Context: an optimization exercise on an open-source flow, tuned for small area and a short achievable clock period. The choices shown serve that exercise and are no tape-out recipe.
RTL that was checked went through simulation tests only; none was proved equivalent to the original.
Not every run is shown, and edits may drop behaviour that the tests do not exercise.
No functional check of the RTL was part of runs 1 to 3 and 9 to 16.

==> flow/design.v, too long to show whole: its modules and the start of the top module <==
// module ex2_1: 1876 lines
module ex2_1 (
	      input 		  clk, rst, validi,
	      input [31:0] 	  data_in,
	      output logic 	  valido,
	      output logic [31:0] data_out
	      );
  // ...
==> flow/run.sh <==
#!/bin/bash
# synth_recipe.tcl (not shown) runs the flow's synth.tcl, then flattens the netlist and writes it again
# the make line also repeats each setting of config.mk as NAME=value (left out here)
make -C /OpenROAD-flow-scripts/flow DESIGN_CONFIG=/design/flow/config.mk WORK_HOME=/design/flow/orfs CLKGATE_MAP_FILE= SYNTH_SCRIPT=/design/flow/synth_recipe.tcl finish
==> flow/config.mk <==
export PLATFORM = sky130hd
export DESIGN_NAME = ex2_1
export DESIGN_NICKNAME = ex2_1
export VERILOG_FILES = /design/flow/design.v
export SDC_FILE = /design/flow/constraint.sdc
export NUM_CORES = 4
export LEC_CHECK = 0
export ABC_CLOCK_PERIOD_IN_PS = 3500
export CAP_MARGIN = 20
export CORE_MARGIN = 2
export CORE_UTILIZATION = 40
export SETUP_SLACK_MARGIN = 4.5
export SLEW_MARGIN = 20
==> flow/constraint.sdc <==
create_clock -name core_clock -period 8.0 [get_ports {clk}]
set_input_delay 1.6000 -clock core_clock [delete_from_list [all_inputs] [get_ports {clk}]]
set_output_delay 1.6000 -clock core_clock [all_outputs]
set_load 0.01 [all_outputs]
run_1/m3.png
Bar = 50 µm.
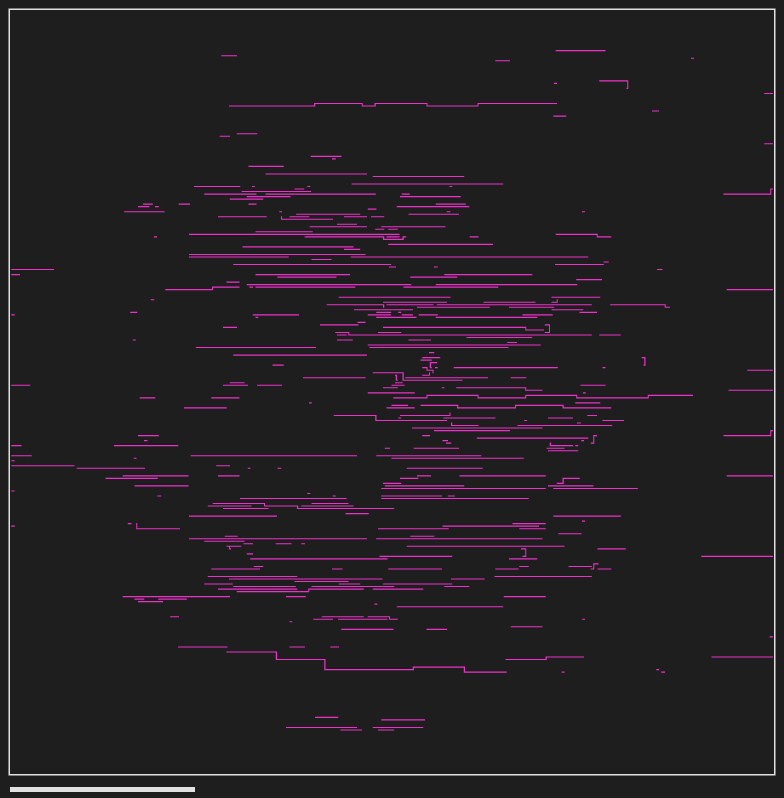
- share of all routed wire: 7.5%
- nets with wire on the layer: 202
- wire length on this layer: 4120 µm
- longest straight run: 65.6 µm
total number of vias: 13344
Detailed Route WL: 54700 µm
met3 GRT Util: 4.49%

run_1/port_trees.png
Bar = 50 µm.
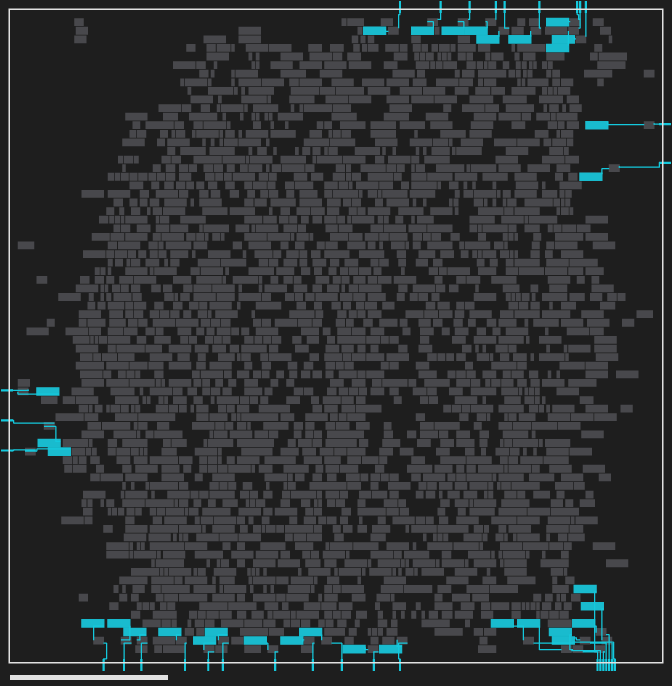
- cyan: `data_out` (bits 32; direction output; end cells 32; buffers 32; wire 426 µm)
IO Port Bufs: 67
IO Count: 68

run_1/closeup.png
Window x 93 to 113, y 93 to 113 µm. Cells in grey, sequential cells in the stronger grey; small squares are vias.
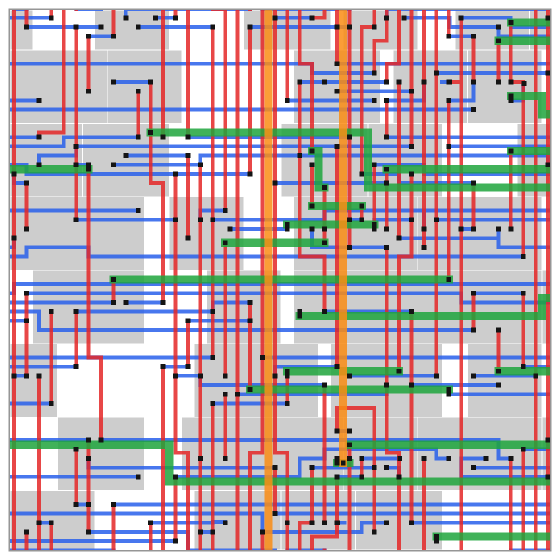
- green: M3
- blue: M1
- orange: M4
- red: M2
- cells with their middle in the window: 30
- most frequent: a22oi_1 (7)
- sequential cells in the window: 0

run_1/congestion_map.png
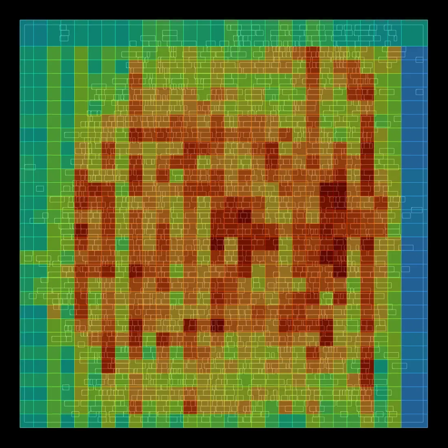
post-layout util: 55.6%
met1 Usage GRT: 35.7%
wire per inst: 22.6 µm
busiest metal layer after global routing: met2

==> summary.md, run 1 <==
| Metric | Value |
|---|---|
| FMAX | `210 MHz` |
| EDFF count, synth | `0` |
| Status | `timing/DRC/antenna clean` |
| Crit share post-route | `59.5%` |
| Critical Path RT | `8.40 ns` |
| DRT met1 WL | `22500 µm` |
| Sequential share of cell area | `14.2%` |
| Setup WS post-layout | `3.24 ns` |
| CLK BUF | `19` |
| Sequential cell count | `159` |
| Setup Crit Path Kind | `input pin to register` |
| Setup violators final | `0` |
| Multi-input logic area | `0.0140 mm²` |
| Post-synthesis cell count | `1685` |
| Tmin final | `4.76 ns` |
| Drt first pass iters | `5` |
| Area leader, netlist | `fa_1` |
| Post-DP HPWL | `35500 µm` |
| Synth Area in Simple Gates | `5.27%` |
| CP max stage cell | `fa_1` |
| Largest net degree at the start of global routing | `39` |
| Non-CTS buffers | `299` |
| Yosys warns | `1` |
| Compound-Gate Fraction of Synth Area | `15.8%` |
| Tap Cells | `532` |
| Initial antenna violation count | `1` |
| Met3 wire length | `4120 µm` |
| Placed cell count | `2187` |
| R2R setup slack | `3.48 ns` |
| Slew margin rel. | `33.5%` |
| Effective utilization at floorplan | `40.3%` |
| Vias per cell | `5.53` |
| Worst hold stages | `1` |
| Finished Layout Cells | `2414` |
| Top cells by area, synth | `fa_1 28%, dfxtp_1 19%, xnor2_1 11%` |
| Top-area cell type share of the netlist area | `27.6%` |
| Die area | `0.0426 mm²` |
| ANT nets after route | `0` |
| Clock latency on the worst-skew pair | `0.48 ns` |
| XOR/XNOR Fraction of Synth Area | `17.4%` |
| Setup Skew | `0.0169 ns` |
| Global placement routability congestion | `0.863` |
| Clock transition at path regs | `0.07 ns` |
| Top cell category | `multi-input gates` |
| Cts-stage hold buffer count | `0` |
| Post-Synth Adder-Cell Area | `33.5%` |
==> run 2: too many edits to list; what changed since run 1 <==
flow/design.v: 1876 -> 1930 lines; modules unchanged: 0
  ex2_1: edited, 1876 -> 1930 lines
run_2/m3.png
Bar = 50 µm.
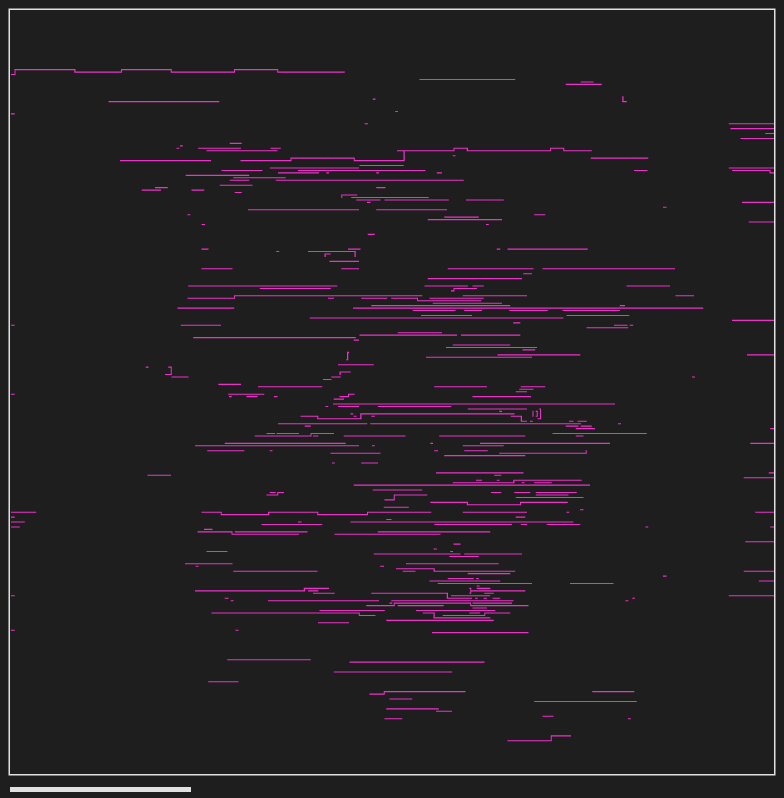
- share of all routed wire: 6.9%
- main direction: horizontal
- nets with wire on the layer: 180
met3 GRT Util: 5.68%
total number of vias: 13782

run_2/port_trees.png
Bar = 50 µm.
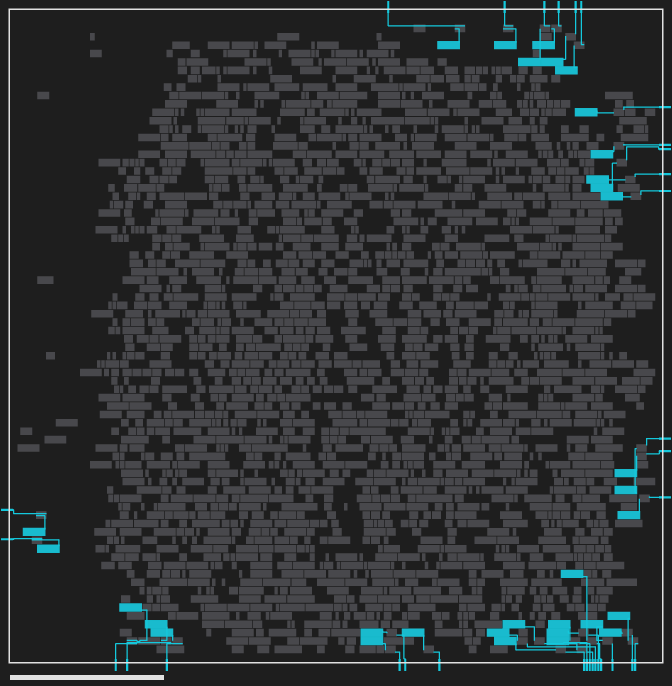

==> summary.md, run 2 <==
| Metric | Value |
|---|---|
| Busiest metal layer after global routing | `met2 (unchanged)` |
| Critical Path RT | `8.35 ns (was 8.40 ns)` |
| Tap Cells | `539 (was 532)` |
| Sequential share of cell area | `16.1% (was 14.2%)` |
| Crit share post-route | `53.9% (was 59.5%)` |
| Die area | `0.0447 mm² (was 0.0426 mm²)` |
| Top cell category | `multi-input gates (unchanged)` |
| Drt first pass iters | `5 (unchanged)` |
| FMAX | `232 MHz (was 210 MHz)` |
| Non-CTS buffers | `285 (was 299)` |
| Yosys warns | `1 (unchanged)` |
| Post-Synth Adder-Cell Area | `31.9% (was 33.5%)` |
| Setup Crit Path Kind | `register to register (was input pin to register)` |
| Multi-input logic area | `0.0142 mm² (was 0.0140 mm²)` |
| Top cells by area, synth | `fa_1 26%, dfxtp_1 21%, a22oi_1 9.8% (was fa_1 28%, dfxtp_1 19%, xnor2_1 11%)` |
| Sequential cell count | `186 (was 159)` |
| Status | `timing/DRC/antenna clean (unchanged)` |
| Area leader, netlist | `fa_1 (unchanged)` |
| Largest net degree at the start of global routing | `34 (was 39)` |
| DRT met1 WL | `23600 µm (was 22500 µm)` |
run_2/clock_wires.png
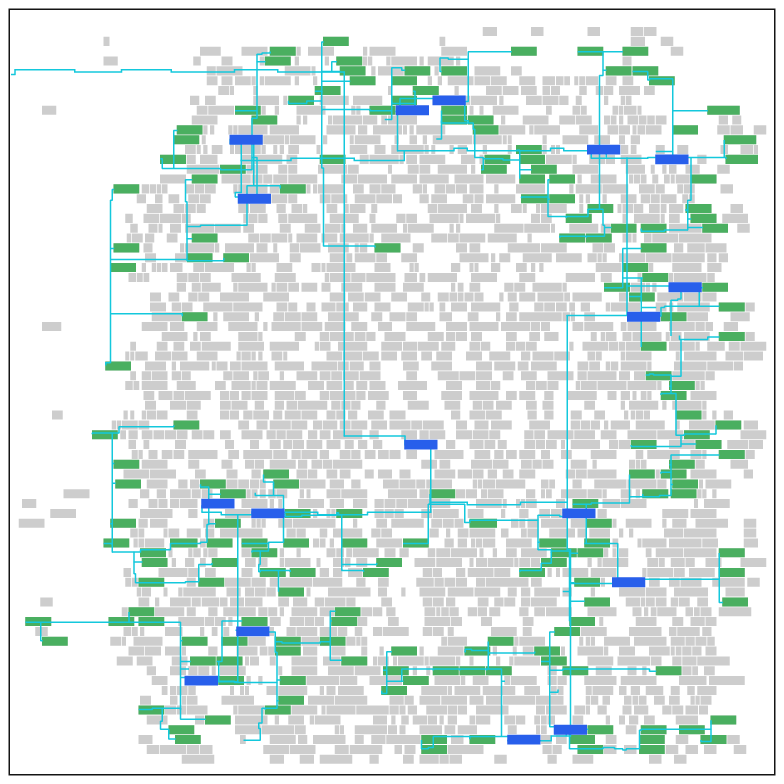
- blue: clock-net drivers (count 17)
- green: flip-flops (count 186)
- cyan: clock wires (length 2830 µm)
- routed clock nets: 18
- flops lie: all over the die
Setup Skew: 0.0155 ns
clock latency on the worst-skew pair: 0.48 ns

--- run 3: outline of the changes from run 2 ---
flow/design.v: 1930 -> 1682 lines; modules unchanged: 0
  ex2_1: edited, 1930 -> 1674 lines
  ex2_1_fa: new, 4 lines
  ex2_1_ha: new, 4 lines
==> module ex2_1_ha as of run 3 <==
module ex2_1_ha (input a, b, output s, co);
   assign s = a ^ b;
   assign co = a & b;
endmodule
==> module ex2_1_fa as of run 3 <==
module ex2_1_fa (input a, b, c, output s, co);
   assign s = a ^ b ^ c;
   assign co = (a & b) | (c & (a ^ b));
endmodule
--- a/flow/config.mk
+++ b/flow/config.mk
@@ -12,2 +12,3 @@
 export SETUP_SLACK_MARGIN = 4.5
 export SLEW_MARGIN = 20
+export SYNTH_HIERARCHICAL = 1
run_3/m3.png
Bar = 50 µm.
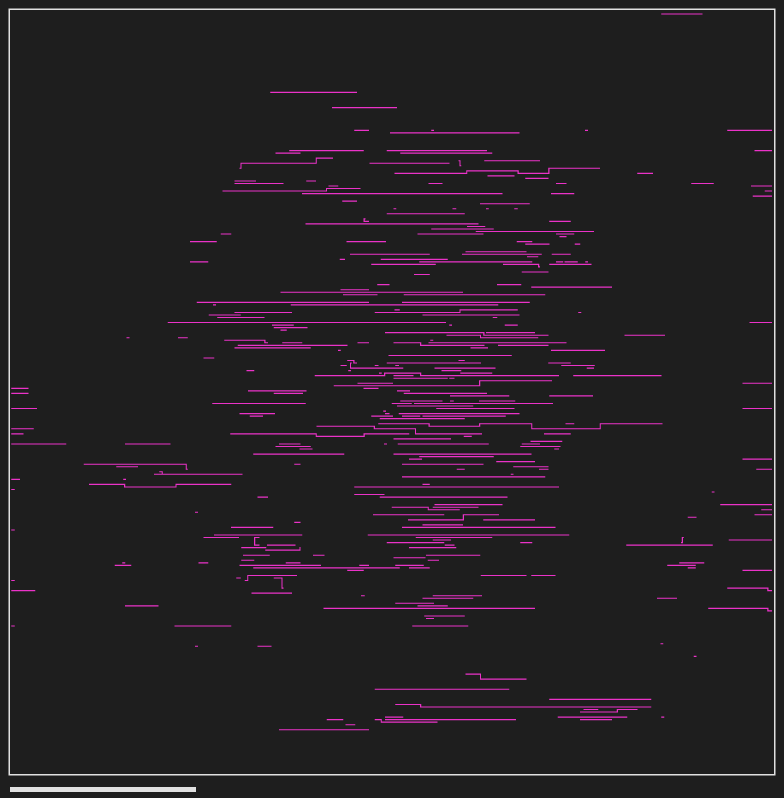
total number of vias: 12724
met3 GRT Util: 5.81%
Detailed Route WL: 55100 µm

run_3/congestion_map.png
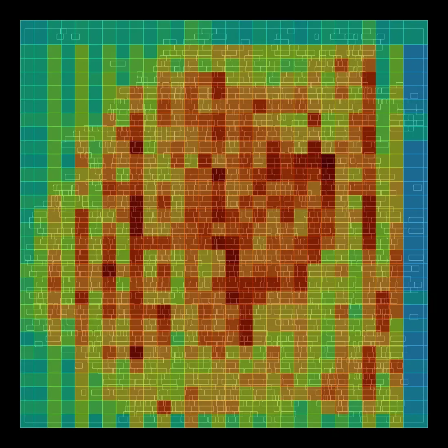
met2 Use GR: 43.2%
wire per inst: 24.7 µm
total global-route track usage: 26.8%
post-layout util: 56.2%

==> summary.md, run 3 <==
| Metric | Value |
|---|---|
| Status | `timing/DRC/antenna clean (unchanged)` |
| Post-synthesis cell count | `1529 (was 1776)` |
| Effective utilization at floorplan | `40.7% (about the same)` |
| Synth Area in Simple Gates | `4.33% (was 6.54%)` |
| ANT nets after route | `0 (unchanged)` |
| Non-CTS buffers | `260 (was 285)` |
| Yosys warns | `7 (was 1)` |
| Area leader, netlist | `fa_1 (unchanged)` |
| CLK BUF | `18 (was 17)` |
| Sequential share of cell area | `16.7% (was 16.1%)` |
| IO Count | `68 (unchanged)` |
| Clock latency on the worst-skew pair | `0.48 ns (about the same)` |
| Post-DP HPWL | `36000 µm (was 37300 µm)` |
| EDFF count, synth | `0 (unchanged)` |
| Largest net degree at the start of global routing | `39 (was 34)` |
| Sequential cell count | `186 (unchanged)` |
| Compound-Gate Fraction of Synth Area | `16.9% (was 15.1%)` |
| IO Port Bufs | `67 (unchanged)` |
| Vias per cell | `5.71 (was 5.53)` |
| DRT met1 WL | `23300 µm (was 23600 µm)` |
| Post-Synth Adder-Cell Area | `33.8% (was 31.9%)` |
| Drt first pass iters | `5 (unchanged)` |
| Busiest metal layer after global routing | `met2 (unchanged)` |
| Cts-stage hold buffer count | `0 (unchanged)` |
| Top cells by area, synth | `fa_1 28%, dfxtp_1 23%, xnor2_1 16% (was fa_1 26%, dfxtp_1 21%, a22oi_1 9.8%)` |
| CP max stage cell | `fa_2 (was fa_1)` |
| Setup WS post-layout | `3.69 ns (about the same)` |
| Setup violators final | `0 (unchanged)` |
| Worst hold stages | `1 (unchanged)` |
| Placed cell count | `2016 (was 2284)` |
| FMAX | `232 MHz (about the same)` |
| Clock transition at path regs | `0.07 ns (about the same)` |
| Top-area cell type share of the netlist area | `27.9% (was 26.3%)` |
run_3/clock_wires.png
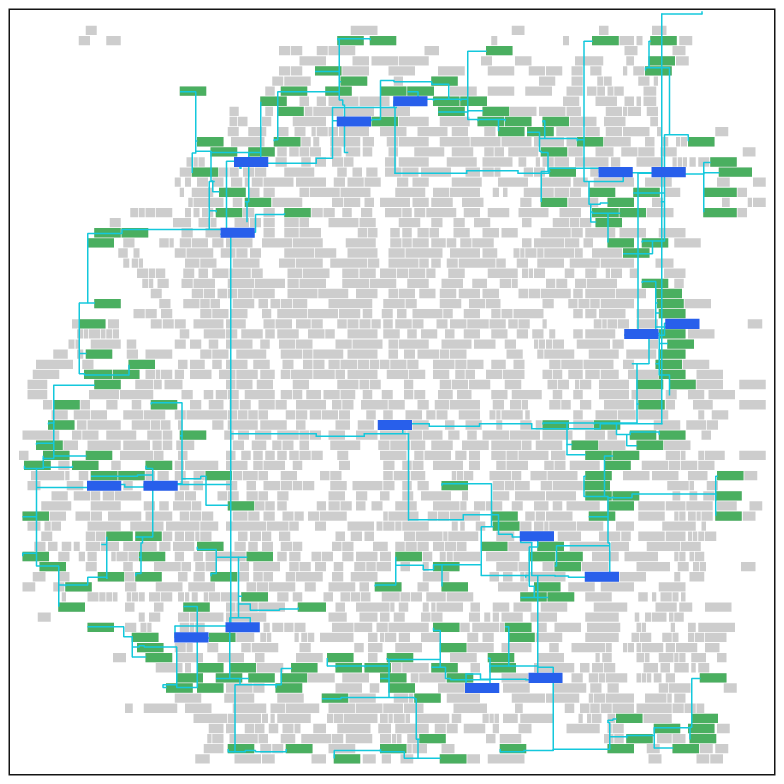
Setup Skew: 0.0151 ns

## Run 4: large edit since run 3, in outline
flow/design.v: 1682 -> 1682 lines; modules unchanged: 2
  ex2_1: edited, 1674 -> 1674 lines
--- a/flow/config.mk
+++ b/flow/config.mk
@@ -6,5 +6,4 @@
 export NUM_CORES = 4
 export LEC_CHECK = 0
-export ABC_CLOCK_PERIOD_IN_PS = 3500
 export CAP_MARGIN = 20
 export CORE_MARGIN = 2
@@ -13,2 +12,3 @@
 export SLEW_MARGIN = 20
 export SYNTH_HIERARCHICAL = 1
+export TNS_END_PERCENT = 0
run_4/closeup.png
Window x 93 to 113, y 93 to 113 µm. Cells in grey, sequential cells in the stronger grey; small squares are vias.
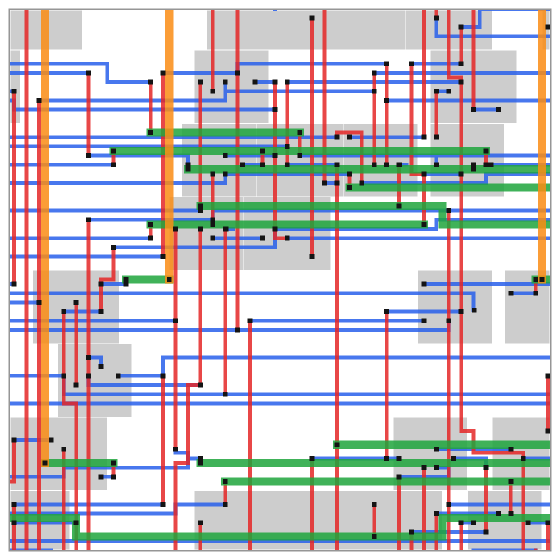

run_4/congestion_map.png
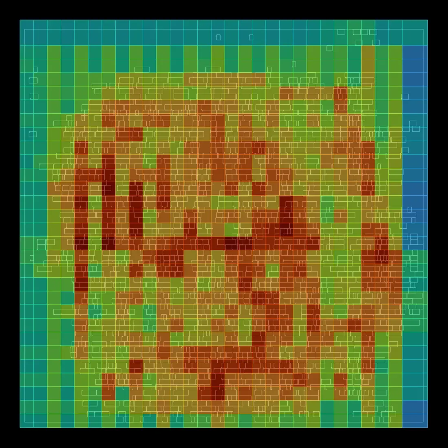
met3 GRT Util: 5.12%
post-layout util: 47.5%
total global-route track usage: 24.9%
met2 Use GR: 40.3%
met1 Usage GRT: 33.2%

==> summary.md, run 4 <==
| Metric | Value |
|---|---|
| Status | `timing/DRC/antenna clean (unchanged)` |
| ANT nets after route | `0 (unchanged)` |
| Synth Area in Simple Gates | `4.61% (was 4.33%)` |
| Finished Layout Cells | `2103 (was 2228)` |
| Worst hold stages | `1 (unchanged)` |
| Effective utilization at floorplan | `40.8% (was 40.7%)` |
| Busiest metal layer after global routing | `met2 (unchanged)` |
| Tap Cells | `525 (unchanged)` |
| Placed cell count | `2041 (was 2016)` |
| Top-area cell type share of the netlist area | `27.7% (was 27.9%)` |
| Die area | `0.0424 mm² (was 0.0422 mm²)` |
| Initial antenna violation count | `0 (unchanged)` |
| DRT met1 WL | `21500 µm (was 23300 µm)` |
| Top cell category | `multi-input gates (unchanged)` |
| Clock transition at path regs | `0.08 ns (was 0.07 ns)` |
| Largest net degree at the start of global routing | `41 (was 39)` |
| CLK BUF | `20 (was 18)` |
| Post-synthesis cell count | `1532 (was 1529)` |
| Met3 wire length | `4090 µm (was 3990 µm)` |
| Setup WS post-layout | `3.88 ns (was 3.69 ns)` |
| Crit share post-route | `51.5% (was 53.9%)` |
| Vias per cell | `5.79 (was 5.71)` |
| Sequential share of cell area | `19.8% (was 16.7%)` |
| IO Port Bufs | `67 (unchanged)` |
| Multi-input logic area | `0.0124 mm² (was 0.0143 mm²)` |
| EDFF count, synth | `0 (unchanged)` |
| Setup Crit Path Kind | `register to register (was input pin to register)` |
| Slew margin rel. | `39.8% (was 32.2%)` |
| Compound-Gate Fraction of Synth Area | `16.9% (about the same)` |
| Cts-stage hold buffer count | `0 (unchanged)` |
| Drt first pass iters | `5 (unchanged)` |
| Sequential cell count | `187 (was 186)` |
| R2R setup slack | `3.88 ns (was 3.97 ns)` |
| Non-CTS buffers | `139 (was 260)` |
| Tmin final | `4.12 ns (was 4.31 ns)` |
| IO Count | `68 (unchanged)` |
| FMAX | `243 MHz (was 232 MHz)` |
| Critical Path RT | `8.35 ns (was 8.40 ns)` |
| Setup violators final | `0 (unchanged)` |
| Top cells by area, synth | `fa_1 28%, dfxtp_1 23%, xnor2_1 16% (unchanged)` |
| Post-DP HPWL | `35300 µm (was 36000 µm)` |
| XOR/XNOR Fraction of Synth Area | `17.6% (was 17.7%)` |
| Post-Synth Adder-Cell Area | `33.6% (was 33.8%)` |
| Setup Skew | `0.0193 ns (was 0.0151 ns)` |
run_4/m3.png
Bar = 50 µm.
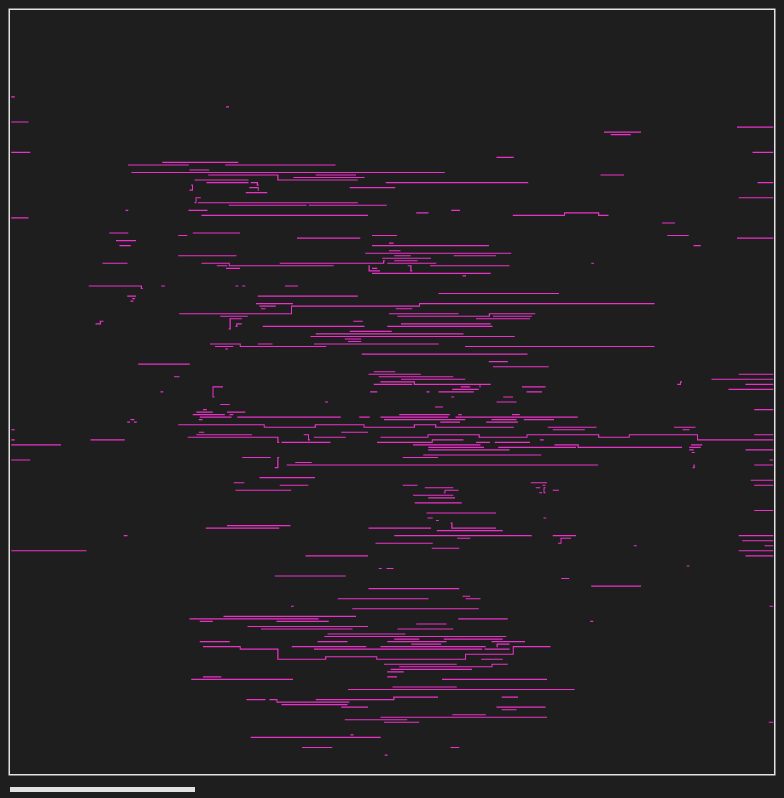
- longest straight run: 84.2 µm
- nets with wire on the layer: 203
- share of all routed wire: 8.0%
- wire length on this layer: 4090 µm
- main direction: horizontal
total number of vias: 12171
Detailed Route WL: 51100 µm

==> run 4 -> run 5 <==
--- a/flow/config.mk
+++ b/flow/config.mk
@@ -9,6 +9,5 @@
 export CORE_MARGIN = 2
 export CORE_UTILIZATION = 40
-export SETUP_SLACK_MARGIN = 4.5
+export SETUP_SLACK_MARGIN = 3.8
 export SLEW_MARGIN = 20
 export SYNTH_HIERARCHICAL = 1
-export TNS_END_PERCENT = 0
run_5/m3.png
Bar = 50 µm.
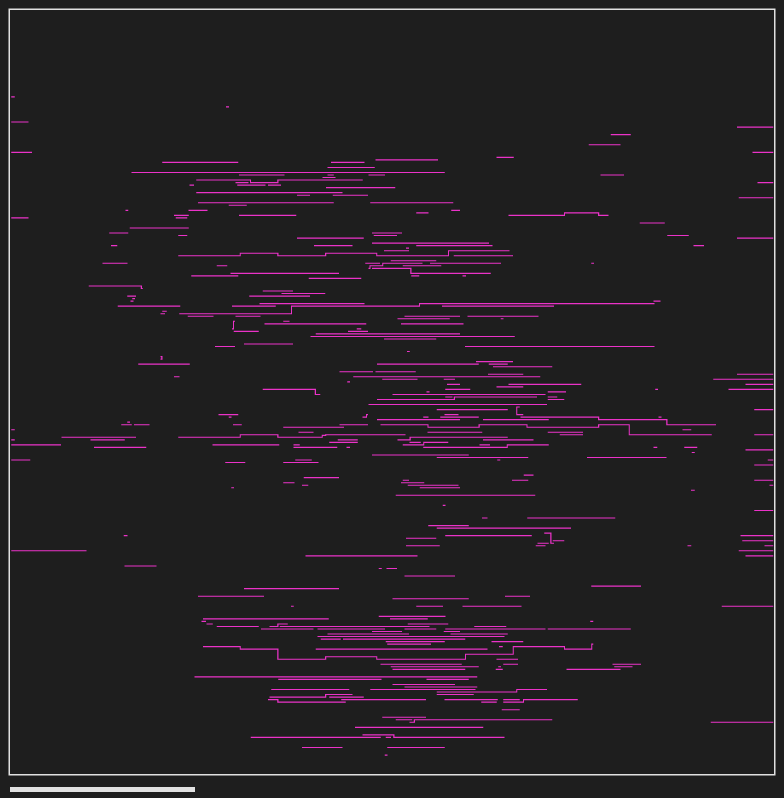
met3 GRT Util: 5.85%
total number of vias: 12135
Detailed Route WL: 50600 µm

run_5/port_trees.png
Bar = 50 µm.
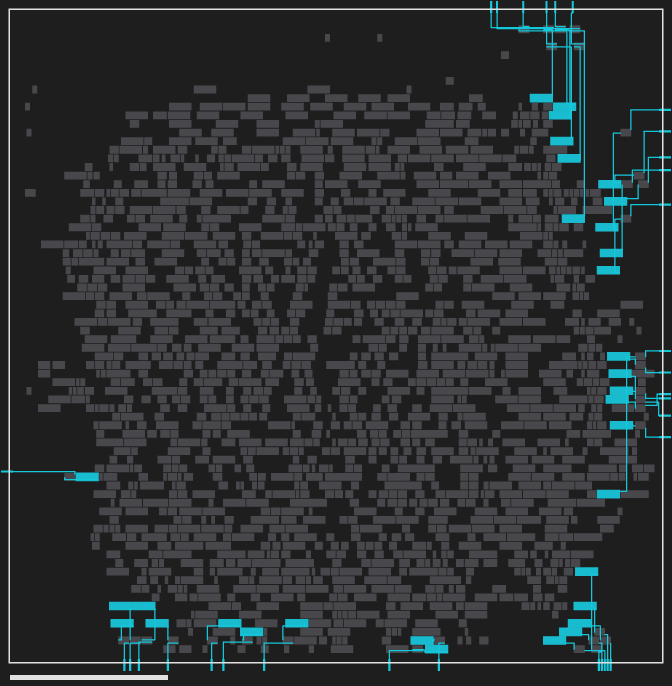

==> summary.md, run 5 <==
| Metric | Value |
|---|---|
| Busiest metal layer after global routing | `met2 (unchanged)` |
| Status | `timing/DRC/antenna clean (unchanged)` |
| DRT met1 WL | `21300 µm (was 21500 µm)` |
| Non-CTS buffers | `139 (unchanged)` |
| Tmin final | `4.13 ns (was 4.12 ns)` |
| Top cell category | `multi-input gates (unchanged)` |
| CP max stage cell | `fa_1 (unchanged)` |
| Drt first pass iters | `6 (was 5)` |
| Placed cell count | `2041 (unchanged)` |
| Slew margin rel. | `38.9% (was 39.8%)` |
| Sequential share of cell area | `19.8% (about the same)` |
| Largest net degree at the start of global routing | `41 (unchanged)` |
| Top cells by area, synth | `fa_1 28%, dfxtp_1 23%, xnor2_1 16% (unchanged)` |
| Wire per inst | `24.1 µm (was 24.3 µm)` |
| Cts-stage hold buffer count | `0 (unchanged)` |
| Tap Cells | `525 (unchanged)` |
| Met2 Use GR | `40.0% (was 40.3%)` |
| Post-Synth Adder-Cell Area | `33.6% (unchanged)` |
| Finished Layout Cells | `2103 (unchanged)` |
| CLK BUF | `20 (unchanged)` |
| IO Count | `68 (unchanged)` |
| ANT nets after route | `0 (unchanged)` |
| R2R setup slack | `3.91 ns (was 3.88 ns)` |
| Worst hold stages | `1 (unchanged)` |
| Met1 Usage GRT | `32.8% (was 33.2%)` |
| XOR/XNOR Fraction of Synth Area | `17.6% (unchanged)` |
| Top-area cell type share of the netlist area | `27.7% (unchanged)` |
| Post-DP HPWL | `35300 µm (unchanged)` |
| Multi-input logic area | `0.0124 mm² (about the same)` |
| Setup Skew | `0.0157 ns (was 0.0193 ns)` |
| FMAX | `242 MHz (was 243 MHz)` |
| EDFF count, synth | `0 (unchanged)` |
| Post-layout util | `47.6% (was 47.5%)` |
| Clock latency on the worst-skew pair | `0.47 ns (about the same)` |
| Vias per cell | `5.77 (was 5.79)` |
| Global placement routability congestion | `0.904 (unchanged)` |
| Compound-Gate Fraction of Synth Area | `16.9% (unchanged)` |
| Area leader, netlist | `fa_1 (unchanged)` |
| Effective utilization at floorplan | `40.8% (unchanged)` |
| Sequential cell count | `187 (unchanged)` |
| Synth Area in Simple Gates | `4.61% (unchanged)` |
| Clock transition at path regs | `0.07 ns (was 0.08 ns)` |
| Setup violators final | `0 (unchanged)` |
| Yosys warns | `7 (unchanged)` |
run_5/closeup.png
Window x 93 to 113, y 93 to 113 µm. Cells in grey, sequential cells in the stronger grey; small squares are vias.
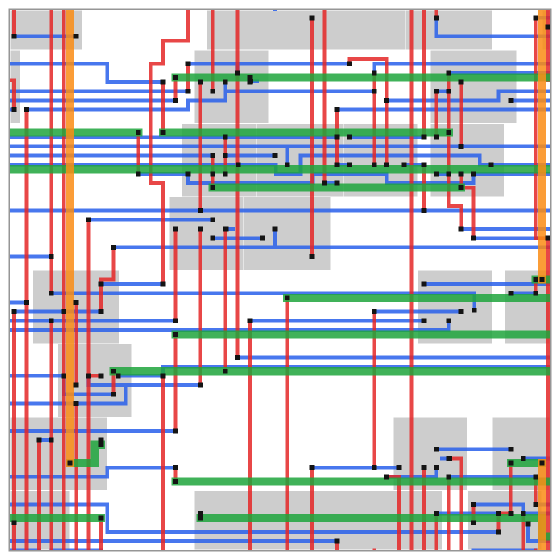
- green: M3
- red: M2
- orange: M4
- blue: M1
- cells with their middle in the window: 18
- most frequent: a22oi_1 (9), xnor2_1 (7)
- sequential cells in the window: 0

==> run 5 -> run 6 <==
--- a/flow/config.mk
+++ b/flow/config.mk
@@ -9,5 +9,6 @@
 export CORE_MARGIN = 2
 export CORE_UTILIZATION = 40
-export SETUP_SLACK_MARGIN = 3.8
+export SETUP_SLACK_MARGIN = 4.0
 export SLEW_MARGIN = 20
 export SYNTH_HIERARCHICAL = 1
+export TNS_END_PERCENT = 0
run_6/port_trees.png
Bar = 50 µm.
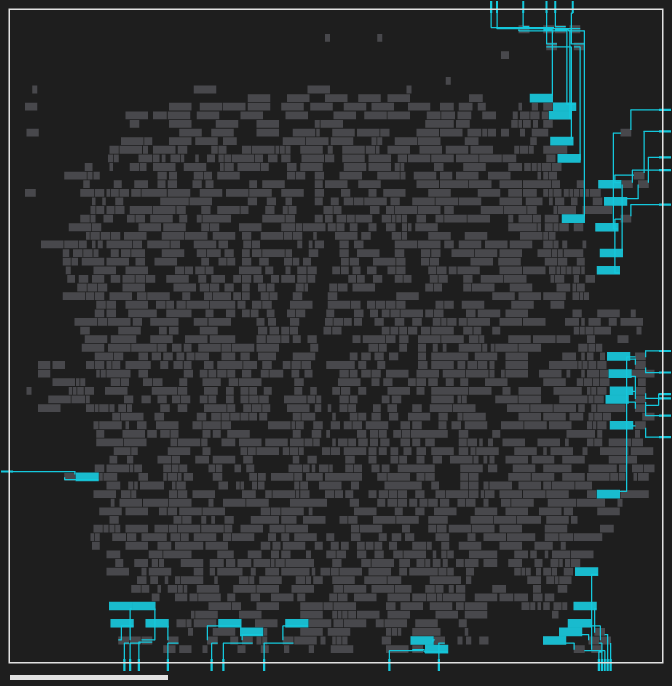

==> summary.md, run 6 <==
| Metric | Value |
|---|---|
| Post-layout util | `47.5% (was 47.6%)` |
| DRT met1 WL | `21500 µm (was 21300 µm)` |
| Total global-route track usage | `24.9% (was 24.7%)` |
| Met3 wire length | `4090 µm (was 4240 µm)` |
| Worst hold stages | `1 (unchanged)` |
| Non-CTS buffers | `139 (unchanged)` |
| IO Count | `68 (unchanged)` |
| XOR/XNOR Fraction of Synth Area | `17.6% (unchanged)` |
| Post-synthesis cell count | `1532 (unchanged)` |
| Detailed Route WL | `51100 µm (was 50600 µm)` |
| Compound-Gate Fraction of Synth Area | `16.9% (unchanged)` |
| Top-area cell type share of the netlist area | `27.7% (unchanged)` |
| Top cell category | `multi-input gates (unchanged)` |
| Critical Path RT | `8.35 ns (was 8.36 ns)` |
| Cts-stage hold buffer count | `0 (unchanged)` |
| Top cells by area, synth | `fa_1 28%, dfxtp_1 23%, xnor2_1 16% (unchanged)` |
| Setup violators final | `0 (unchanged)` |
| Yosys warns | `7 (unchanged)` |
| Vias per cell | `5.79 (was 5.77)` |
| Tmin final | `4.12 ns (was 4.13 ns)` |
| Placed cell count | `2041 (unchanged)` |
| Wire per inst | `24.3 µm (was 24.1 µm)` |
| Met2 Use GR | `40.3% (was 40.0%)` |
| Total number of vias | `12171 (was 12135)` |
| Met1 Usage GRT | `33.2% (was 32.8%)` |
| FMAX | `243 MHz (was 242 MHz)` |
| Drt first pass iters | `5 (was 6)` |
| Met3 GRT Util | `5.12% (was 5.85%)` |
| Status | `timing/DRC/antenna clean (unchanged)` |
| Sequential share of cell area | `19.8% (about the same)` |
| Busiest metal layer after global routing | `met2 (unchanged)` |
| Global placement routability congestion | `0.904 (unchanged)` |
| ANT nets after route | `0 (unchanged)` |
| R2R setup slack | `3.88 ns (was 3.91 ns)` |
| Largest net degree at the start of global routing | `41 (unchanged)` |
| Area leader, netlist | `fa_1 (unchanged)` |
run_6/clock_wires.png
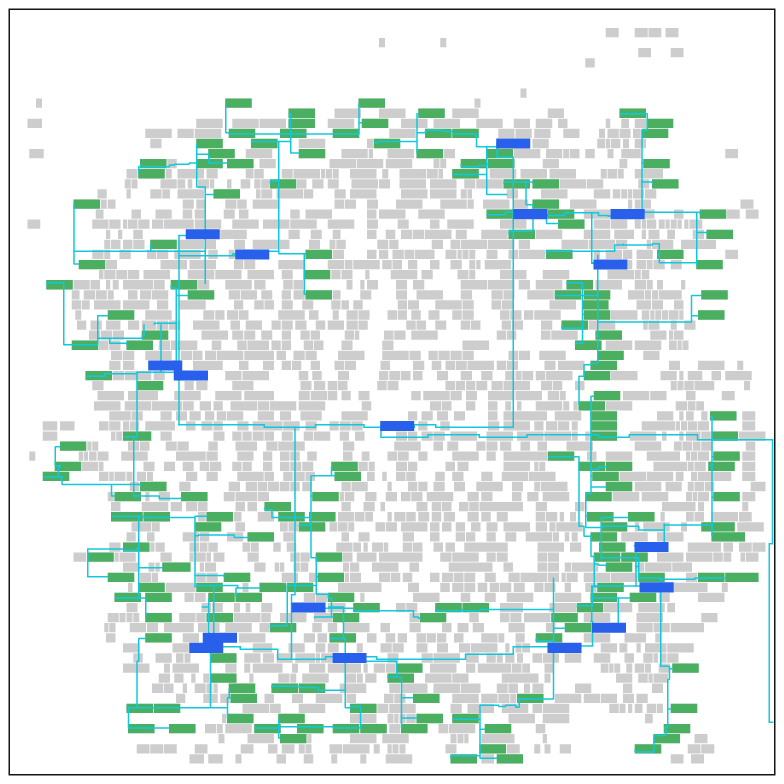
- blue: clock-net drivers (count 17)
- green: flip-flops (count 187)
- cyan: clock wires (length 2650 µm)
- routed clock nets: 18
Setup Skew: 0.0193 ns
clock latency on the worst-skew pair: 0.47 ns

==> run 6 -> run 7 <==
--- a/flow/config.mk
+++ b/flow/config.mk
@@ -9,5 +9,5 @@
 export CORE_MARGIN = 2
 export CORE_UTILIZATION = 40
-export SETUP_SLACK_MARGIN = 4.0
+export SETUP_SLACK_MARGIN = 3.5
 export SLEW_MARGIN = 20
 export SYNTH_HIERARCHICAL = 1
run_7/clock_wires.png
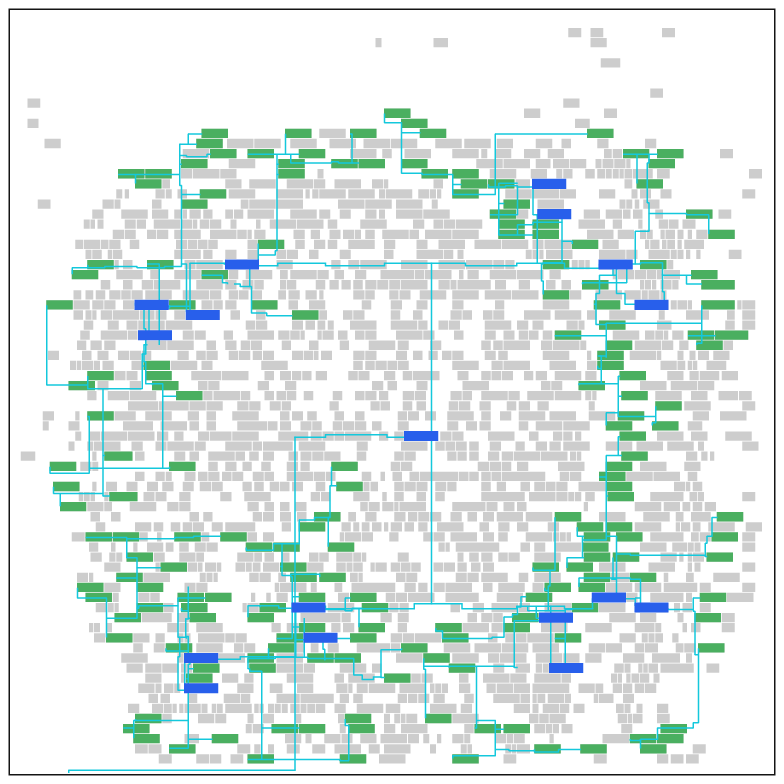
- cyan: clock wires (length 2700 µm)
- blue: clock-net drivers (count 17)
- green: flip-flops (count 187)
- flops lie: all over the die
- routed clock nets: 18
clock latency on the worst-skew pair: 0.46 ns
Setup Skew: 0.0139 ns

run_7/congestion_map.png
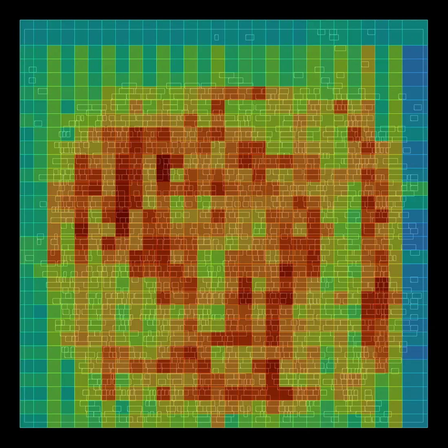
post-layout util: 47.5%
wire per inst: 24.0 µm
met2 Use GR: 38.1%
met1 Usage GRT: 32.1%

==> summary.md, run 7 <==
| Metric | Value |
|---|---|
| Non-CTS buffers | `152 (was 139)` |
| Top-area cell type share of the netlist area | `27.7% (unchanged)` |
| Share of post-route cells with drive strength above 1 | `11.3% (was 13.9%)` |
| Sequential cell count | `187 (unchanged)` |
| Placed cell count | `2044 (was 2041)` |
| Tap Cells | `525 (unchanged)` |
| DRT met1 WL | `21300 µm (was 21500 µm)` |
| Effective utilization at floorplan | `40.8% (unchanged)` |
| Vias per cell | `5.76 (was 5.79)` |
| IO Count | `68 (unchanged)` |
| IO Port Bufs | `67 (unchanged)` |
| Synth Cell Area | `0.0163 mm² (unchanged)` |
| EDFF count, synth | `0 (unchanged)` |
| Met3 wire length | `4480 µm (was 4090 µm)` |
| Top cells by area, synth | `fa_1 28%, dfxtp_1 23%, xnor2_1 16% (unchanged)` |
| R2R setup slack | `3.59 ns (was 3.88 ns)` |
| CP max stage cell | `fa_1 (unchanged)` |
| Busiest metal layer after global routing | `met2 (unchanged)` |
| Register area share after synthesis | `23.0% (unchanged)` |
| Post-synthesis cell count | `1532 (unchanged)` |
| Global placement routability congestion | `0.895 (was 0.904)` |
| Initial antenna violation count | `1 (was 0)` |
| Setup violators final | `0 (unchanged)` |
| Post-Synth Adder-Cell Area | `33.6% (unchanged)` |
| Status | `timing/DRC/antenna clean (unchanged)` |
| Multi-input logic area | `0.0122 mm² (was 0.0124 mm²)` |
| Finished Layout Cells | `2116 (was 2103)` |
| Critical Path RT | `8.33 ns (was 8.35 ns)` |
| ANT nets after route | `0 (unchanged)` |
| Compound-Gate Fraction of Synth Area | `16.9% (unchanged)` |
| Synth Area in Simple Gates | `4.61% (unchanged)` |
| Largest net degree at the start of global routing | `57 (was 41)` |
| Crit share post-route | `55.5% (was 51.5%)` |
| Total global-route track usage | `24.1% (was 24.9%)` |
| Tmin final | `4.44 ns (was 4.12 ns)` |
| Worst hold stages | `1 (unchanged)` |
| Post-DP HPWL | `34700 µm (was 35300 µm)` |
| Slew margin rel. | `30.3% (was 39.8%)` |
| Die area | `0.0424 mm² (unchanged)` |
| First-pass GRT wire length | `76000 µm (was 78200 µm)` |
| FMAX | `225 MHz (was 243 MHz)` |
| XOR/XNOR Fraction of Synth Area | `17.6% (unchanged)` |
| Sequential share of cell area | `19.8% (about the same)` |
| Setup Crit Path Kind | `input pin to register (was register to register)` |
| CLK BUF | `19 (was 20)` |
run_7/m3.png
Bar = 50 µm.
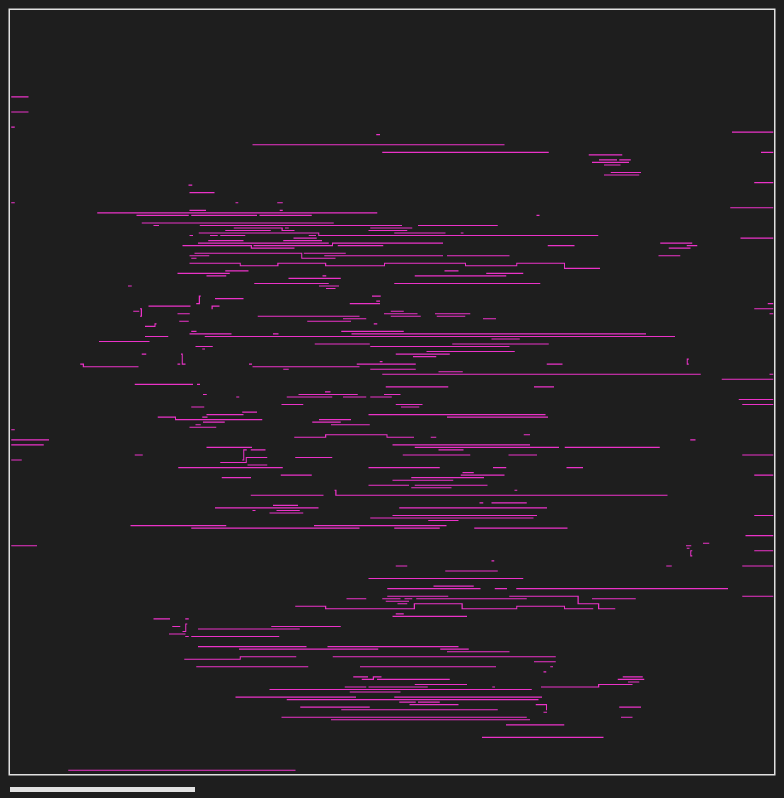
met3 GRT Util: 6.18%
Detailed Route WL: 50800 µm
total number of vias: 12192

==> run 7 -> run 8 <==
--- a/flow/config.mk
+++ b/flow/config.mk
@@ -6,9 +6,9 @@
 export NUM_CORES = 4
 export LEC_CHECK = 0
+export ABC_CLOCK_PERIOD_IN_PS = 3500
 export CAP_MARGIN = 20
 export CORE_MARGIN = 2
 export CORE_UTILIZATION = 40
-export SETUP_SLACK_MARGIN = 3.5
+export SETUP_SLACK_MARGIN = 4.5
 export SLEW_MARGIN = 20
 export SYNTH_HIERARCHICAL = 1
-export TNS_END_PERCENT = 0
run_8/m3.png
Bar = 50 µm.
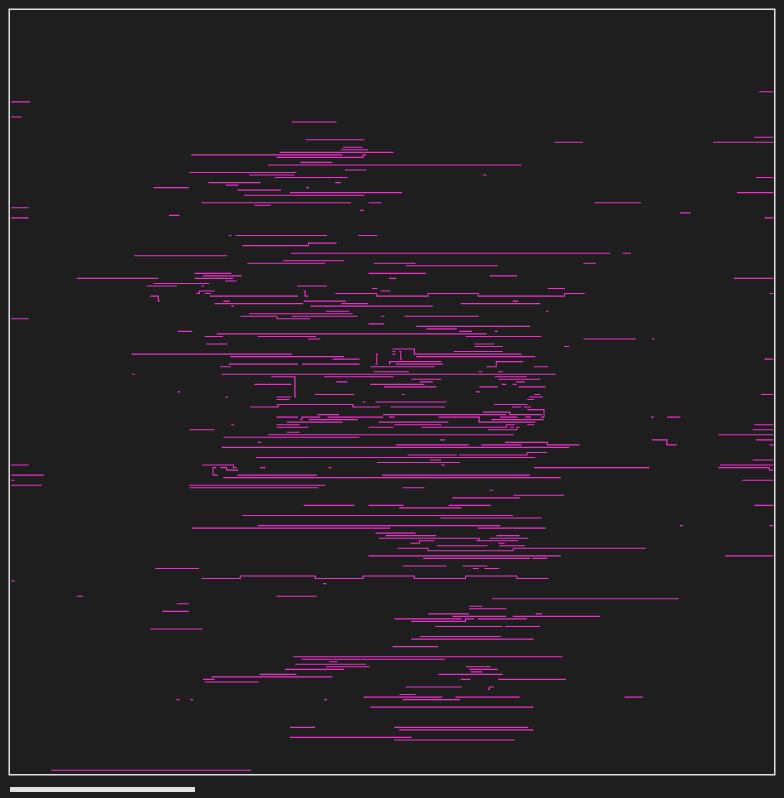
- longest straight run: 93.4 µm
- nets with wire on the layer: 213
- share of all routed wire: 8.5%
met3 GRT Util: 5.44%
Detailed Route WL: 54000 µm
total number of vias: 12648

run_8/congestion_map.png
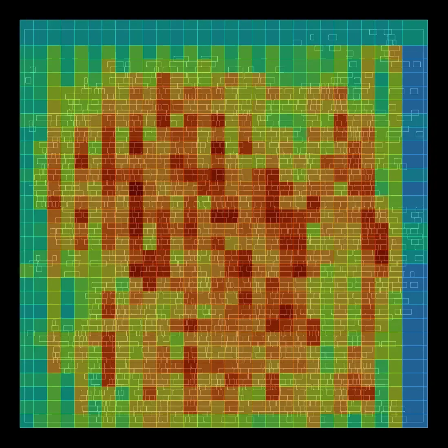
met2 Use GR: 41.2%
total global-route track usage: 26.0%
met1 Usage GRT: 35.4%
post-layout util: 53.3%

==> summary.md, run 8 <==
| Metric | Value |
|---|---|
| Area leader, netlist | `fa_1 (unchanged)` |
| Worst hold stages | `1 (unchanged)` |
| XOR/XNOR Fraction of Synth Area | `17.6% (unchanged)` |
| Global placement routability congestion | `0.897 (was 0.895)` |
| Status | `timing/DRC/antenna clean (unchanged)` |
| Top-area cell type share of the netlist area | `27.7% (unchanged)` |
| Finished Layout Cells | `2187 (was 2116)` |
| Multi-input logic area | `0.0135 mm² (was 0.0122 mm²)` |
| Setup Crit Path Kind | `input pin to register (unchanged)` |
| Share of post-route cells with drive strength above 1 | `31.3% (was 11.3%)` |
| EDFF count, synth | `0 (unchanged)` |
| CLK BUF | `20 (was 19)` |
| Sequential share of cell area | `17.7% (was 19.8%)` |
| Largest net degree at the start of global routing | `64 (was 57)` |
| CP max stage cell | `fa_1 (unchanged)` |
| Critical Path RT | `8.34 ns (was 8.33 ns)` |
| Register area share after synthesis | `23.0% (unchanged)` |
| R2R setup slack | `3.92 ns (was 3.59 ns)` |
| Vias per cell | `5.78 (was 5.76)` |
| Clock transition at path regs | `0.07 ns (was 0.08 ns)` |
| Top cells by area, synth | `fa_1 28%, dfxtp_1 23%, xnor2_1 16% (unchanged)` |
| Placed cell count | `2044 (unchanged)` |
| Top cell category | `multi-input gates (unchanged)` |
| Cts-stage hold buffer count | `0 (unchanged)` |
| Slew margin rel. | `39.4% (was 30.3%)` |
| Setup WS post-layout | `3.90 ns (was 3.56 ns)` |
run_8/closeup.png
Window x 93 to 113, y 93 to 113 µm. Cells in grey, sequential cells in the stronger grey; small squares are vias.
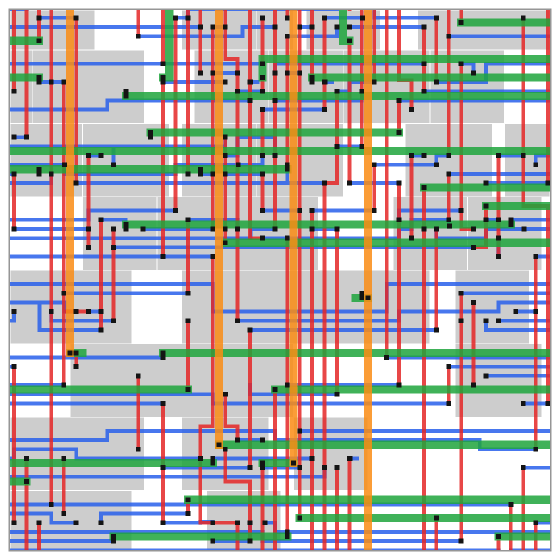

## Run 9: large edit since run 8, in outline
flow/design.v: 1682 -> 1816 lines; modules unchanged: 0
  ex2_1: edited, 1674 -> 1816 lines
  removed: ex2_1_fa, ex2_1_ha
--- a/flow/config.mk
+++ b/flow/config.mk
@@ -6,9 +6,6 @@
 export NUM_CORES = 4
 export LEC_CHECK = 0
-export ABC_CLOCK_PERIOD_IN_PS = 3500
 export CAP_MARGIN = 20
 export CORE_MARGIN = 2
 export CORE_UTILIZATION = 40
-export SETUP_SLACK_MARGIN = 4.5
 export SLEW_MARGIN = 20
-export SYNTH_HIERARCHICAL = 1
run_9/m3.png
Bar = 50 µm.
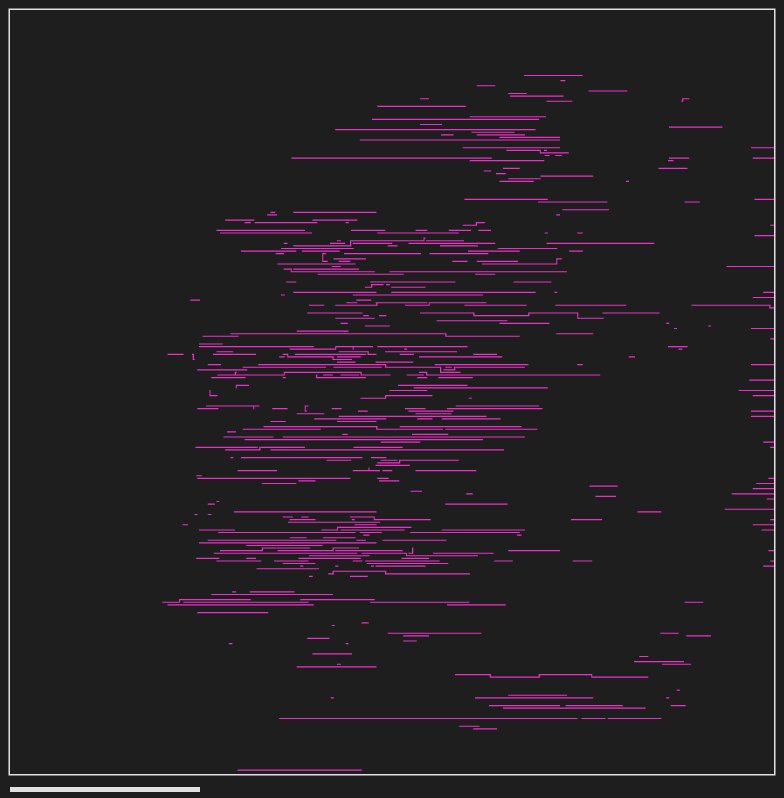
- share of all routed wire: 9.3%
- nets with wire on the layer: 195
Detailed Route WL: 49400 µm
met3 GRT Util: 5.51%
total number of vias: 11986

run_9/closeup.png
Window x 91 to 111, y 91 to 111 µm. Cells in grey, sequential cells in the stronger grey; small squares are vias.
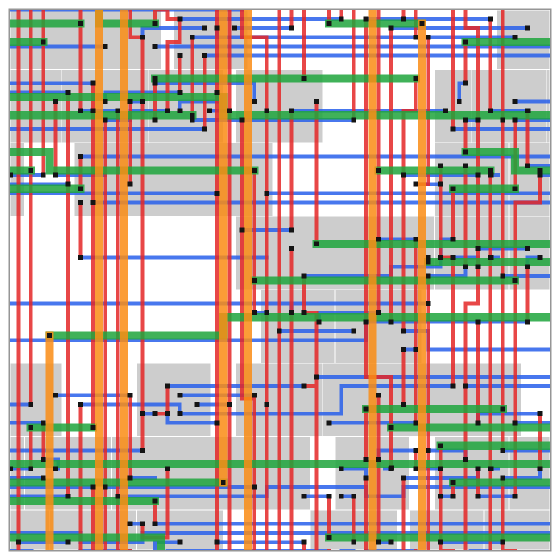

==> summary.md, run 9 <==
| Metric | Value |
|---|---|
| Multi-input logic area | `0.0119 mm² (was 0.0135 mm²)` |
| Clock latency on the worst-skew pair | `0.46 ns (was 0.47 ns)` |
| IO Count | `68 (unchanged)` |
| Post-Synth Adder-Cell Area | `35.3% (was 33.6%)` |
| Finished Layout Cells | `2092 (was 2187)` |
| Status | `timing/DRC/antenna clean (unchanged)` |
| Vias per cell | `5.73 (was 5.78)` |
| Synth Cell Area | `0.0156 mm² (was 0.0163 mm²)` |
| DRT met1 WL | `20200 µm (was 23100 µm)` |
| R2R setup slack | `2.42 ns (was 3.92 ns)` |
| Met1 Usage GRT | `33.2% (was 35.4%)` |
| Met3 wire length | `4570 µm (was 4600 µm)` |
| Non-CTS buffers | `119 (was 223)` |
| Largest net degree at the start of global routing | `49 (was 64)` |
| Global placement routability congestion | `0.922 (was 0.897)` |
| EDFF count, synth | `0 (unchanged)` |
| Sequential share of cell area | `15.1% (was 17.7%)` |
| Share of post-route cells with drive strength above 1 | `7.05% (was 31.3%)` |
| Top-area cell type share of the netlist area | `29.1% (was 27.7%)` |
| XOR/XNOR Fraction of Synth Area | `18.4% (was 17.6%)` |
| Worst hold stages | `1 (unchanged)` |
| Setup Skew | `0.0130 ns (was 0.0214 ns)` |
| Critical Path RT | `8.33 ns (was 8.34 ns)` |
| First-pass GRT wire length | `75900 µm (was 81100 µm)` |
| Top cells by area, synth | `fa_1 29%, dfxtp_1 16%, xor2_1 12% (was fa_1 28%, dfxtp_1 23%, xnor2_1 16%)` |
| Post-layout util | `45.0% (was 53.3%)` |
| Synth Area in Simple Gates | `5.28% (was 4.61%)` |
| Sequential cell count | `130 (was 187)` |
| FMAX | `166 MHz (was 244 MHz)` |
| Area leader, netlist | `fa_1 (unchanged)` |
| IO Port Bufs | `67 (unchanged)` |
| Post-DP HPWL | `35800 µm (was 35000 µm)` |
| Yosys warns | `1 (was 7)` |
| ANT nets after route | `0 (unchanged)` |
| Total global-route track usage | `24.9% (was 26.0%)` |
| Drt first pass iters | `8 (was 5)` |
| Setup WS post-layout | `1.97 ns (was 3.90 ns)` |
| Cts-stage hold buffer count | `0 (unchanged)` |
| Compound-Gate Fraction of Synth Area | `17.4% (was 16.9%)` |
| Busiest metal layer after global routing | `met2 (unchanged)` |
| Clock transition at path regs | `0.06 ns (was 0.07 ns)` |
| Register area share after synthesis | `16.8% (was 23.0%)` |
| Tap Cells | `518 (was 525)` |
| Setup violators final | `0 (unchanged)` |
| CP max stage cell | `clkdlybuf4s50_1 (was fa_1)` |
| Placed cell count | `2060 (was 2044)` |
| Die area | `0.0405 mm² (was 0.0424 mm²)` |
run_9/port_trees.png
Bar = 50 µm.
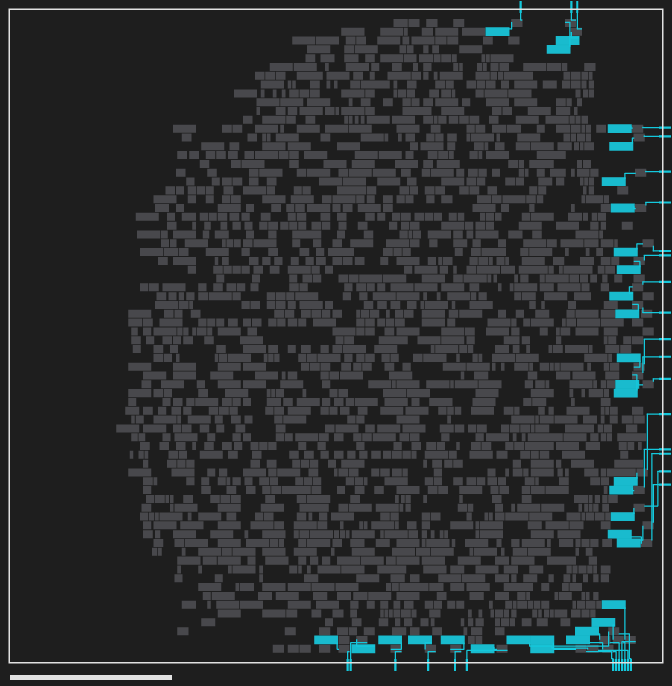

==> run 9 -> run 10 <==
--- a/flow/config.mk
+++ b/flow/config.mk
@@ -6,6 +6,8 @@
 export NUM_CORES = 4
 export LEC_CHECK = 0
+export ABC_CLOCK_PERIOD_IN_PS = 3500
 export CAP_MARGIN = 20
 export CORE_MARGIN = 2
 export CORE_UTILIZATION = 40
+export SETUP_SLACK_MARGIN = 4.5
 export SLEW_MARGIN = 20
run_10/clock_wires.png
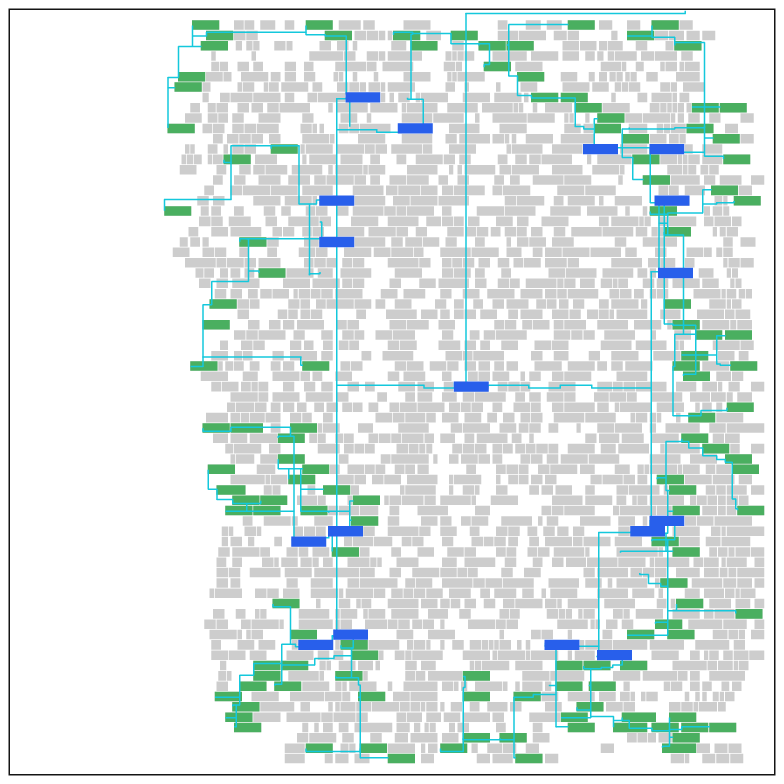
- blue: clock-net drivers (count 17)
- cyan: clock wires (length 2130 µm)
- green: flip-flops (count 130)
- routed clock nets: 18
clock latency on the worst-skew pair: 0.45 ns
Setup Skew: 0.0104 ns

run_10/congestion_map.png
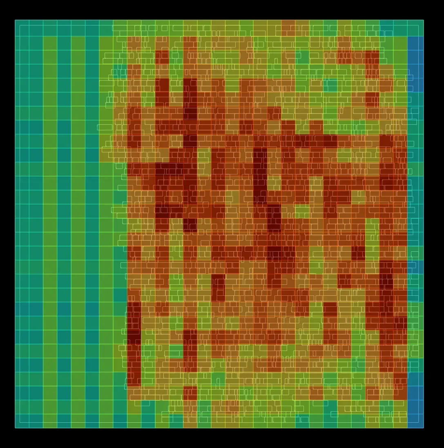
wire per inst: 23.2 µm
met3 GRT Util: 4.36%

==> summary.md, run 10 <==
| Metric | Value |
|---|---|
| Tap Cells | `518 (unchanged)` |
| Drt first pass iters | `6 (was 8)` |
| Crit share post-route | `61.6% (was 75.4%)` |
| RSZ-0062 raised after global routing | `yes (was no)` |
| ANT nets after route | `0 (unchanged)` |
| Vias per cell | `5.68 (was 5.73)` |
| Synth Cell Area | `0.0156 mm² (unchanged)` |
| IO Count | `68 (unchanged)` |
| Slew margin rel. | `24.7% (was 37.1%)` |
| IO Port Bufs | `67 (unchanged)` |
| CLK BUF | `18 (was 19)` |
| FMAX | `203 MHz (was 166 MHz)` |
| Tmin final | `4.93 ns (was 6.03 ns)` |
| Yosys warns | `1 (unchanged)` |
| Worst hold stages | `1 (unchanged)` |
| Clock transition at path regs | `0.06 ns (about the same)` |
| Top-area cell type share of the netlist area | `29.1% (unchanged)` |
| Total global-route track usage | `25.7% (was 24.9%)` |
| Placed cell count | `2065 (was 2060)` |
| Post-Synth Adder-Cell Area | `35.3% (unchanged)` |
| EDFF count, synth | `0 (unchanged)` |
| Compound-Gate Fraction of Synth Area | `17.4% (unchanged)` |
| Top cell category | `multi-input gates (unchanged)` |
| Post-DP HPWL | `35300 µm (was 35800 µm)` |
| Met1 Usage GRT | `33.1% (was 33.2%)` |
| Register area share after synthesis | `16.8% (unchanged)` |
| Drt first-iter violations | `1029 (was 1316)` |
| Setup Crit Path Kind | `input pin to register (unchanged)` |
| Multi-input logic area | `0.0135 mm² (was 0.0119 mm²)` |
| Synth Area in Simple Gates | `5.28% (unchanged)` |
| Post-synthesis cell count | `1564 (unchanged)` |
| Area leader, netlist | `fa_1 (unchanged)` |
| Sequential cell count | `130 (unchanged)` |
| Non-CTS buffers | `223 (was 119)` |
| DRT met1 WL | `20400 µm (was 20200 µm)` |
| Largest net degree at the start of global routing | `45 (was 49)` |
| Critical Path RT | `8.33 ns (about the same)` |
| CP max stage cell | `fa_1 (was clkdlybuf4s50_1)` |
| Met3 wire length | `3810 µm (was 4570 µm)` |
| Detailed Route WL | `51000 µm (was 49400 µm)` |
| Setup violators final | `0 (unchanged)` |
| Status | `timing/DRC/antenna clean (unchanged)` |
| R2R setup slack | `3.14 ns (was 2.42 ns)` |
| Effective utilization at floorplan | `40.4% (unchanged)` |
| Cts-stage hold buffer count | `0 (unchanged)` |
| Post-layout util | `52.7% (was 45.0%)` |
| First-pass GRT wire length | `79100 µm (was 75900 µm)` |
| Total number of vias | `12471 (was 11986)` |
| Top cells by area, synth | `fa_1 29%, dfxtp_1 16%, xor2_1 12% (unchanged)` |
| XOR/XNOR Fraction of Synth Area | `18.4% (unchanged)` |
run_10/closeup.png
Window x 91 to 111, y 91 to 111 µm. Cells in grey, sequential cells in the stronger grey; small squares are vias.
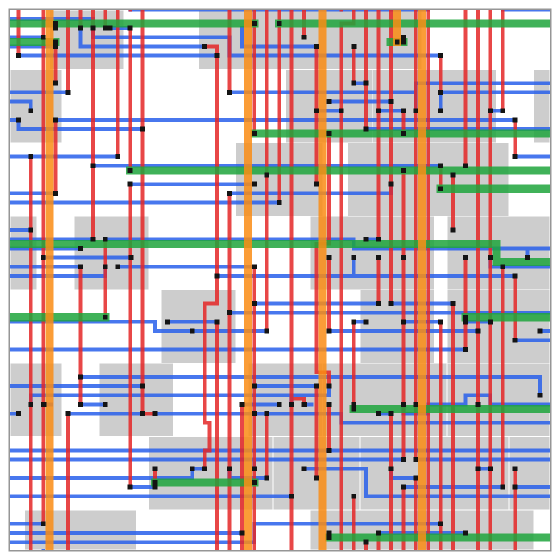

## Run 11: large edit since run 10, in outline
flow/design.v: 1816 -> 1928 lines; modules unchanged: 0
  ex2_1: edited, 1816 -> 1928 lines
run_11/closeup.png
Window x 96 to 116, y 96 to 116 µm. Cells in grey, sequential cells in the stronger grey; small squares are vias.
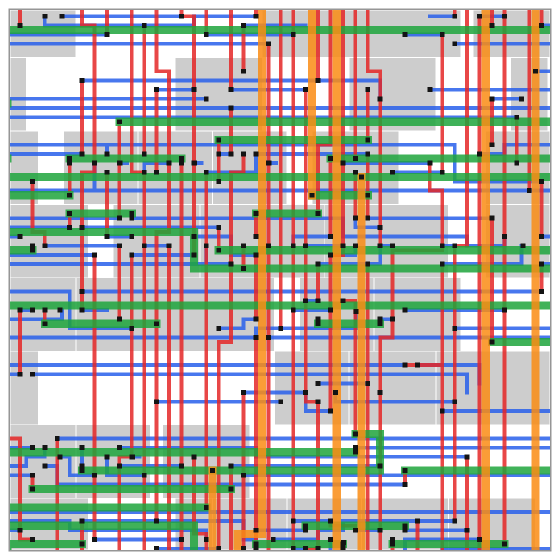
- blue: M1
- red: M2
- green: M3
- orange: M4
- cells with their middle in the window: 31
- most frequent: a22oi_1 (11), xnor2_1 (9), xor2_1 (4)
- sequential cells in the window: 0

run_11/m3.png
Bar = 50 µm.
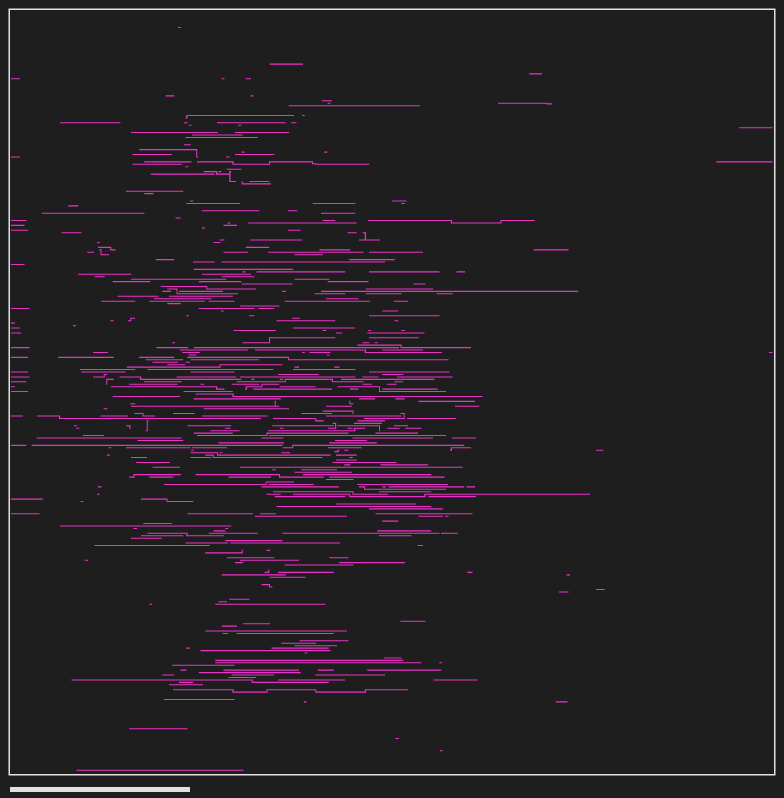
Detailed Route WL: 58900 µm
total number of vias: 13907

==> summary.md, run 11 <==
| Metric | Value |
|---|---|
| Status | `timing/DRC/antenna clean (unchanged)` |
| Synth Cell Area | `0.0174 mm² (was 0.0156 mm²)` |
| Setup Skew | `0.0268 ns (was 0.0104 ns)` |
| Die area | `0.0452 mm² (was 0.0405 mm²)` |
| Post-Synth Adder-Cell Area | `31.5% (was 35.3%)` |
| Non-CTS buffers | `238 (was 223)` |
| Crit share post-route | `51.1% (was 61.6%)` |
| RSZ-0062 raised after global routing | `yes (unchanged)` |
| Cts-stage hold buffer count | `0 (unchanged)` |
| Slew margin rel. | `35.8% (was 24.7%)` |
| Critical Path RT | `8.35 ns (was 8.33 ns)` |
| Compound-Gate Fraction of Synth Area | `14.8% (was 17.4%)` |
| Sequential share of cell area | `16.4% (was 12.9%)` |
| R2R setup slack | `4.02 ns (was 3.14 ns)` |
| Busiest metal layer after global routing | `met2 (unchanged)` |
| Largest net degree at the start of global routing | `42 (was 45)` |
| Worst hold stages | `1 (unchanged)` |
| Register area share after synthesis | `21.5% (was 16.8%)` |
| Global placement routability congestion | `0.884 (was 0.923)` |
| Met2 Use GR | `42.1% (was 41.9%)` |
| Tmin final | `4.09 ns (was 4.93 ns)` |
| Clock latency on the worst-skew pair | `0.49 ns (was 0.45 ns)` |
| Wire per inst | `23.0 µm (was 23.2 µm)` |
| Synth Area in Simple Gates | `4.77% (was 5.28%)` |
| Effective utilization at floorplan | `40.5% (was 40.4%)` |
| Multi-input logic area | `0.0137 mm² (was 0.0135 mm²)` |
| Met1 Usage GRT | `34.2% (was 33.1%)` |
| XOR/XNOR Fraction of Synth Area | `16.6% (was 18.4%)` |
| First-pass GRT wire length | `89100 µm (was 79100 µm)` |
| Drt first-iter violations | `1365 (was 1029)` |
| IO Count | `68 (unchanged)` |
| Drt first pass iters | `6 (unchanged)` |
| Top cell category | `multi-input gates (unchanged)` |
| Tap Cells | `585 (was 518)` |
| Total global-route track usage | `27.0% (was 25.7%)` |
| Top-area cell type share of the netlist area | `26.0% (was 29.1%)` |
| Post-layout util | `53.3% (was 52.7%)` |
| Vias per cell | `5.44 (was 5.68)` |
| Initial antenna violation count | `1 (was 0)` |
| Top cells by area, synth | `fa_1 26%, dfxtp_1 21%, a22oi_1 9.7% (was fa_1 29%, dfxtp_1 16%, xor2_1 12%)` |
| Share of post-route cells with drive strength above 1 | `33.8% (was 33.0%)` |
run_11/port_trees.png
Bar = 50 µm.
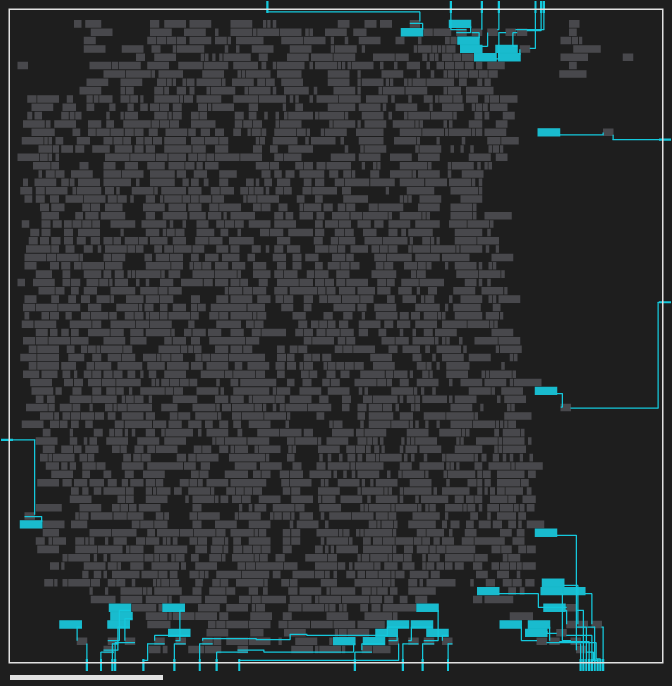

==> run 12: too many edits to list; what changed since run 11 <==
flow/design.v: 1928 -> 1628 lines; modules unchanged: 0
  ex2_1: edited, 1928 -> 1620 lines
  ex2_1_fa: new, 4 lines
  ex2_1_ha: new, 4 lines
==> module ex2_1_ha as of run 12 <==
module ex2_1_ha (input a, b, output s, co);
   assign s = a ^ b;
   assign co = a & b;
endmodule
==> module ex2_1_fa as of run 12 <==
module ex2_1_fa (input a, b, c, output s, co);
   assign s = a ^ b ^ c;
   assign co = (a & b) | (c & (a ^ b));
endmodule
--- a/flow/config.mk
+++ b/flow/config.mk
@@ -12,2 +12,3 @@
 export SETUP_SLACK_MARGIN = 4.5
 export SLEW_MARGIN = 20
+export SYNTH_HIERARCHICAL = 1
run_12/m3.png
Bar = 50 µm.
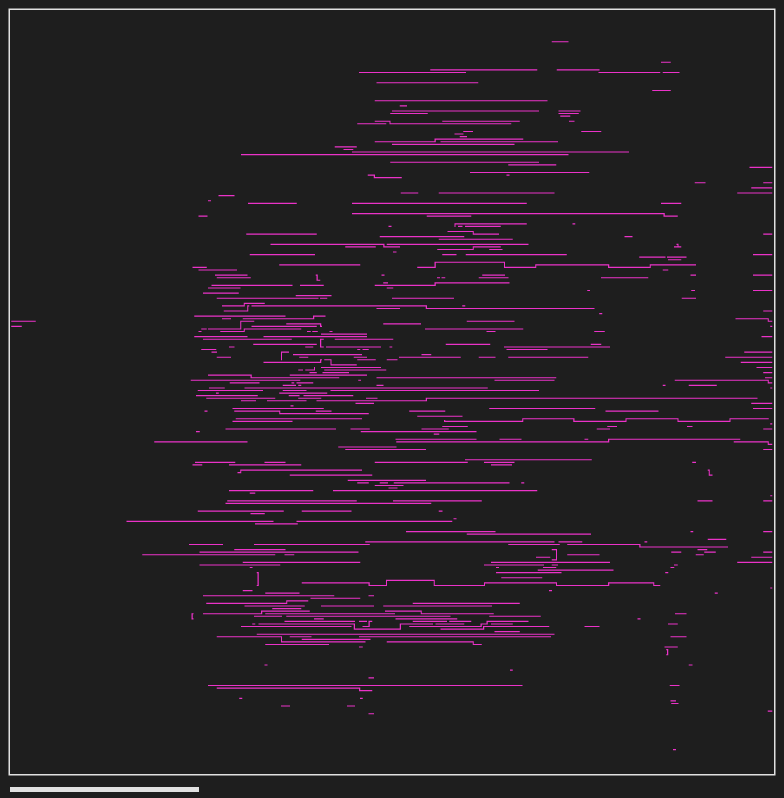
- wire length on this layer: 5390 µm
- nets with wire on the layer: 243
- main direction: horizontal
- share of all routed wire: 9.6%
- longest straight run: 87.6 µm
met3 GRT Util: 6.04%
total number of vias: 12752
Detailed Route WL: 56200 µm

run_12/closeup.png
Window x 91 to 111, y 91 to 111 µm. Cells in grey, sequential cells in the stronger grey; small squares are vias.
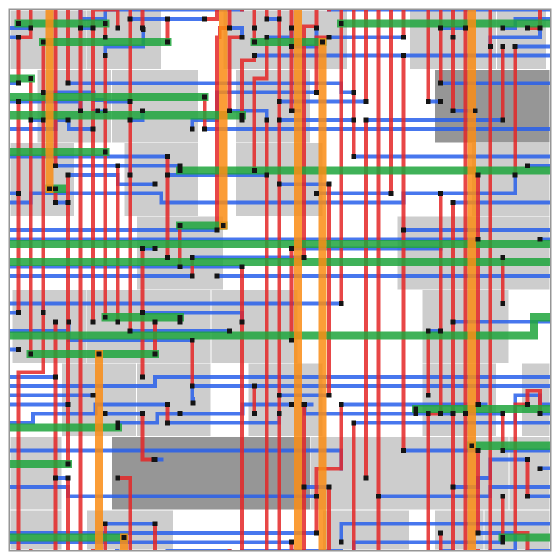

==> summary.md, run 12 <==
| Metric | Value |
|---|---|
| Tmin final | `4.43 ns (was 4.09 ns)` |
| Synth Cell Area | `0.0158 mm² (was 0.0174 mm²)` |
| Cts-stage hold buffer count | `0 (unchanged)` |
| ANT nets after route | `0 (unchanged)` |
| Die area | `0.0410 mm² (was 0.0452 mm²)` |
| Clock latency on the worst-skew pair | `0.45 ns (was 0.49 ns)` |
| Post-layout util | `52.9% (was 53.3%)` |
| Drt first-iter violations | `1138 (was 1365)` |
| Critical Path RT | `8.39 ns (was 8.35 ns)` |
| Crit share post-route | `55.3% (was 51.1%)` |
| Met1 Usage GRT | `36.3% (was 34.2%)` |
| IO Count | `68 (unchanged)` |
| Tap Cells | `518 (was 585)` |
| Wire per inst | `26.2 µm (was 23.0 µm)` |
| Compound-Gate Fraction of Synth Area | `17.7% (was 14.8%)` |
| Met2 Use GR | `43.2% (was 42.1%)` |
| Setup WS post-layout | `3.57 ns (was 3.91 ns)` |
| Busiest metal layer after global routing | `met2 (unchanged)` |
| Worst hold stages | `1 (unchanged)` |
| Vias per cell | `5.94 (was 5.44)` |
| Initial antenna violation count | `0 (was 1)` |
| Setup Crit Path Kind | `input pin to register (unchanged)` |
| Setup violators final | `0 (unchanged)` |
| Synth Area in Simple Gates | `4.29% (was 4.77%)` |
| Yosys warns | `7 (was 1)` |
| Status | `timing/DRC/antenna clean (unchanged)` |
| Top-area cell type share of the netlist area | `28.7% (was 26.0%)` |
| Register area share after synthesis | `20.4% (was 21.5%)` |
| Finished Layout Cells | `2146 (was 2557)` |
| Non-CTS buffers | `217 (was 238)` |
| Slew margin rel. | `36.0% (was 35.8%)` |
| Drt first pass iters | `6 (unchanged)` |
| FMAX | `226 MHz (was 245 MHz)` |
| Post-DP HPWL | `37200 µm (was 37400 µm)` |
| Total global-route track usage | `27.4% (was 27.0%)` |
| CP max stage cell | `fa_1 (was fa_2)` |
| CLK BUF | `17 (unchanged)` |
| Sequential cell count | `160 (was 186)` |
| Share of post-route cells with drive strength above 1 | `31.4% (was 33.8%)` |
| Sequential share of cell area | `15.7% (was 16.4%)` |
| XOR/XNOR Fraction of Synth Area | `18.2% (was 16.6%)` |
| Post-synthesis cell count | `1510 (was 1836)` |
| Met3 wire length | `5390 µm (was 5320 µm)` |
run_12/port_trees.png
Bar = 50 µm.
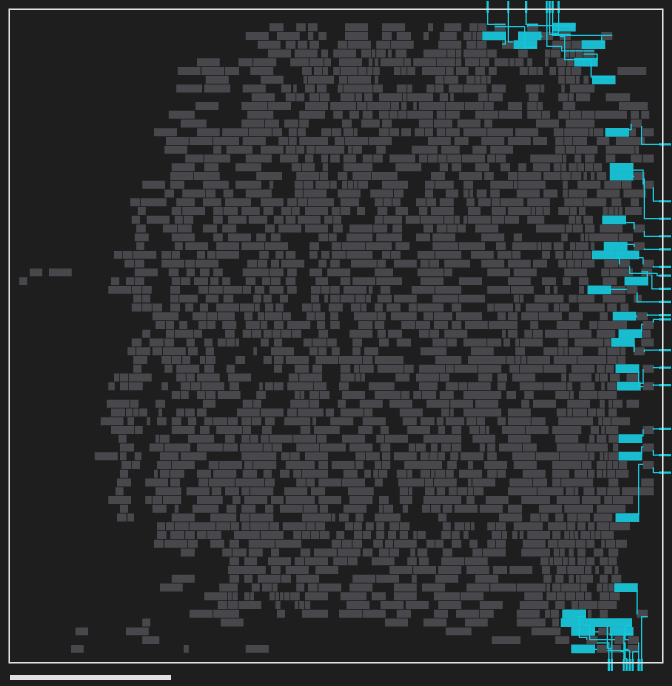
- cyan: `data_out` (bits 32; direction output; end cells 32; buffers 32; wire 487 µm)

==> run 13: too many edits to list; what changed since run 12 <==
flow/design.v: 1628 -> 1682 lines; modules unchanged: 2
  ex2_1: edited, 1620 -> 1674 lines
run_13/closeup.png
Window x 93 to 113, y 93 to 113 µm. Cells in grey, sequential cells in the stronger grey; small squares are vias.
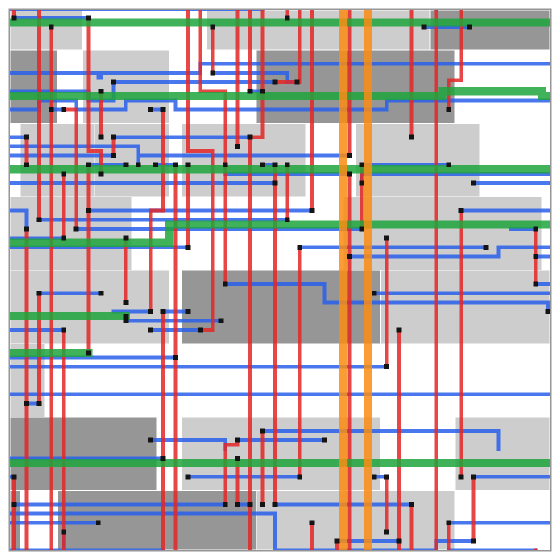
- red: M2
- blue: M1
- green: M3
- orange: M4
- cells with their middle in the window: 18
- most frequent: dfxtp_1 (5), fa_1 (3)
- sequential cells in the window: 5

run_13/clock_wires.png
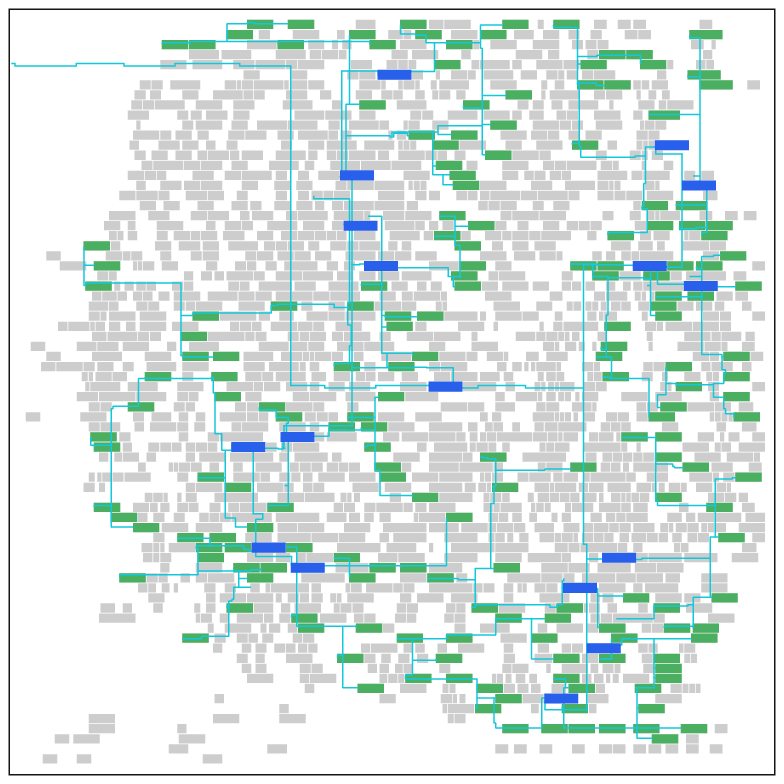
clock latency on the worst-skew pair: 0.47 ns
Setup Skew: 0.0190 ns

==> summary.md, run 13 <==
| Metric | Value |
|---|---|
| Synth Cell Area | `0.0164 mm² (was 0.0158 mm²)` |
| Post-Synth Adder-Cell Area | `33.4% (was 34.8%)` |
| Busiest metal layer after global routing | `met2 (unchanged)` |
| Worst hold stages | `1 (unchanged)` |
| Effective utilization at floorplan | `40.4% (was 40.7%)` |
| ANT nets after route | `0 (unchanged)` |
| Area leader, netlist | `fa_1 (unchanged)` |
| First-pass GRT wire length | `87100 µm (was 83500 µm)` |
| Top cells by area, synth | `fa_1 28%, dfxtp_1 22%, xnor2_1 16% (was fa_1 29%, dfxtp_1 20%, xnor2_1 16%)` |
| Wire per inst | `26.8 µm (was 26.2 µm)` |
| Total global-route track usage | `28.2% (was 27.4%)` |
| Initial antenna violation count | `0 (unchanged)` |
| CLK BUF | `19 (was 17)` |
| CP max stage cell | `fa_2 (was fa_1)` |
| Post-synthesis cell count | `1544 (was 1510)` |
| Post-DP HPWL | `37000 µm (was 37200 µm)` |
| Setup Crit Path Kind | `input pin to register (unchanged)` |
| Top cell category | `multi-input gates (unchanged)` |
| Sequential share of cell area | `17.4% (was 15.7%)` |
| DRT met1 WL | `24300 µm (was 22300 µm)` |
| Crit share post-route | `53.5% (was 55.3%)` |
| Post-layout util | `53.2% (was 52.9%)` |
| EDFF count, synth | `0 (unchanged)` |
| IO Port Bufs | `67 (unchanged)` |
| XOR/XNOR Fraction of Synth Area | `17.4% (was 18.2%)` |
| Sequential cell count | `187 (was 160)` |
| Synth Area in Simple Gates | `4.44% (was 4.29%)` |
| Status | `timing/DRC/antenna clean (unchanged)` |
| Placed cell count | `2056 (was 2009)` |
| Drt first-iter violations | `1300 (was 1138)` |
| RSZ-0062 raised after global routing | `yes (unchanged)` |
| Top-area cell type share of the netlist area | `27.6% (was 28.7%)` |
| Met3 wire length | `5320 µm (was 5390 µm)` |
| Critical Path RT | `8.35 ns (was 8.39 ns)` |
| Drt first pass iters | `5 (was 6)` |
| FMAX | `234 MHz (was 226 MHz)` |
run_13/m3.png
Bar = 50 µm.
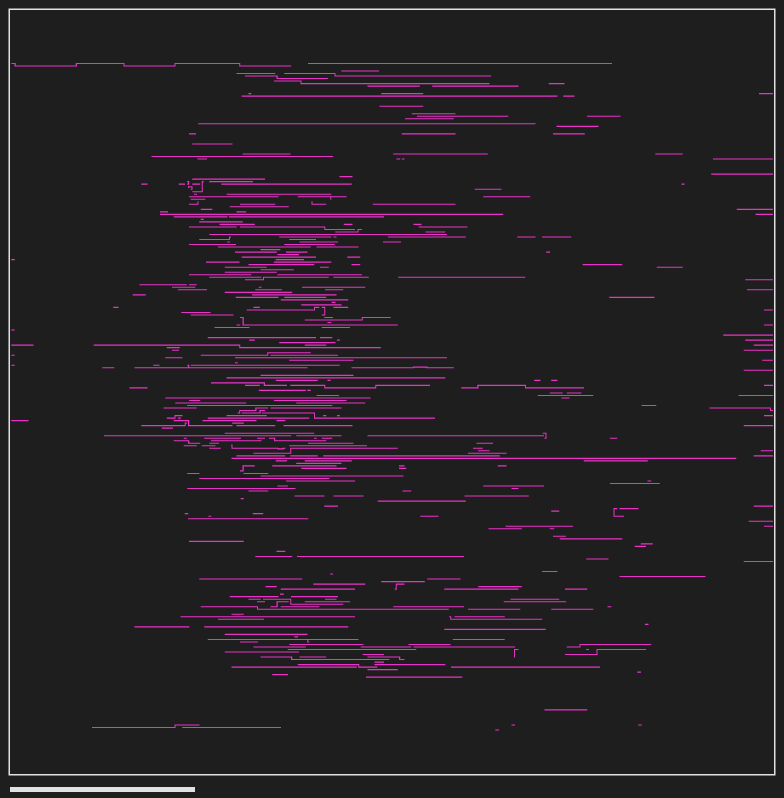
- share of all routed wire: 9.0%
- main direction: horizontal
total number of vias: 12963
met3 GRT Util: 6.92%
Detailed Route WL: 58900 µm

==> run 13 -> run 14 <==
--- a/flow/config.mk
+++ b/flow/config.mk
@@ -6,9 +6,9 @@
 export NUM_CORES = 4
 export LEC_CHECK = 0
-export ABC_CLOCK_PERIOD_IN_PS = 3500
+export ABC_CLOCK_PERIOD_IN_PS = 4000
 export CAP_MARGIN = 20
 export CORE_MARGIN = 2
 export CORE_UTILIZATION = 40
-export SETUP_SLACK_MARGIN = 4.5
+export SETUP_SLACK_MARGIN = 4.0
 export SLEW_MARGIN = 20
 export SYNTH_HIERARCHICAL = 1
run_14/port_trees.png
Bar = 50 µm.
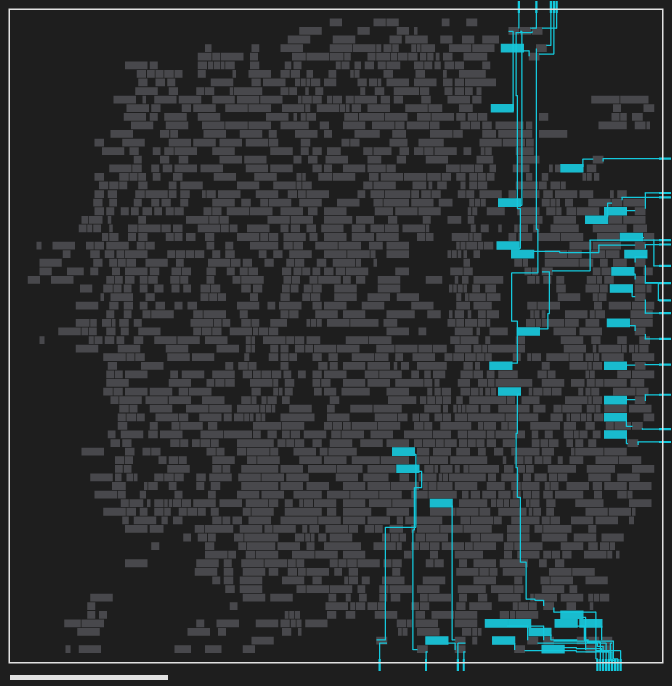

run_14/closeup.png
Window x 93 to 113, y 93 to 113 µm. Cells in grey, sequential cells in the stronger grey; small squares are vias.
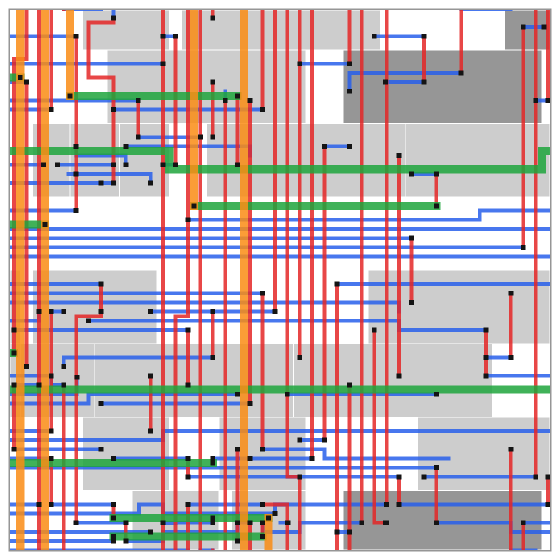
- blue: M1
- orange: M4
- red: M2
- green: M3
- cells with their middle in the window: 20
- sequential cells in the window: 2
- most frequent: fa_1 (7), xnor2_1 (4)

==> summary.md, run 14 <==
| Metric | Value |
|---|---|
| Busiest metal layer after global routing | `met2 (unchanged)` |
| Clock latency on the worst-skew pair | `0.47 ns (about the same)` |
| RSZ-0062 raised after global routing | `yes (unchanged)` |
| Compound-Gate Fraction of Synth Area | `17.5% (unchanged)` |
| IO Port Bufs | `67 (unchanged)` |
| Detailed Route WL | `58300 µm (was 58900 µm)` |
| Finished Layout Cells | `2158 (was 2196)` |
| Worst hold stages | `1 (unchanged)` |
| Largest net degree at the start of global routing | `34 (was 41)` |
| Setup WS post-layout | `3.68 ns (was 3.72 ns)` |
| IO Count | `68 (unchanged)` |
| Post-layout util | `50.1% (was 53.2%)` |
| Synth Cell Area | `0.0164 mm² (unchanged)` |
| Met2 Use GR | `46.7% (was 44.5%)` |
| Multi-input logic area | `0.0129 mm² (was 0.0137 mm²)` |
| Status | `timing/DRC/antenna clean (unchanged)` |
| Die area | `0.0427 mm² (unchanged)` |
| Global placement routability congestion | `0.906 (was 0.915)` |
| Top cell category | `multi-input gates (unchanged)` |
| Met3 GRT Util | `6.84% (was 6.92%)` |
| Register area share after synthesis | `22.9% (unchanged)` |
| Post-synthesis cell count | `1544 (unchanged)` |
| Clock transition at path regs | `0.06 ns (was 0.07 ns)` |
| First-pass GRT wire length | `87000 µm (was 87100 µm)` |
| CLK BUF | `18 (was 19)` |
| Setup Skew | `0.0178 ns (was 0.0190 ns)` |
| Crit share post-route | `54.0% (was 53.5%)` |
| Tmin final | `4.32 ns (was 4.28 ns)` |
| Cts-stage hold buffer count | `0 (unchanged)` |
| Effective utilization at floorplan | `40.4% (unchanged)` |
| Met3 wire length | `5440 µm (was 5320 µm)` |
run_14/congestion_map.png
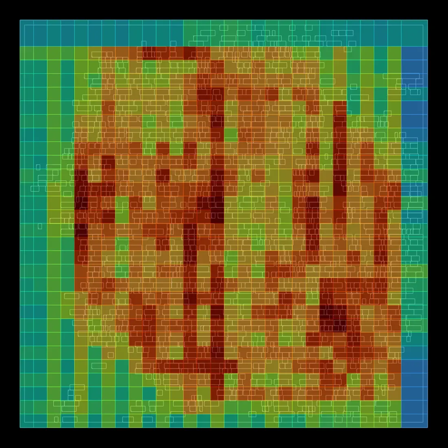
wire per inst: 27.0 µm
total global-route track usage: 28.3%

==> run 15: too many edits to list; what changed since run 14 <==
flow/design.v: 1682 -> 1602 lines; modules unchanged: 2
  ex2_1: edited, 1674 -> 1594 lines
--- a/flow/config.mk
+++ b/flow/config.mk
@@ -6,9 +6,9 @@
 export NUM_CORES = 4
 export LEC_CHECK = 0
-export ABC_CLOCK_PERIOD_IN_PS = 4000
+export ABC_CLOCK_PERIOD_IN_PS = 3500
 export CAP_MARGIN = 20
 export CORE_MARGIN = 2
 export CORE_UTILIZATION = 40
-export SETUP_SLACK_MARGIN = 4.0
+export SETUP_SLACK_MARGIN = 4.5
 export SLEW_MARGIN = 20
 export SYNTH_HIERARCHICAL = 1
run_15/closeup.png
Window x 90 to 110, y 90 to 110 µm. Cells in grey, sequential cells in the stronger grey; small squares are vias.
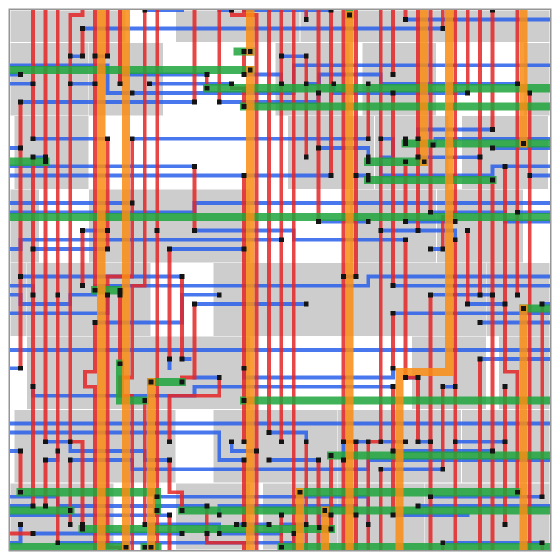
- blue: M1
- orange: M4
- green: M3
- red: M2
- most frequent: xnor2_1 (6), a22oi_1 (5), a22oi_2 (5)
- sequential cells in the window: 0
- cells with their middle in the window: 25

run_15/m3.png
Bar = 50 µm.
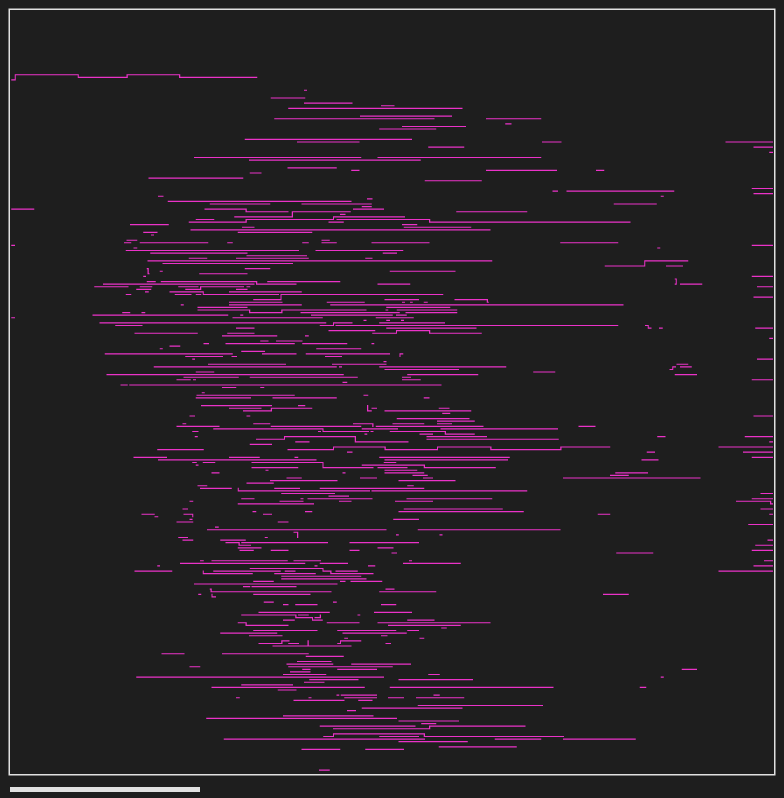
total number of vias: 12768
met3 GRT Util: 7.21%
Detailed Route WL: 58600 µm

==> summary.md, run 15 <==
| Metric | Value |
|---|---|
| Status | `timing/DRC/antenna clean (unchanged)` |
| Setup Skew | `0.0135 ns (was 0.0178 ns)` |
| Sequential cell count | `147 (was 187)` |
| Tmin final | `4.10 ns (was 4.32 ns)` |
| Compound-Gate Fraction of Synth Area | `17.8% (was 17.5%)` |
| Drt first pass iters | `5 (was 6)` |
| Drt first-iter violations | `1330 (was 1235)` |
| RSZ-0062 raised after global routing | `yes (unchanged)` |
| Met2 Use GR | `45.6% (was 46.7%)` |
| Top-area cell type share of the netlist area | `29.2% (was 27.6%)` |
| Tap Cells | `518 (was 532)` |
| Crit share post-route | `51.3% (was 54.0%)` |
| Busiest metal layer after global routing | `met2 (unchanged)` |
| Critical Path RT | `8.35 ns (was 8.31 ns)` |
| Effective utilization at floorplan | `40.3% (was 40.4%)` |
| DRT met1 WL | `22700 µm (was 22900 µm)` |
| XOR/XNOR Fraction of Synth Area | `18.5% (was 17.4%)` |
| R2R setup slack | `3.94 ns (was 3.96 ns)` |
| Post-DP HPWL | `36800 µm (was 36700 µm)` |
| Largest net degree at the start of global routing | `64 (was 34)` |
| EDFF count, synth | `0 (unchanged)` |
| Area leader, netlist | `fa_1 (unchanged)` |
| Setup violators final | `0 (unchanged)` |
| Non-CTS buffers | `226 (was 181)` |
run_15/port_trees.png
Bar = 50 µm.
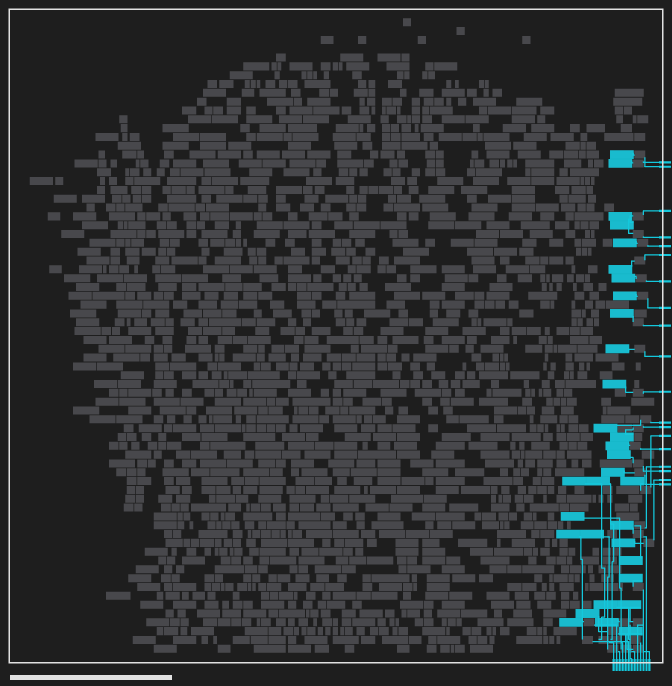
- cyan: `data_out` (bits 32; direction output; end cells 32; buffers 32; wire 664 µm)

==> run 15 -> run 16 <==
--- a/flow/design.v
+++ b/flow/design.v
@@ -992,8 +992,8 @@
       q74 <= c616;
       q75 <= s639;
-      q76 <= s650;
-      q77 <= c640;
-      q78 <= s651;
-      q79 <= s652;
+      q76 <= s651;
+      q77 <= c638;
+      q78 <= s652;
+      q79 <= c640;
       data_out <= ra + rb;
    end
@@ -1511,7 +1511,7 @@
    assign s648 = s641 ^ s642 ^ s643;
    assign s649 = s644 ^ s645 ^ c628;
-   assign s650 = c630 ^ c632 ^ c634;
-   assign s651 = s646 ^ s647 ^ s648;
-   assign s652 = c636 ^ c638 ^ s649;
+   assign s650 = c630 ^ s646 ^ s647;
+   assign s651 = s648 ^ c632 ^ c634;
+   assign s652 = s649 ^ s650 ^ c636;
    ex2_1_ha us653 (.a(q0), .b(q1), .s(s653), .co(c654));
    ex2_1_ha us655 (.a(q2), .b(c654), .s(s655), .co(c656));
@@ -1588,8 +1588,8 @@
    assign s797 = q76 ^ q77 ^ q78;
    assign s798 = q79 ^ c790 ^ s797;
-   assign s799 = c792 ^ data_in[31] ^ s798;
-   assign s800 = c794 ^ c796;
-   assign ra = {s799, c788, c780, c772, c766, c760, c754, c748, c742, c736, c730, c724, c718, c712, c708, c704, c700, c696, c692, c688, c684, c680, s677, s673, c668, c664, data_in[5], data_in[4], s659, s657, s655, s653};
-   assign rb = {s800, s795, s787, s779, s771, s765, s759, s753, s747, s741, s735, s729, s723, s717, s711, s707, s703, s699, s695, s691, s687, s683, s679, s675, s671, s667, s663, s661, data_in[3], data_in[2], data_in[1], data_in[0]};
+   assign s799 = s798 ^ c792 ^ data_in[31];
+   assign s800 = c794 ^ s799;
+   assign ra = {s800, c788, c780, c772, c766, c760, c754, c748, c742, c736, c730, c724, c718, c712, c708, c704, c700, c696, c692, c688, c684, c680, s677, s673, c668, c664, data_in[5], data_in[4], s659, s657, s655, s653};
+   assign rb = {c796, s795, s787, s779, s771, s765, s759, s753, s747, s741, s735, s729, s723, s717, s711, s707, s703, s699, s695, s691, s687, s683, s679, s675, s671, s667, s663, s661, data_in[3], data_in[2], data_in[1], data_in[0]};
 endmodule
 module ex2_1_fa (input a, b, c, output s, co);
--- a/flow/config.mk
+++ b/flow/config.mk
@@ -6,5 +6,4 @@
 export NUM_CORES = 4
 export LEC_CHECK = 0
-export ABC_CLOCK_PERIOD_IN_PS = 3500
 export CAP_MARGIN = 20
 export CORE_MARGIN = 2
run_16/clock_wires.png
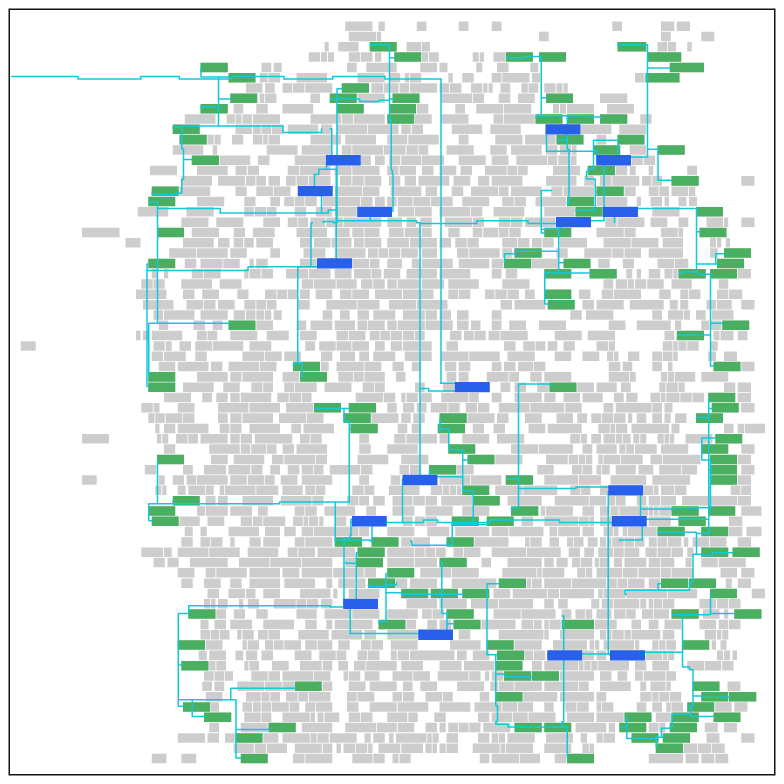
Setup Skew: 0.0151 ns
clock latency on the worst-skew pair: 0.46 ns

run_16/m3.png
Bar = 50 µm.
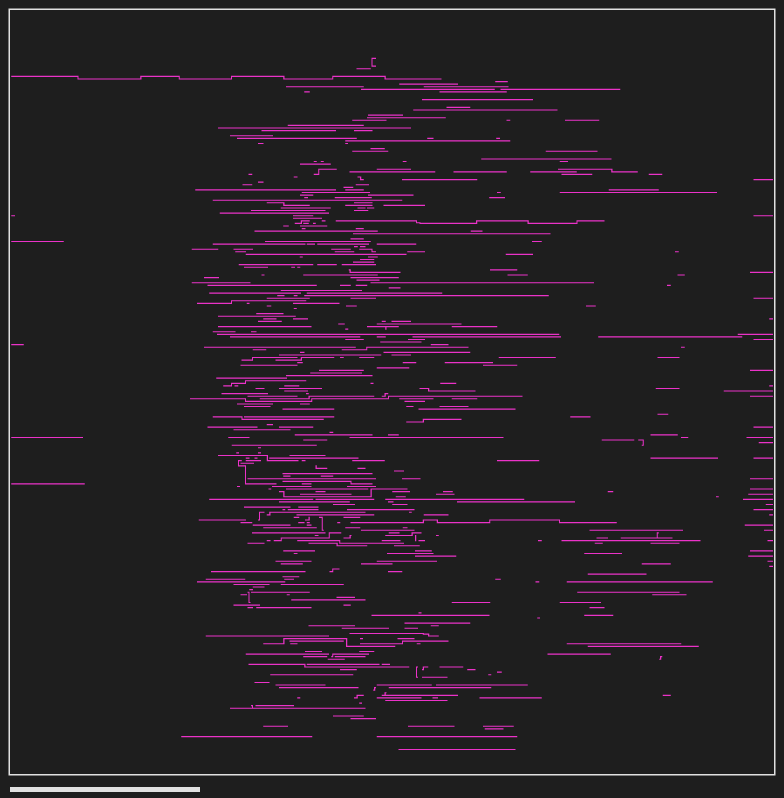
met3 GRT Util: 6.30%
Detailed Route WL: 58000 µm
total number of vias: 12935

==> summary.md, run 16 <==
| Metric | Value |
|---|---|
| Status | `timing/DRC/antenna clean (unchanged)` |
| IO Port Bufs | `67 (unchanged)` |
| Die area | `0.0406 mm² (was 0.0404 mm²)` |
| Met1 Usage GRT | `36.3% (was 37.2%)` |
| Setup Crit Path Kind | `input pin to register (unchanged)` |
| Busiest metal layer after global routing | `met2 (unchanged)` |
| Setup violators final | `0 (unchanged)` |
| IO Count | `68 (unchanged)` |
| Area leader, netlist | `fa_1 (unchanged)` |
| Top-area cell type share of the netlist area | `29.0% (was 29.2%)` |
| ANT nets after route | `0 (unchanged)` |
| Cts-stage hold buffer count | `0 (unchanged)` |
| Tap Cells | `518 (unchanged)` |
| Drt first pass iters | `5 (unchanged)` |
| Tmin final | `4.07 ns (was 4.10 ns)` |
| First-pass GRT wire length | `86200 µm (about the same)` |
| Clock transition at path regs | `0.07 ns (about the same)` |
| Vias per cell | `6.01 (was 5.96)` |
| Register area share after synthesis | `19.0% (was 19.1%)` |
| Multi-input logic area | `0.0139 mm² (was 0.0138 mm²)` |
| Synth Area in Simple Gates | `4.80% (was 4.85%)` |
| Sequential cell count | `147 (unchanged)` |
| Sequential share of cell area | `14.1% (about the same)` |
| Setup WS post-layout | `3.93 ns (was 3.90 ns)` |
| Slew margin rel. | `38.4% (was 39.3%)` |
| Top cells by area, synth | `fa_1 29%, dfxtp_1 18%, xnor2_1 17% (was fa_1 29%, dfxtp_1 19%, xnor2_1 17%)` |
run_16/congestion_map.png
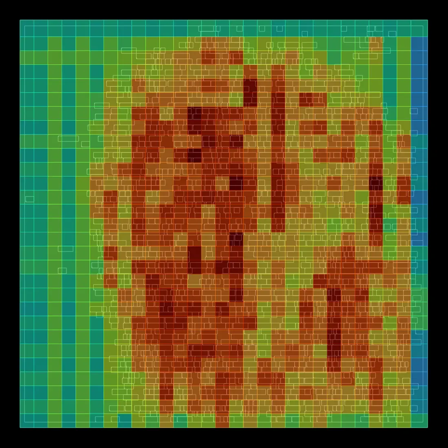
wire per inst: 26.9 µm
met2 Use GR: 46.0%
post-layout util: 54.5%

## Run 17: large edit since run 16, in outline
flow/design.v: 1602 -> 1602 lines; modules unchanged: 2
  ex2_1: edited, 1594 -> 1594 lines
run_17/m3.png
Bar = 50 µm.
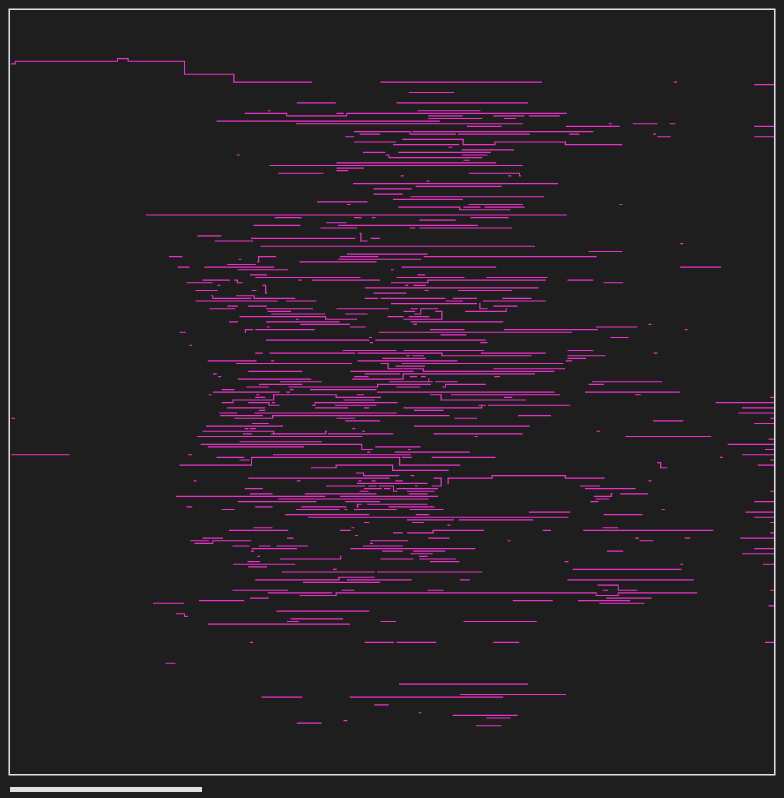
- longest straight run: 110 µm
- share of all routed wire: 9.9%
- main direction: horizontal
total number of vias: 12626
met3 GRT Util: 7.26%
Detailed Route WL: 57600 µm

run_17/clock_wires.png
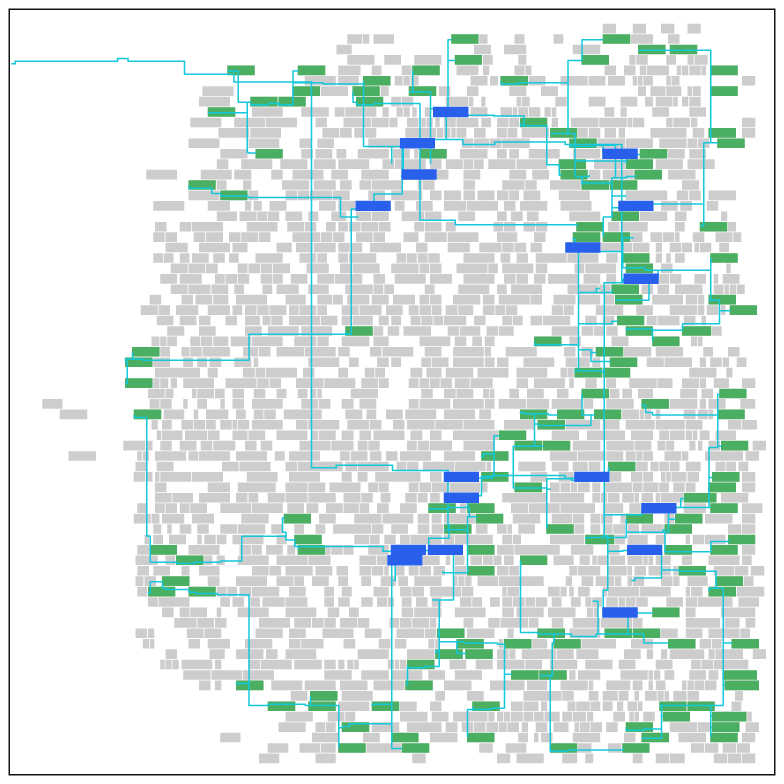
- blue: clock-net drivers (count 17)
- green: flip-flops (count 147)
- cyan: clock wires (length 2490 µm)
- routed clock nets: 18
Setup Skew: 0.0208 ns
clock latency on the worst-skew pair: 0.44 ns

==> summary.md, run 17 <==
| Metric | Value |
|---|---|
| Status | `timing/DRC/antenna clean (unchanged)` |
| Total global-route track usage | `29.4% (was 28.5%)` |
| CP max stage cell | `fa_1 (was fa_2)` |
| Met1 Usage GRT | `39.9% (was 36.3%)` |
| Drt first pass iters | `7 (was 5)` |
| Area leader, netlist | `fa_1 (unchanged)` |
| Worst hold stages | `1 (unchanged)` |
| Sequential share of cell area | `14.3% (was 14.1%)` |
| Global placement routability congestion | `0.893 (was 0.890)` |
| Top-area cell type share of the netlist area | `29.8% (was 29.0%)` |
| Compound-Gate Fraction of Synth Area | `17.5% (was 17.8%)` |
| Post-layout util | `54.9% (was 54.5%)` |
| Effective utilization at floorplan | `40.5% (was 40.4%)` |
| H-tree depth | `4 (unchanged)` |
| Top cell category | `multi-input gates (unchanged)` |
| Setup WS post-layout | `3.94 ns (was 3.93 ns)` |
| IO Count | `68 (unchanged)` |
| Slew margin rel. | `32.0% (was 38.4%)` |
| Share of post-route cells with drive strength above 1 | `39.1% (was 38.2%)` |
| Non-CTS buffers | `233 (was 237)` |
| Cts-stage hold buffer count | `0 (unchanged)` |
| Finished Layout Cells | `2111 (was 2153)` |
| Die area | `0.0397 mm² (was 0.0406 mm²)` |
| Multi-input logic area | `0.0135 mm² (was 0.0139 mm²)` |
| DRT met1 WL | `23600 µm (was 22600 µm)` |
| First-pass GRT wire length | `84100 µm (was 86200 µm)` |
| Busiest metal layer after global routing | `met2 (unchanged)` |
| Yosys warns | `7 (unchanged)` |
| Placed cell count | `1956 (was 1995)` |
| Tap Cells | `511 (was 518)` |
| Post-Synth Adder-Cell Area | `35.9% (was 35.2%)` |
| FMAX | `246 MHz (about the same)` |
| Sequential cell count | `147 (unchanged)` |
| Critical Path RT | `8.36 ns (was 8.33 ns)` |
| Wire per inst | `27.3 µm (was 26.9 µm)` |
| Largest net degree at the start of global routing | `64 (unchanged)` |
| Register area share after synthesis | `19.4% (was 19.0%)` |
| Clock transition at path regs | `0.07 ns (about the same)` |
| Setup Crit Path Kind | `input pin to register (unchanged)` |
| Hold WS | `0.452 ns (was 0.435 ns)` |
| EDFF count, synth | `0 (unchanged)` |
| Tmin final | `4.06 ns (was 4.07 ns)` |
| Synth Area in Simple Gates | `3.93% (was 4.80%)` |
| R2R setup slack | `3.98 ns (was 3.95 ns)` |
| Met3 wire length | `5690 µm (was 5360 µm)` |
| Top cells by area, synth | `fa_1 30%, dfxtp_1 19%, xnor2_1 17% (was fa_1 29%, dfxtp_1 18%, xnor2_1 17%)` |
| Synth Cell Area | `0.0153 mm² (was 0.0156 mm²)` |
| Met2 Use GR | `43.9% (was 46.0%)` |
run_17/closeup.png
Window x 90 to 110, y 90 to 110 µm. Cells in grey, sequential cells in the stronger grey; small squares are vias.
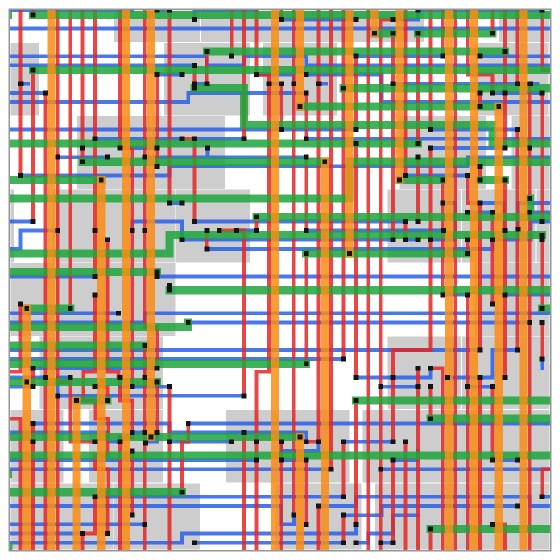
- orange: M4
- red: M2
- blue: M1
- green: M3
- sequential cells in the window: 0
- cells with their middle in the window: 21
- most frequent: a22oi_1 (8), xnor2_1 (5), a22oi_2 (3)


==> gallery <==
Routed clock nets over the placement.
shot_01.png
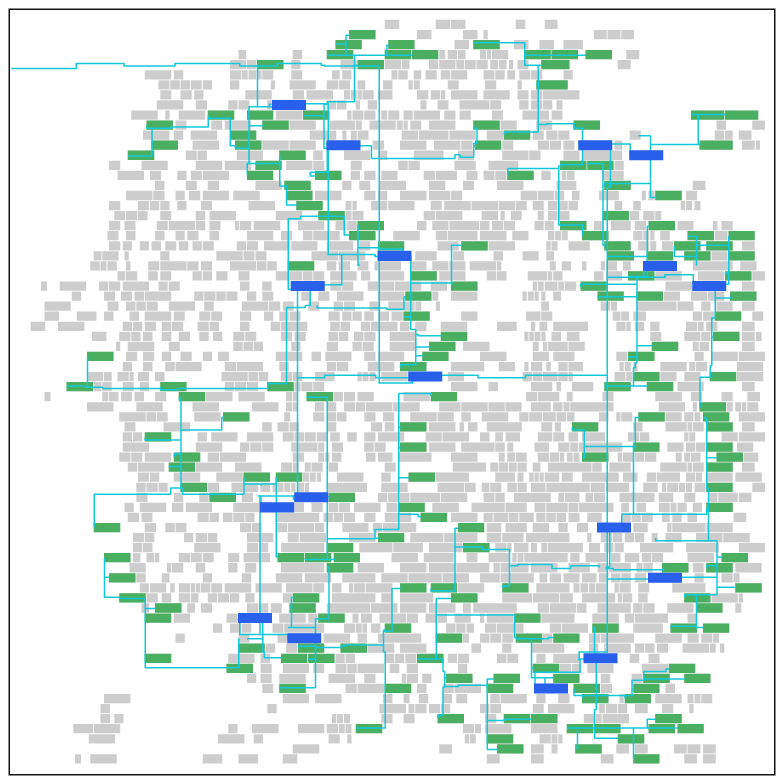
shot_02.png
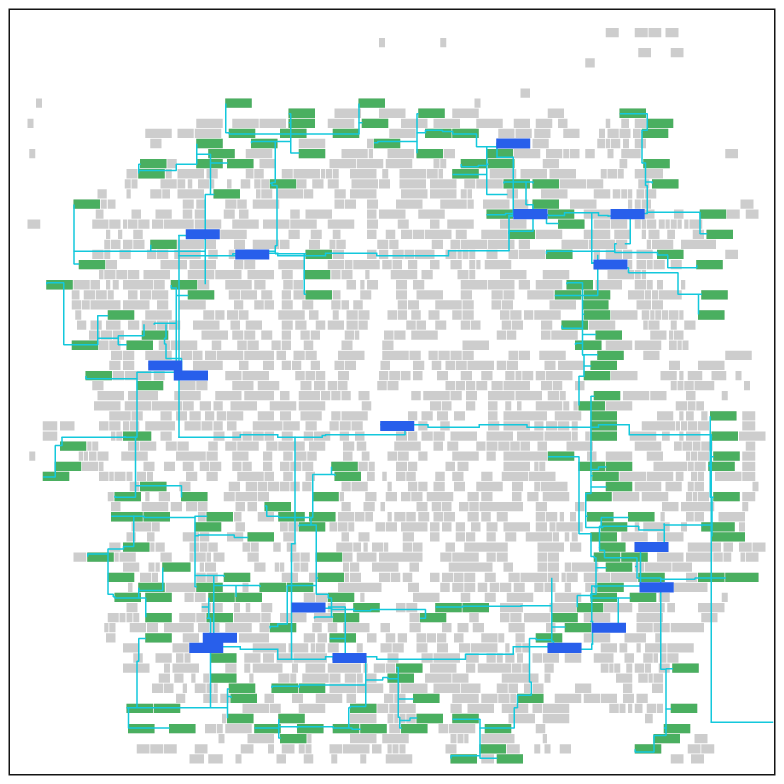
shot_03.png
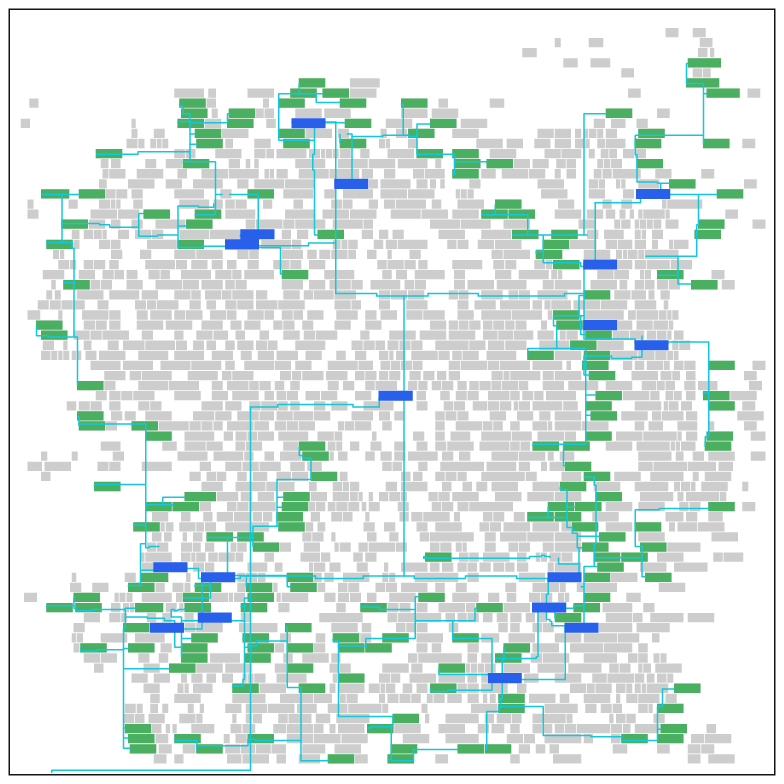
shot_04.png
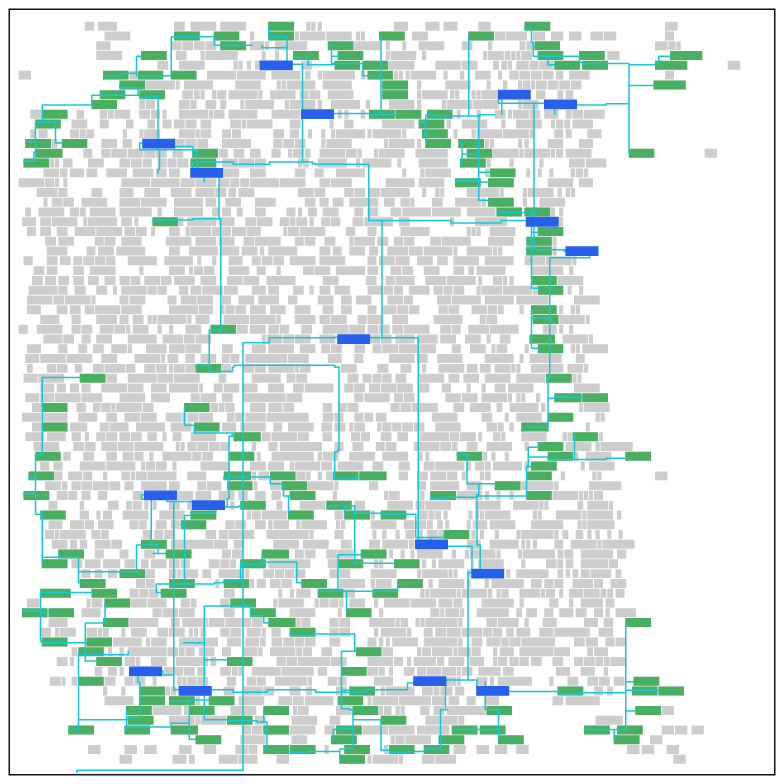
shot_05.png
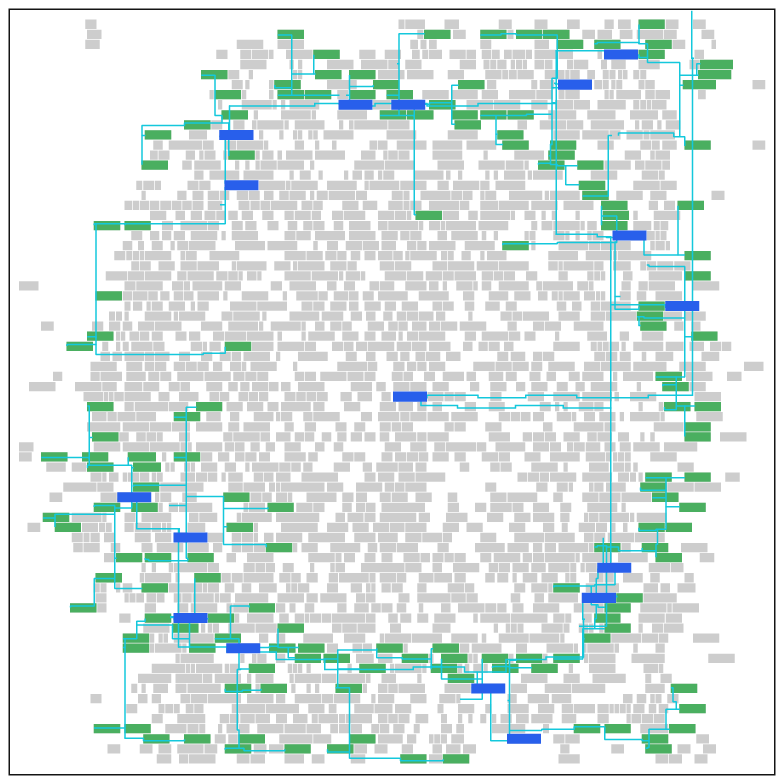
shot_06.png
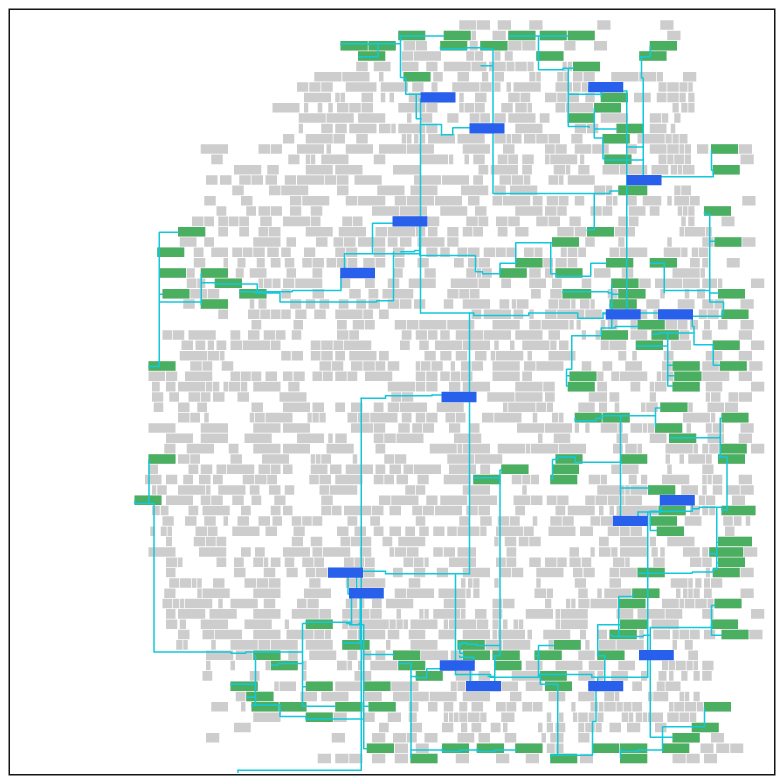
- run 1 = shot_05.png
- run 14 = shot_01.png
- run 9 = shot_06.png
- run 8 = shot_03.png
- run 5 = shot_02.png
- run 11 = shot_04.png

Key to shot_04.png:
- blue: clock-net drivers (count 17)
- green: flip-flops (count 186)
- cyan: clock wires (length 2730 µm)
- routed clock nets: 18

[port drivers added, routing unchanged]
In the flow no input, the clock included, has a driving cell. The finished layouts below were timed again as built, in two steps.
Step 1 (the two cells are an assumption about what drives the block):
set clk [get_ports {clk}]
set_driving_cell -lib_cell sky130_fd_sc_hd__clkbuf_16 $clk
set_driving_cell -lib_cell sky130_fd_sc_hd__buf_2 [delete_from_list [all_inputs] $clk]
Step 2 adds t to the input delays and takes it off the output delays; t is the mean of the earliest and latest rising clock arrival at the registers after step 1. Input paths then give back, and output paths get back, about the clock's delay inside the block.
Three values: no drivers, after step 1, after step 2; two values: the first two.
run	shift t [ns]	slack for setup (ns)	worst hold slack (ns)	latest minus earliest clock arrival (ns)	cell pins on the clock port's net
run 1	0.522	3.239 / 3.242 / 2.720	0.437 / 0.437 / 0.437	0.018 / 0.018	1
run 2	0.533	3.692 / 3.692 / 3.208	0.430 / 0.430 / 0.430	0.016 / 0.016	1
run 3	0.531	3.689 / 3.662 / 3.131	0.437 / 0.437 / 0.437	0.016 / 0.016	1
run 4	0.513	3.879 / 3.879 / 3.395	0.440 / 0.440 / 0.440	0.020 / 0.020	1
run 5	0.518	3.866 / 3.900 / 3.382	0.439 / 0.439 / 0.439	0.017 / 0.017	1
run 6	0.513	3.879 / 3.879 / 3.395	0.440 / 0.440 / 0.440	0.020 / 0.020	1
run 7	0.504	3.563 / 3.586 / 3.087	0.436 / 0.436 / 0.436	0.014 / 0.013	1
run 8	0.518	3.898 / 3.915 / 3.398	0.433 / 0.433 / 0.433	0.023 / 0.023	1
run 9	0.506	1.971 / 1.998 / 1.492	0.438 / 0.438 / 0.438	0.013 / 0.013	1
run 10	0.497	3.071 / 3.046 / 2.548	0.431 / 0.431 / 0.431	0.011 / 0.011	1
run 11	0.530	3.912 / 3.930 / 3.399	0.446 / 0.446 / 0.446	0.027 / 0.027	1
run 12	0.497	3.573 / 3.569 / 3.072	0.434 / 0.434 / 0.434	0.015 / 0.015	1
run 13	0.521	3.721 / 3.743 / 3.222	0.439 / 0.439 / 0.439	0.020 / 0.020	1
run 14	0.521	3.681 / 3.691 / 3.170	0.432 / 0.432 / 0.432	0.018 / 0.018	1
run 15	0.512	3.897 / 3.870 / 3.359	0.433 / 0.433 / 0.433	0.015 / 0.015	1
run 16	0.512	3.928 / 3.925 / 3.412	0.435 / 0.435 / 0.435	0.016 / 0.017	1
run 17	0.493	3.942 / 3.958 / 3.465	0.452 / 0.452 / 0.452	0.021 / 0.021	1
After both steps every run listed still meets setup and hold. The setup slack of run 3, which loses most, moves by -0.027 ns with the drivers and by -0.558 ns with both steps.
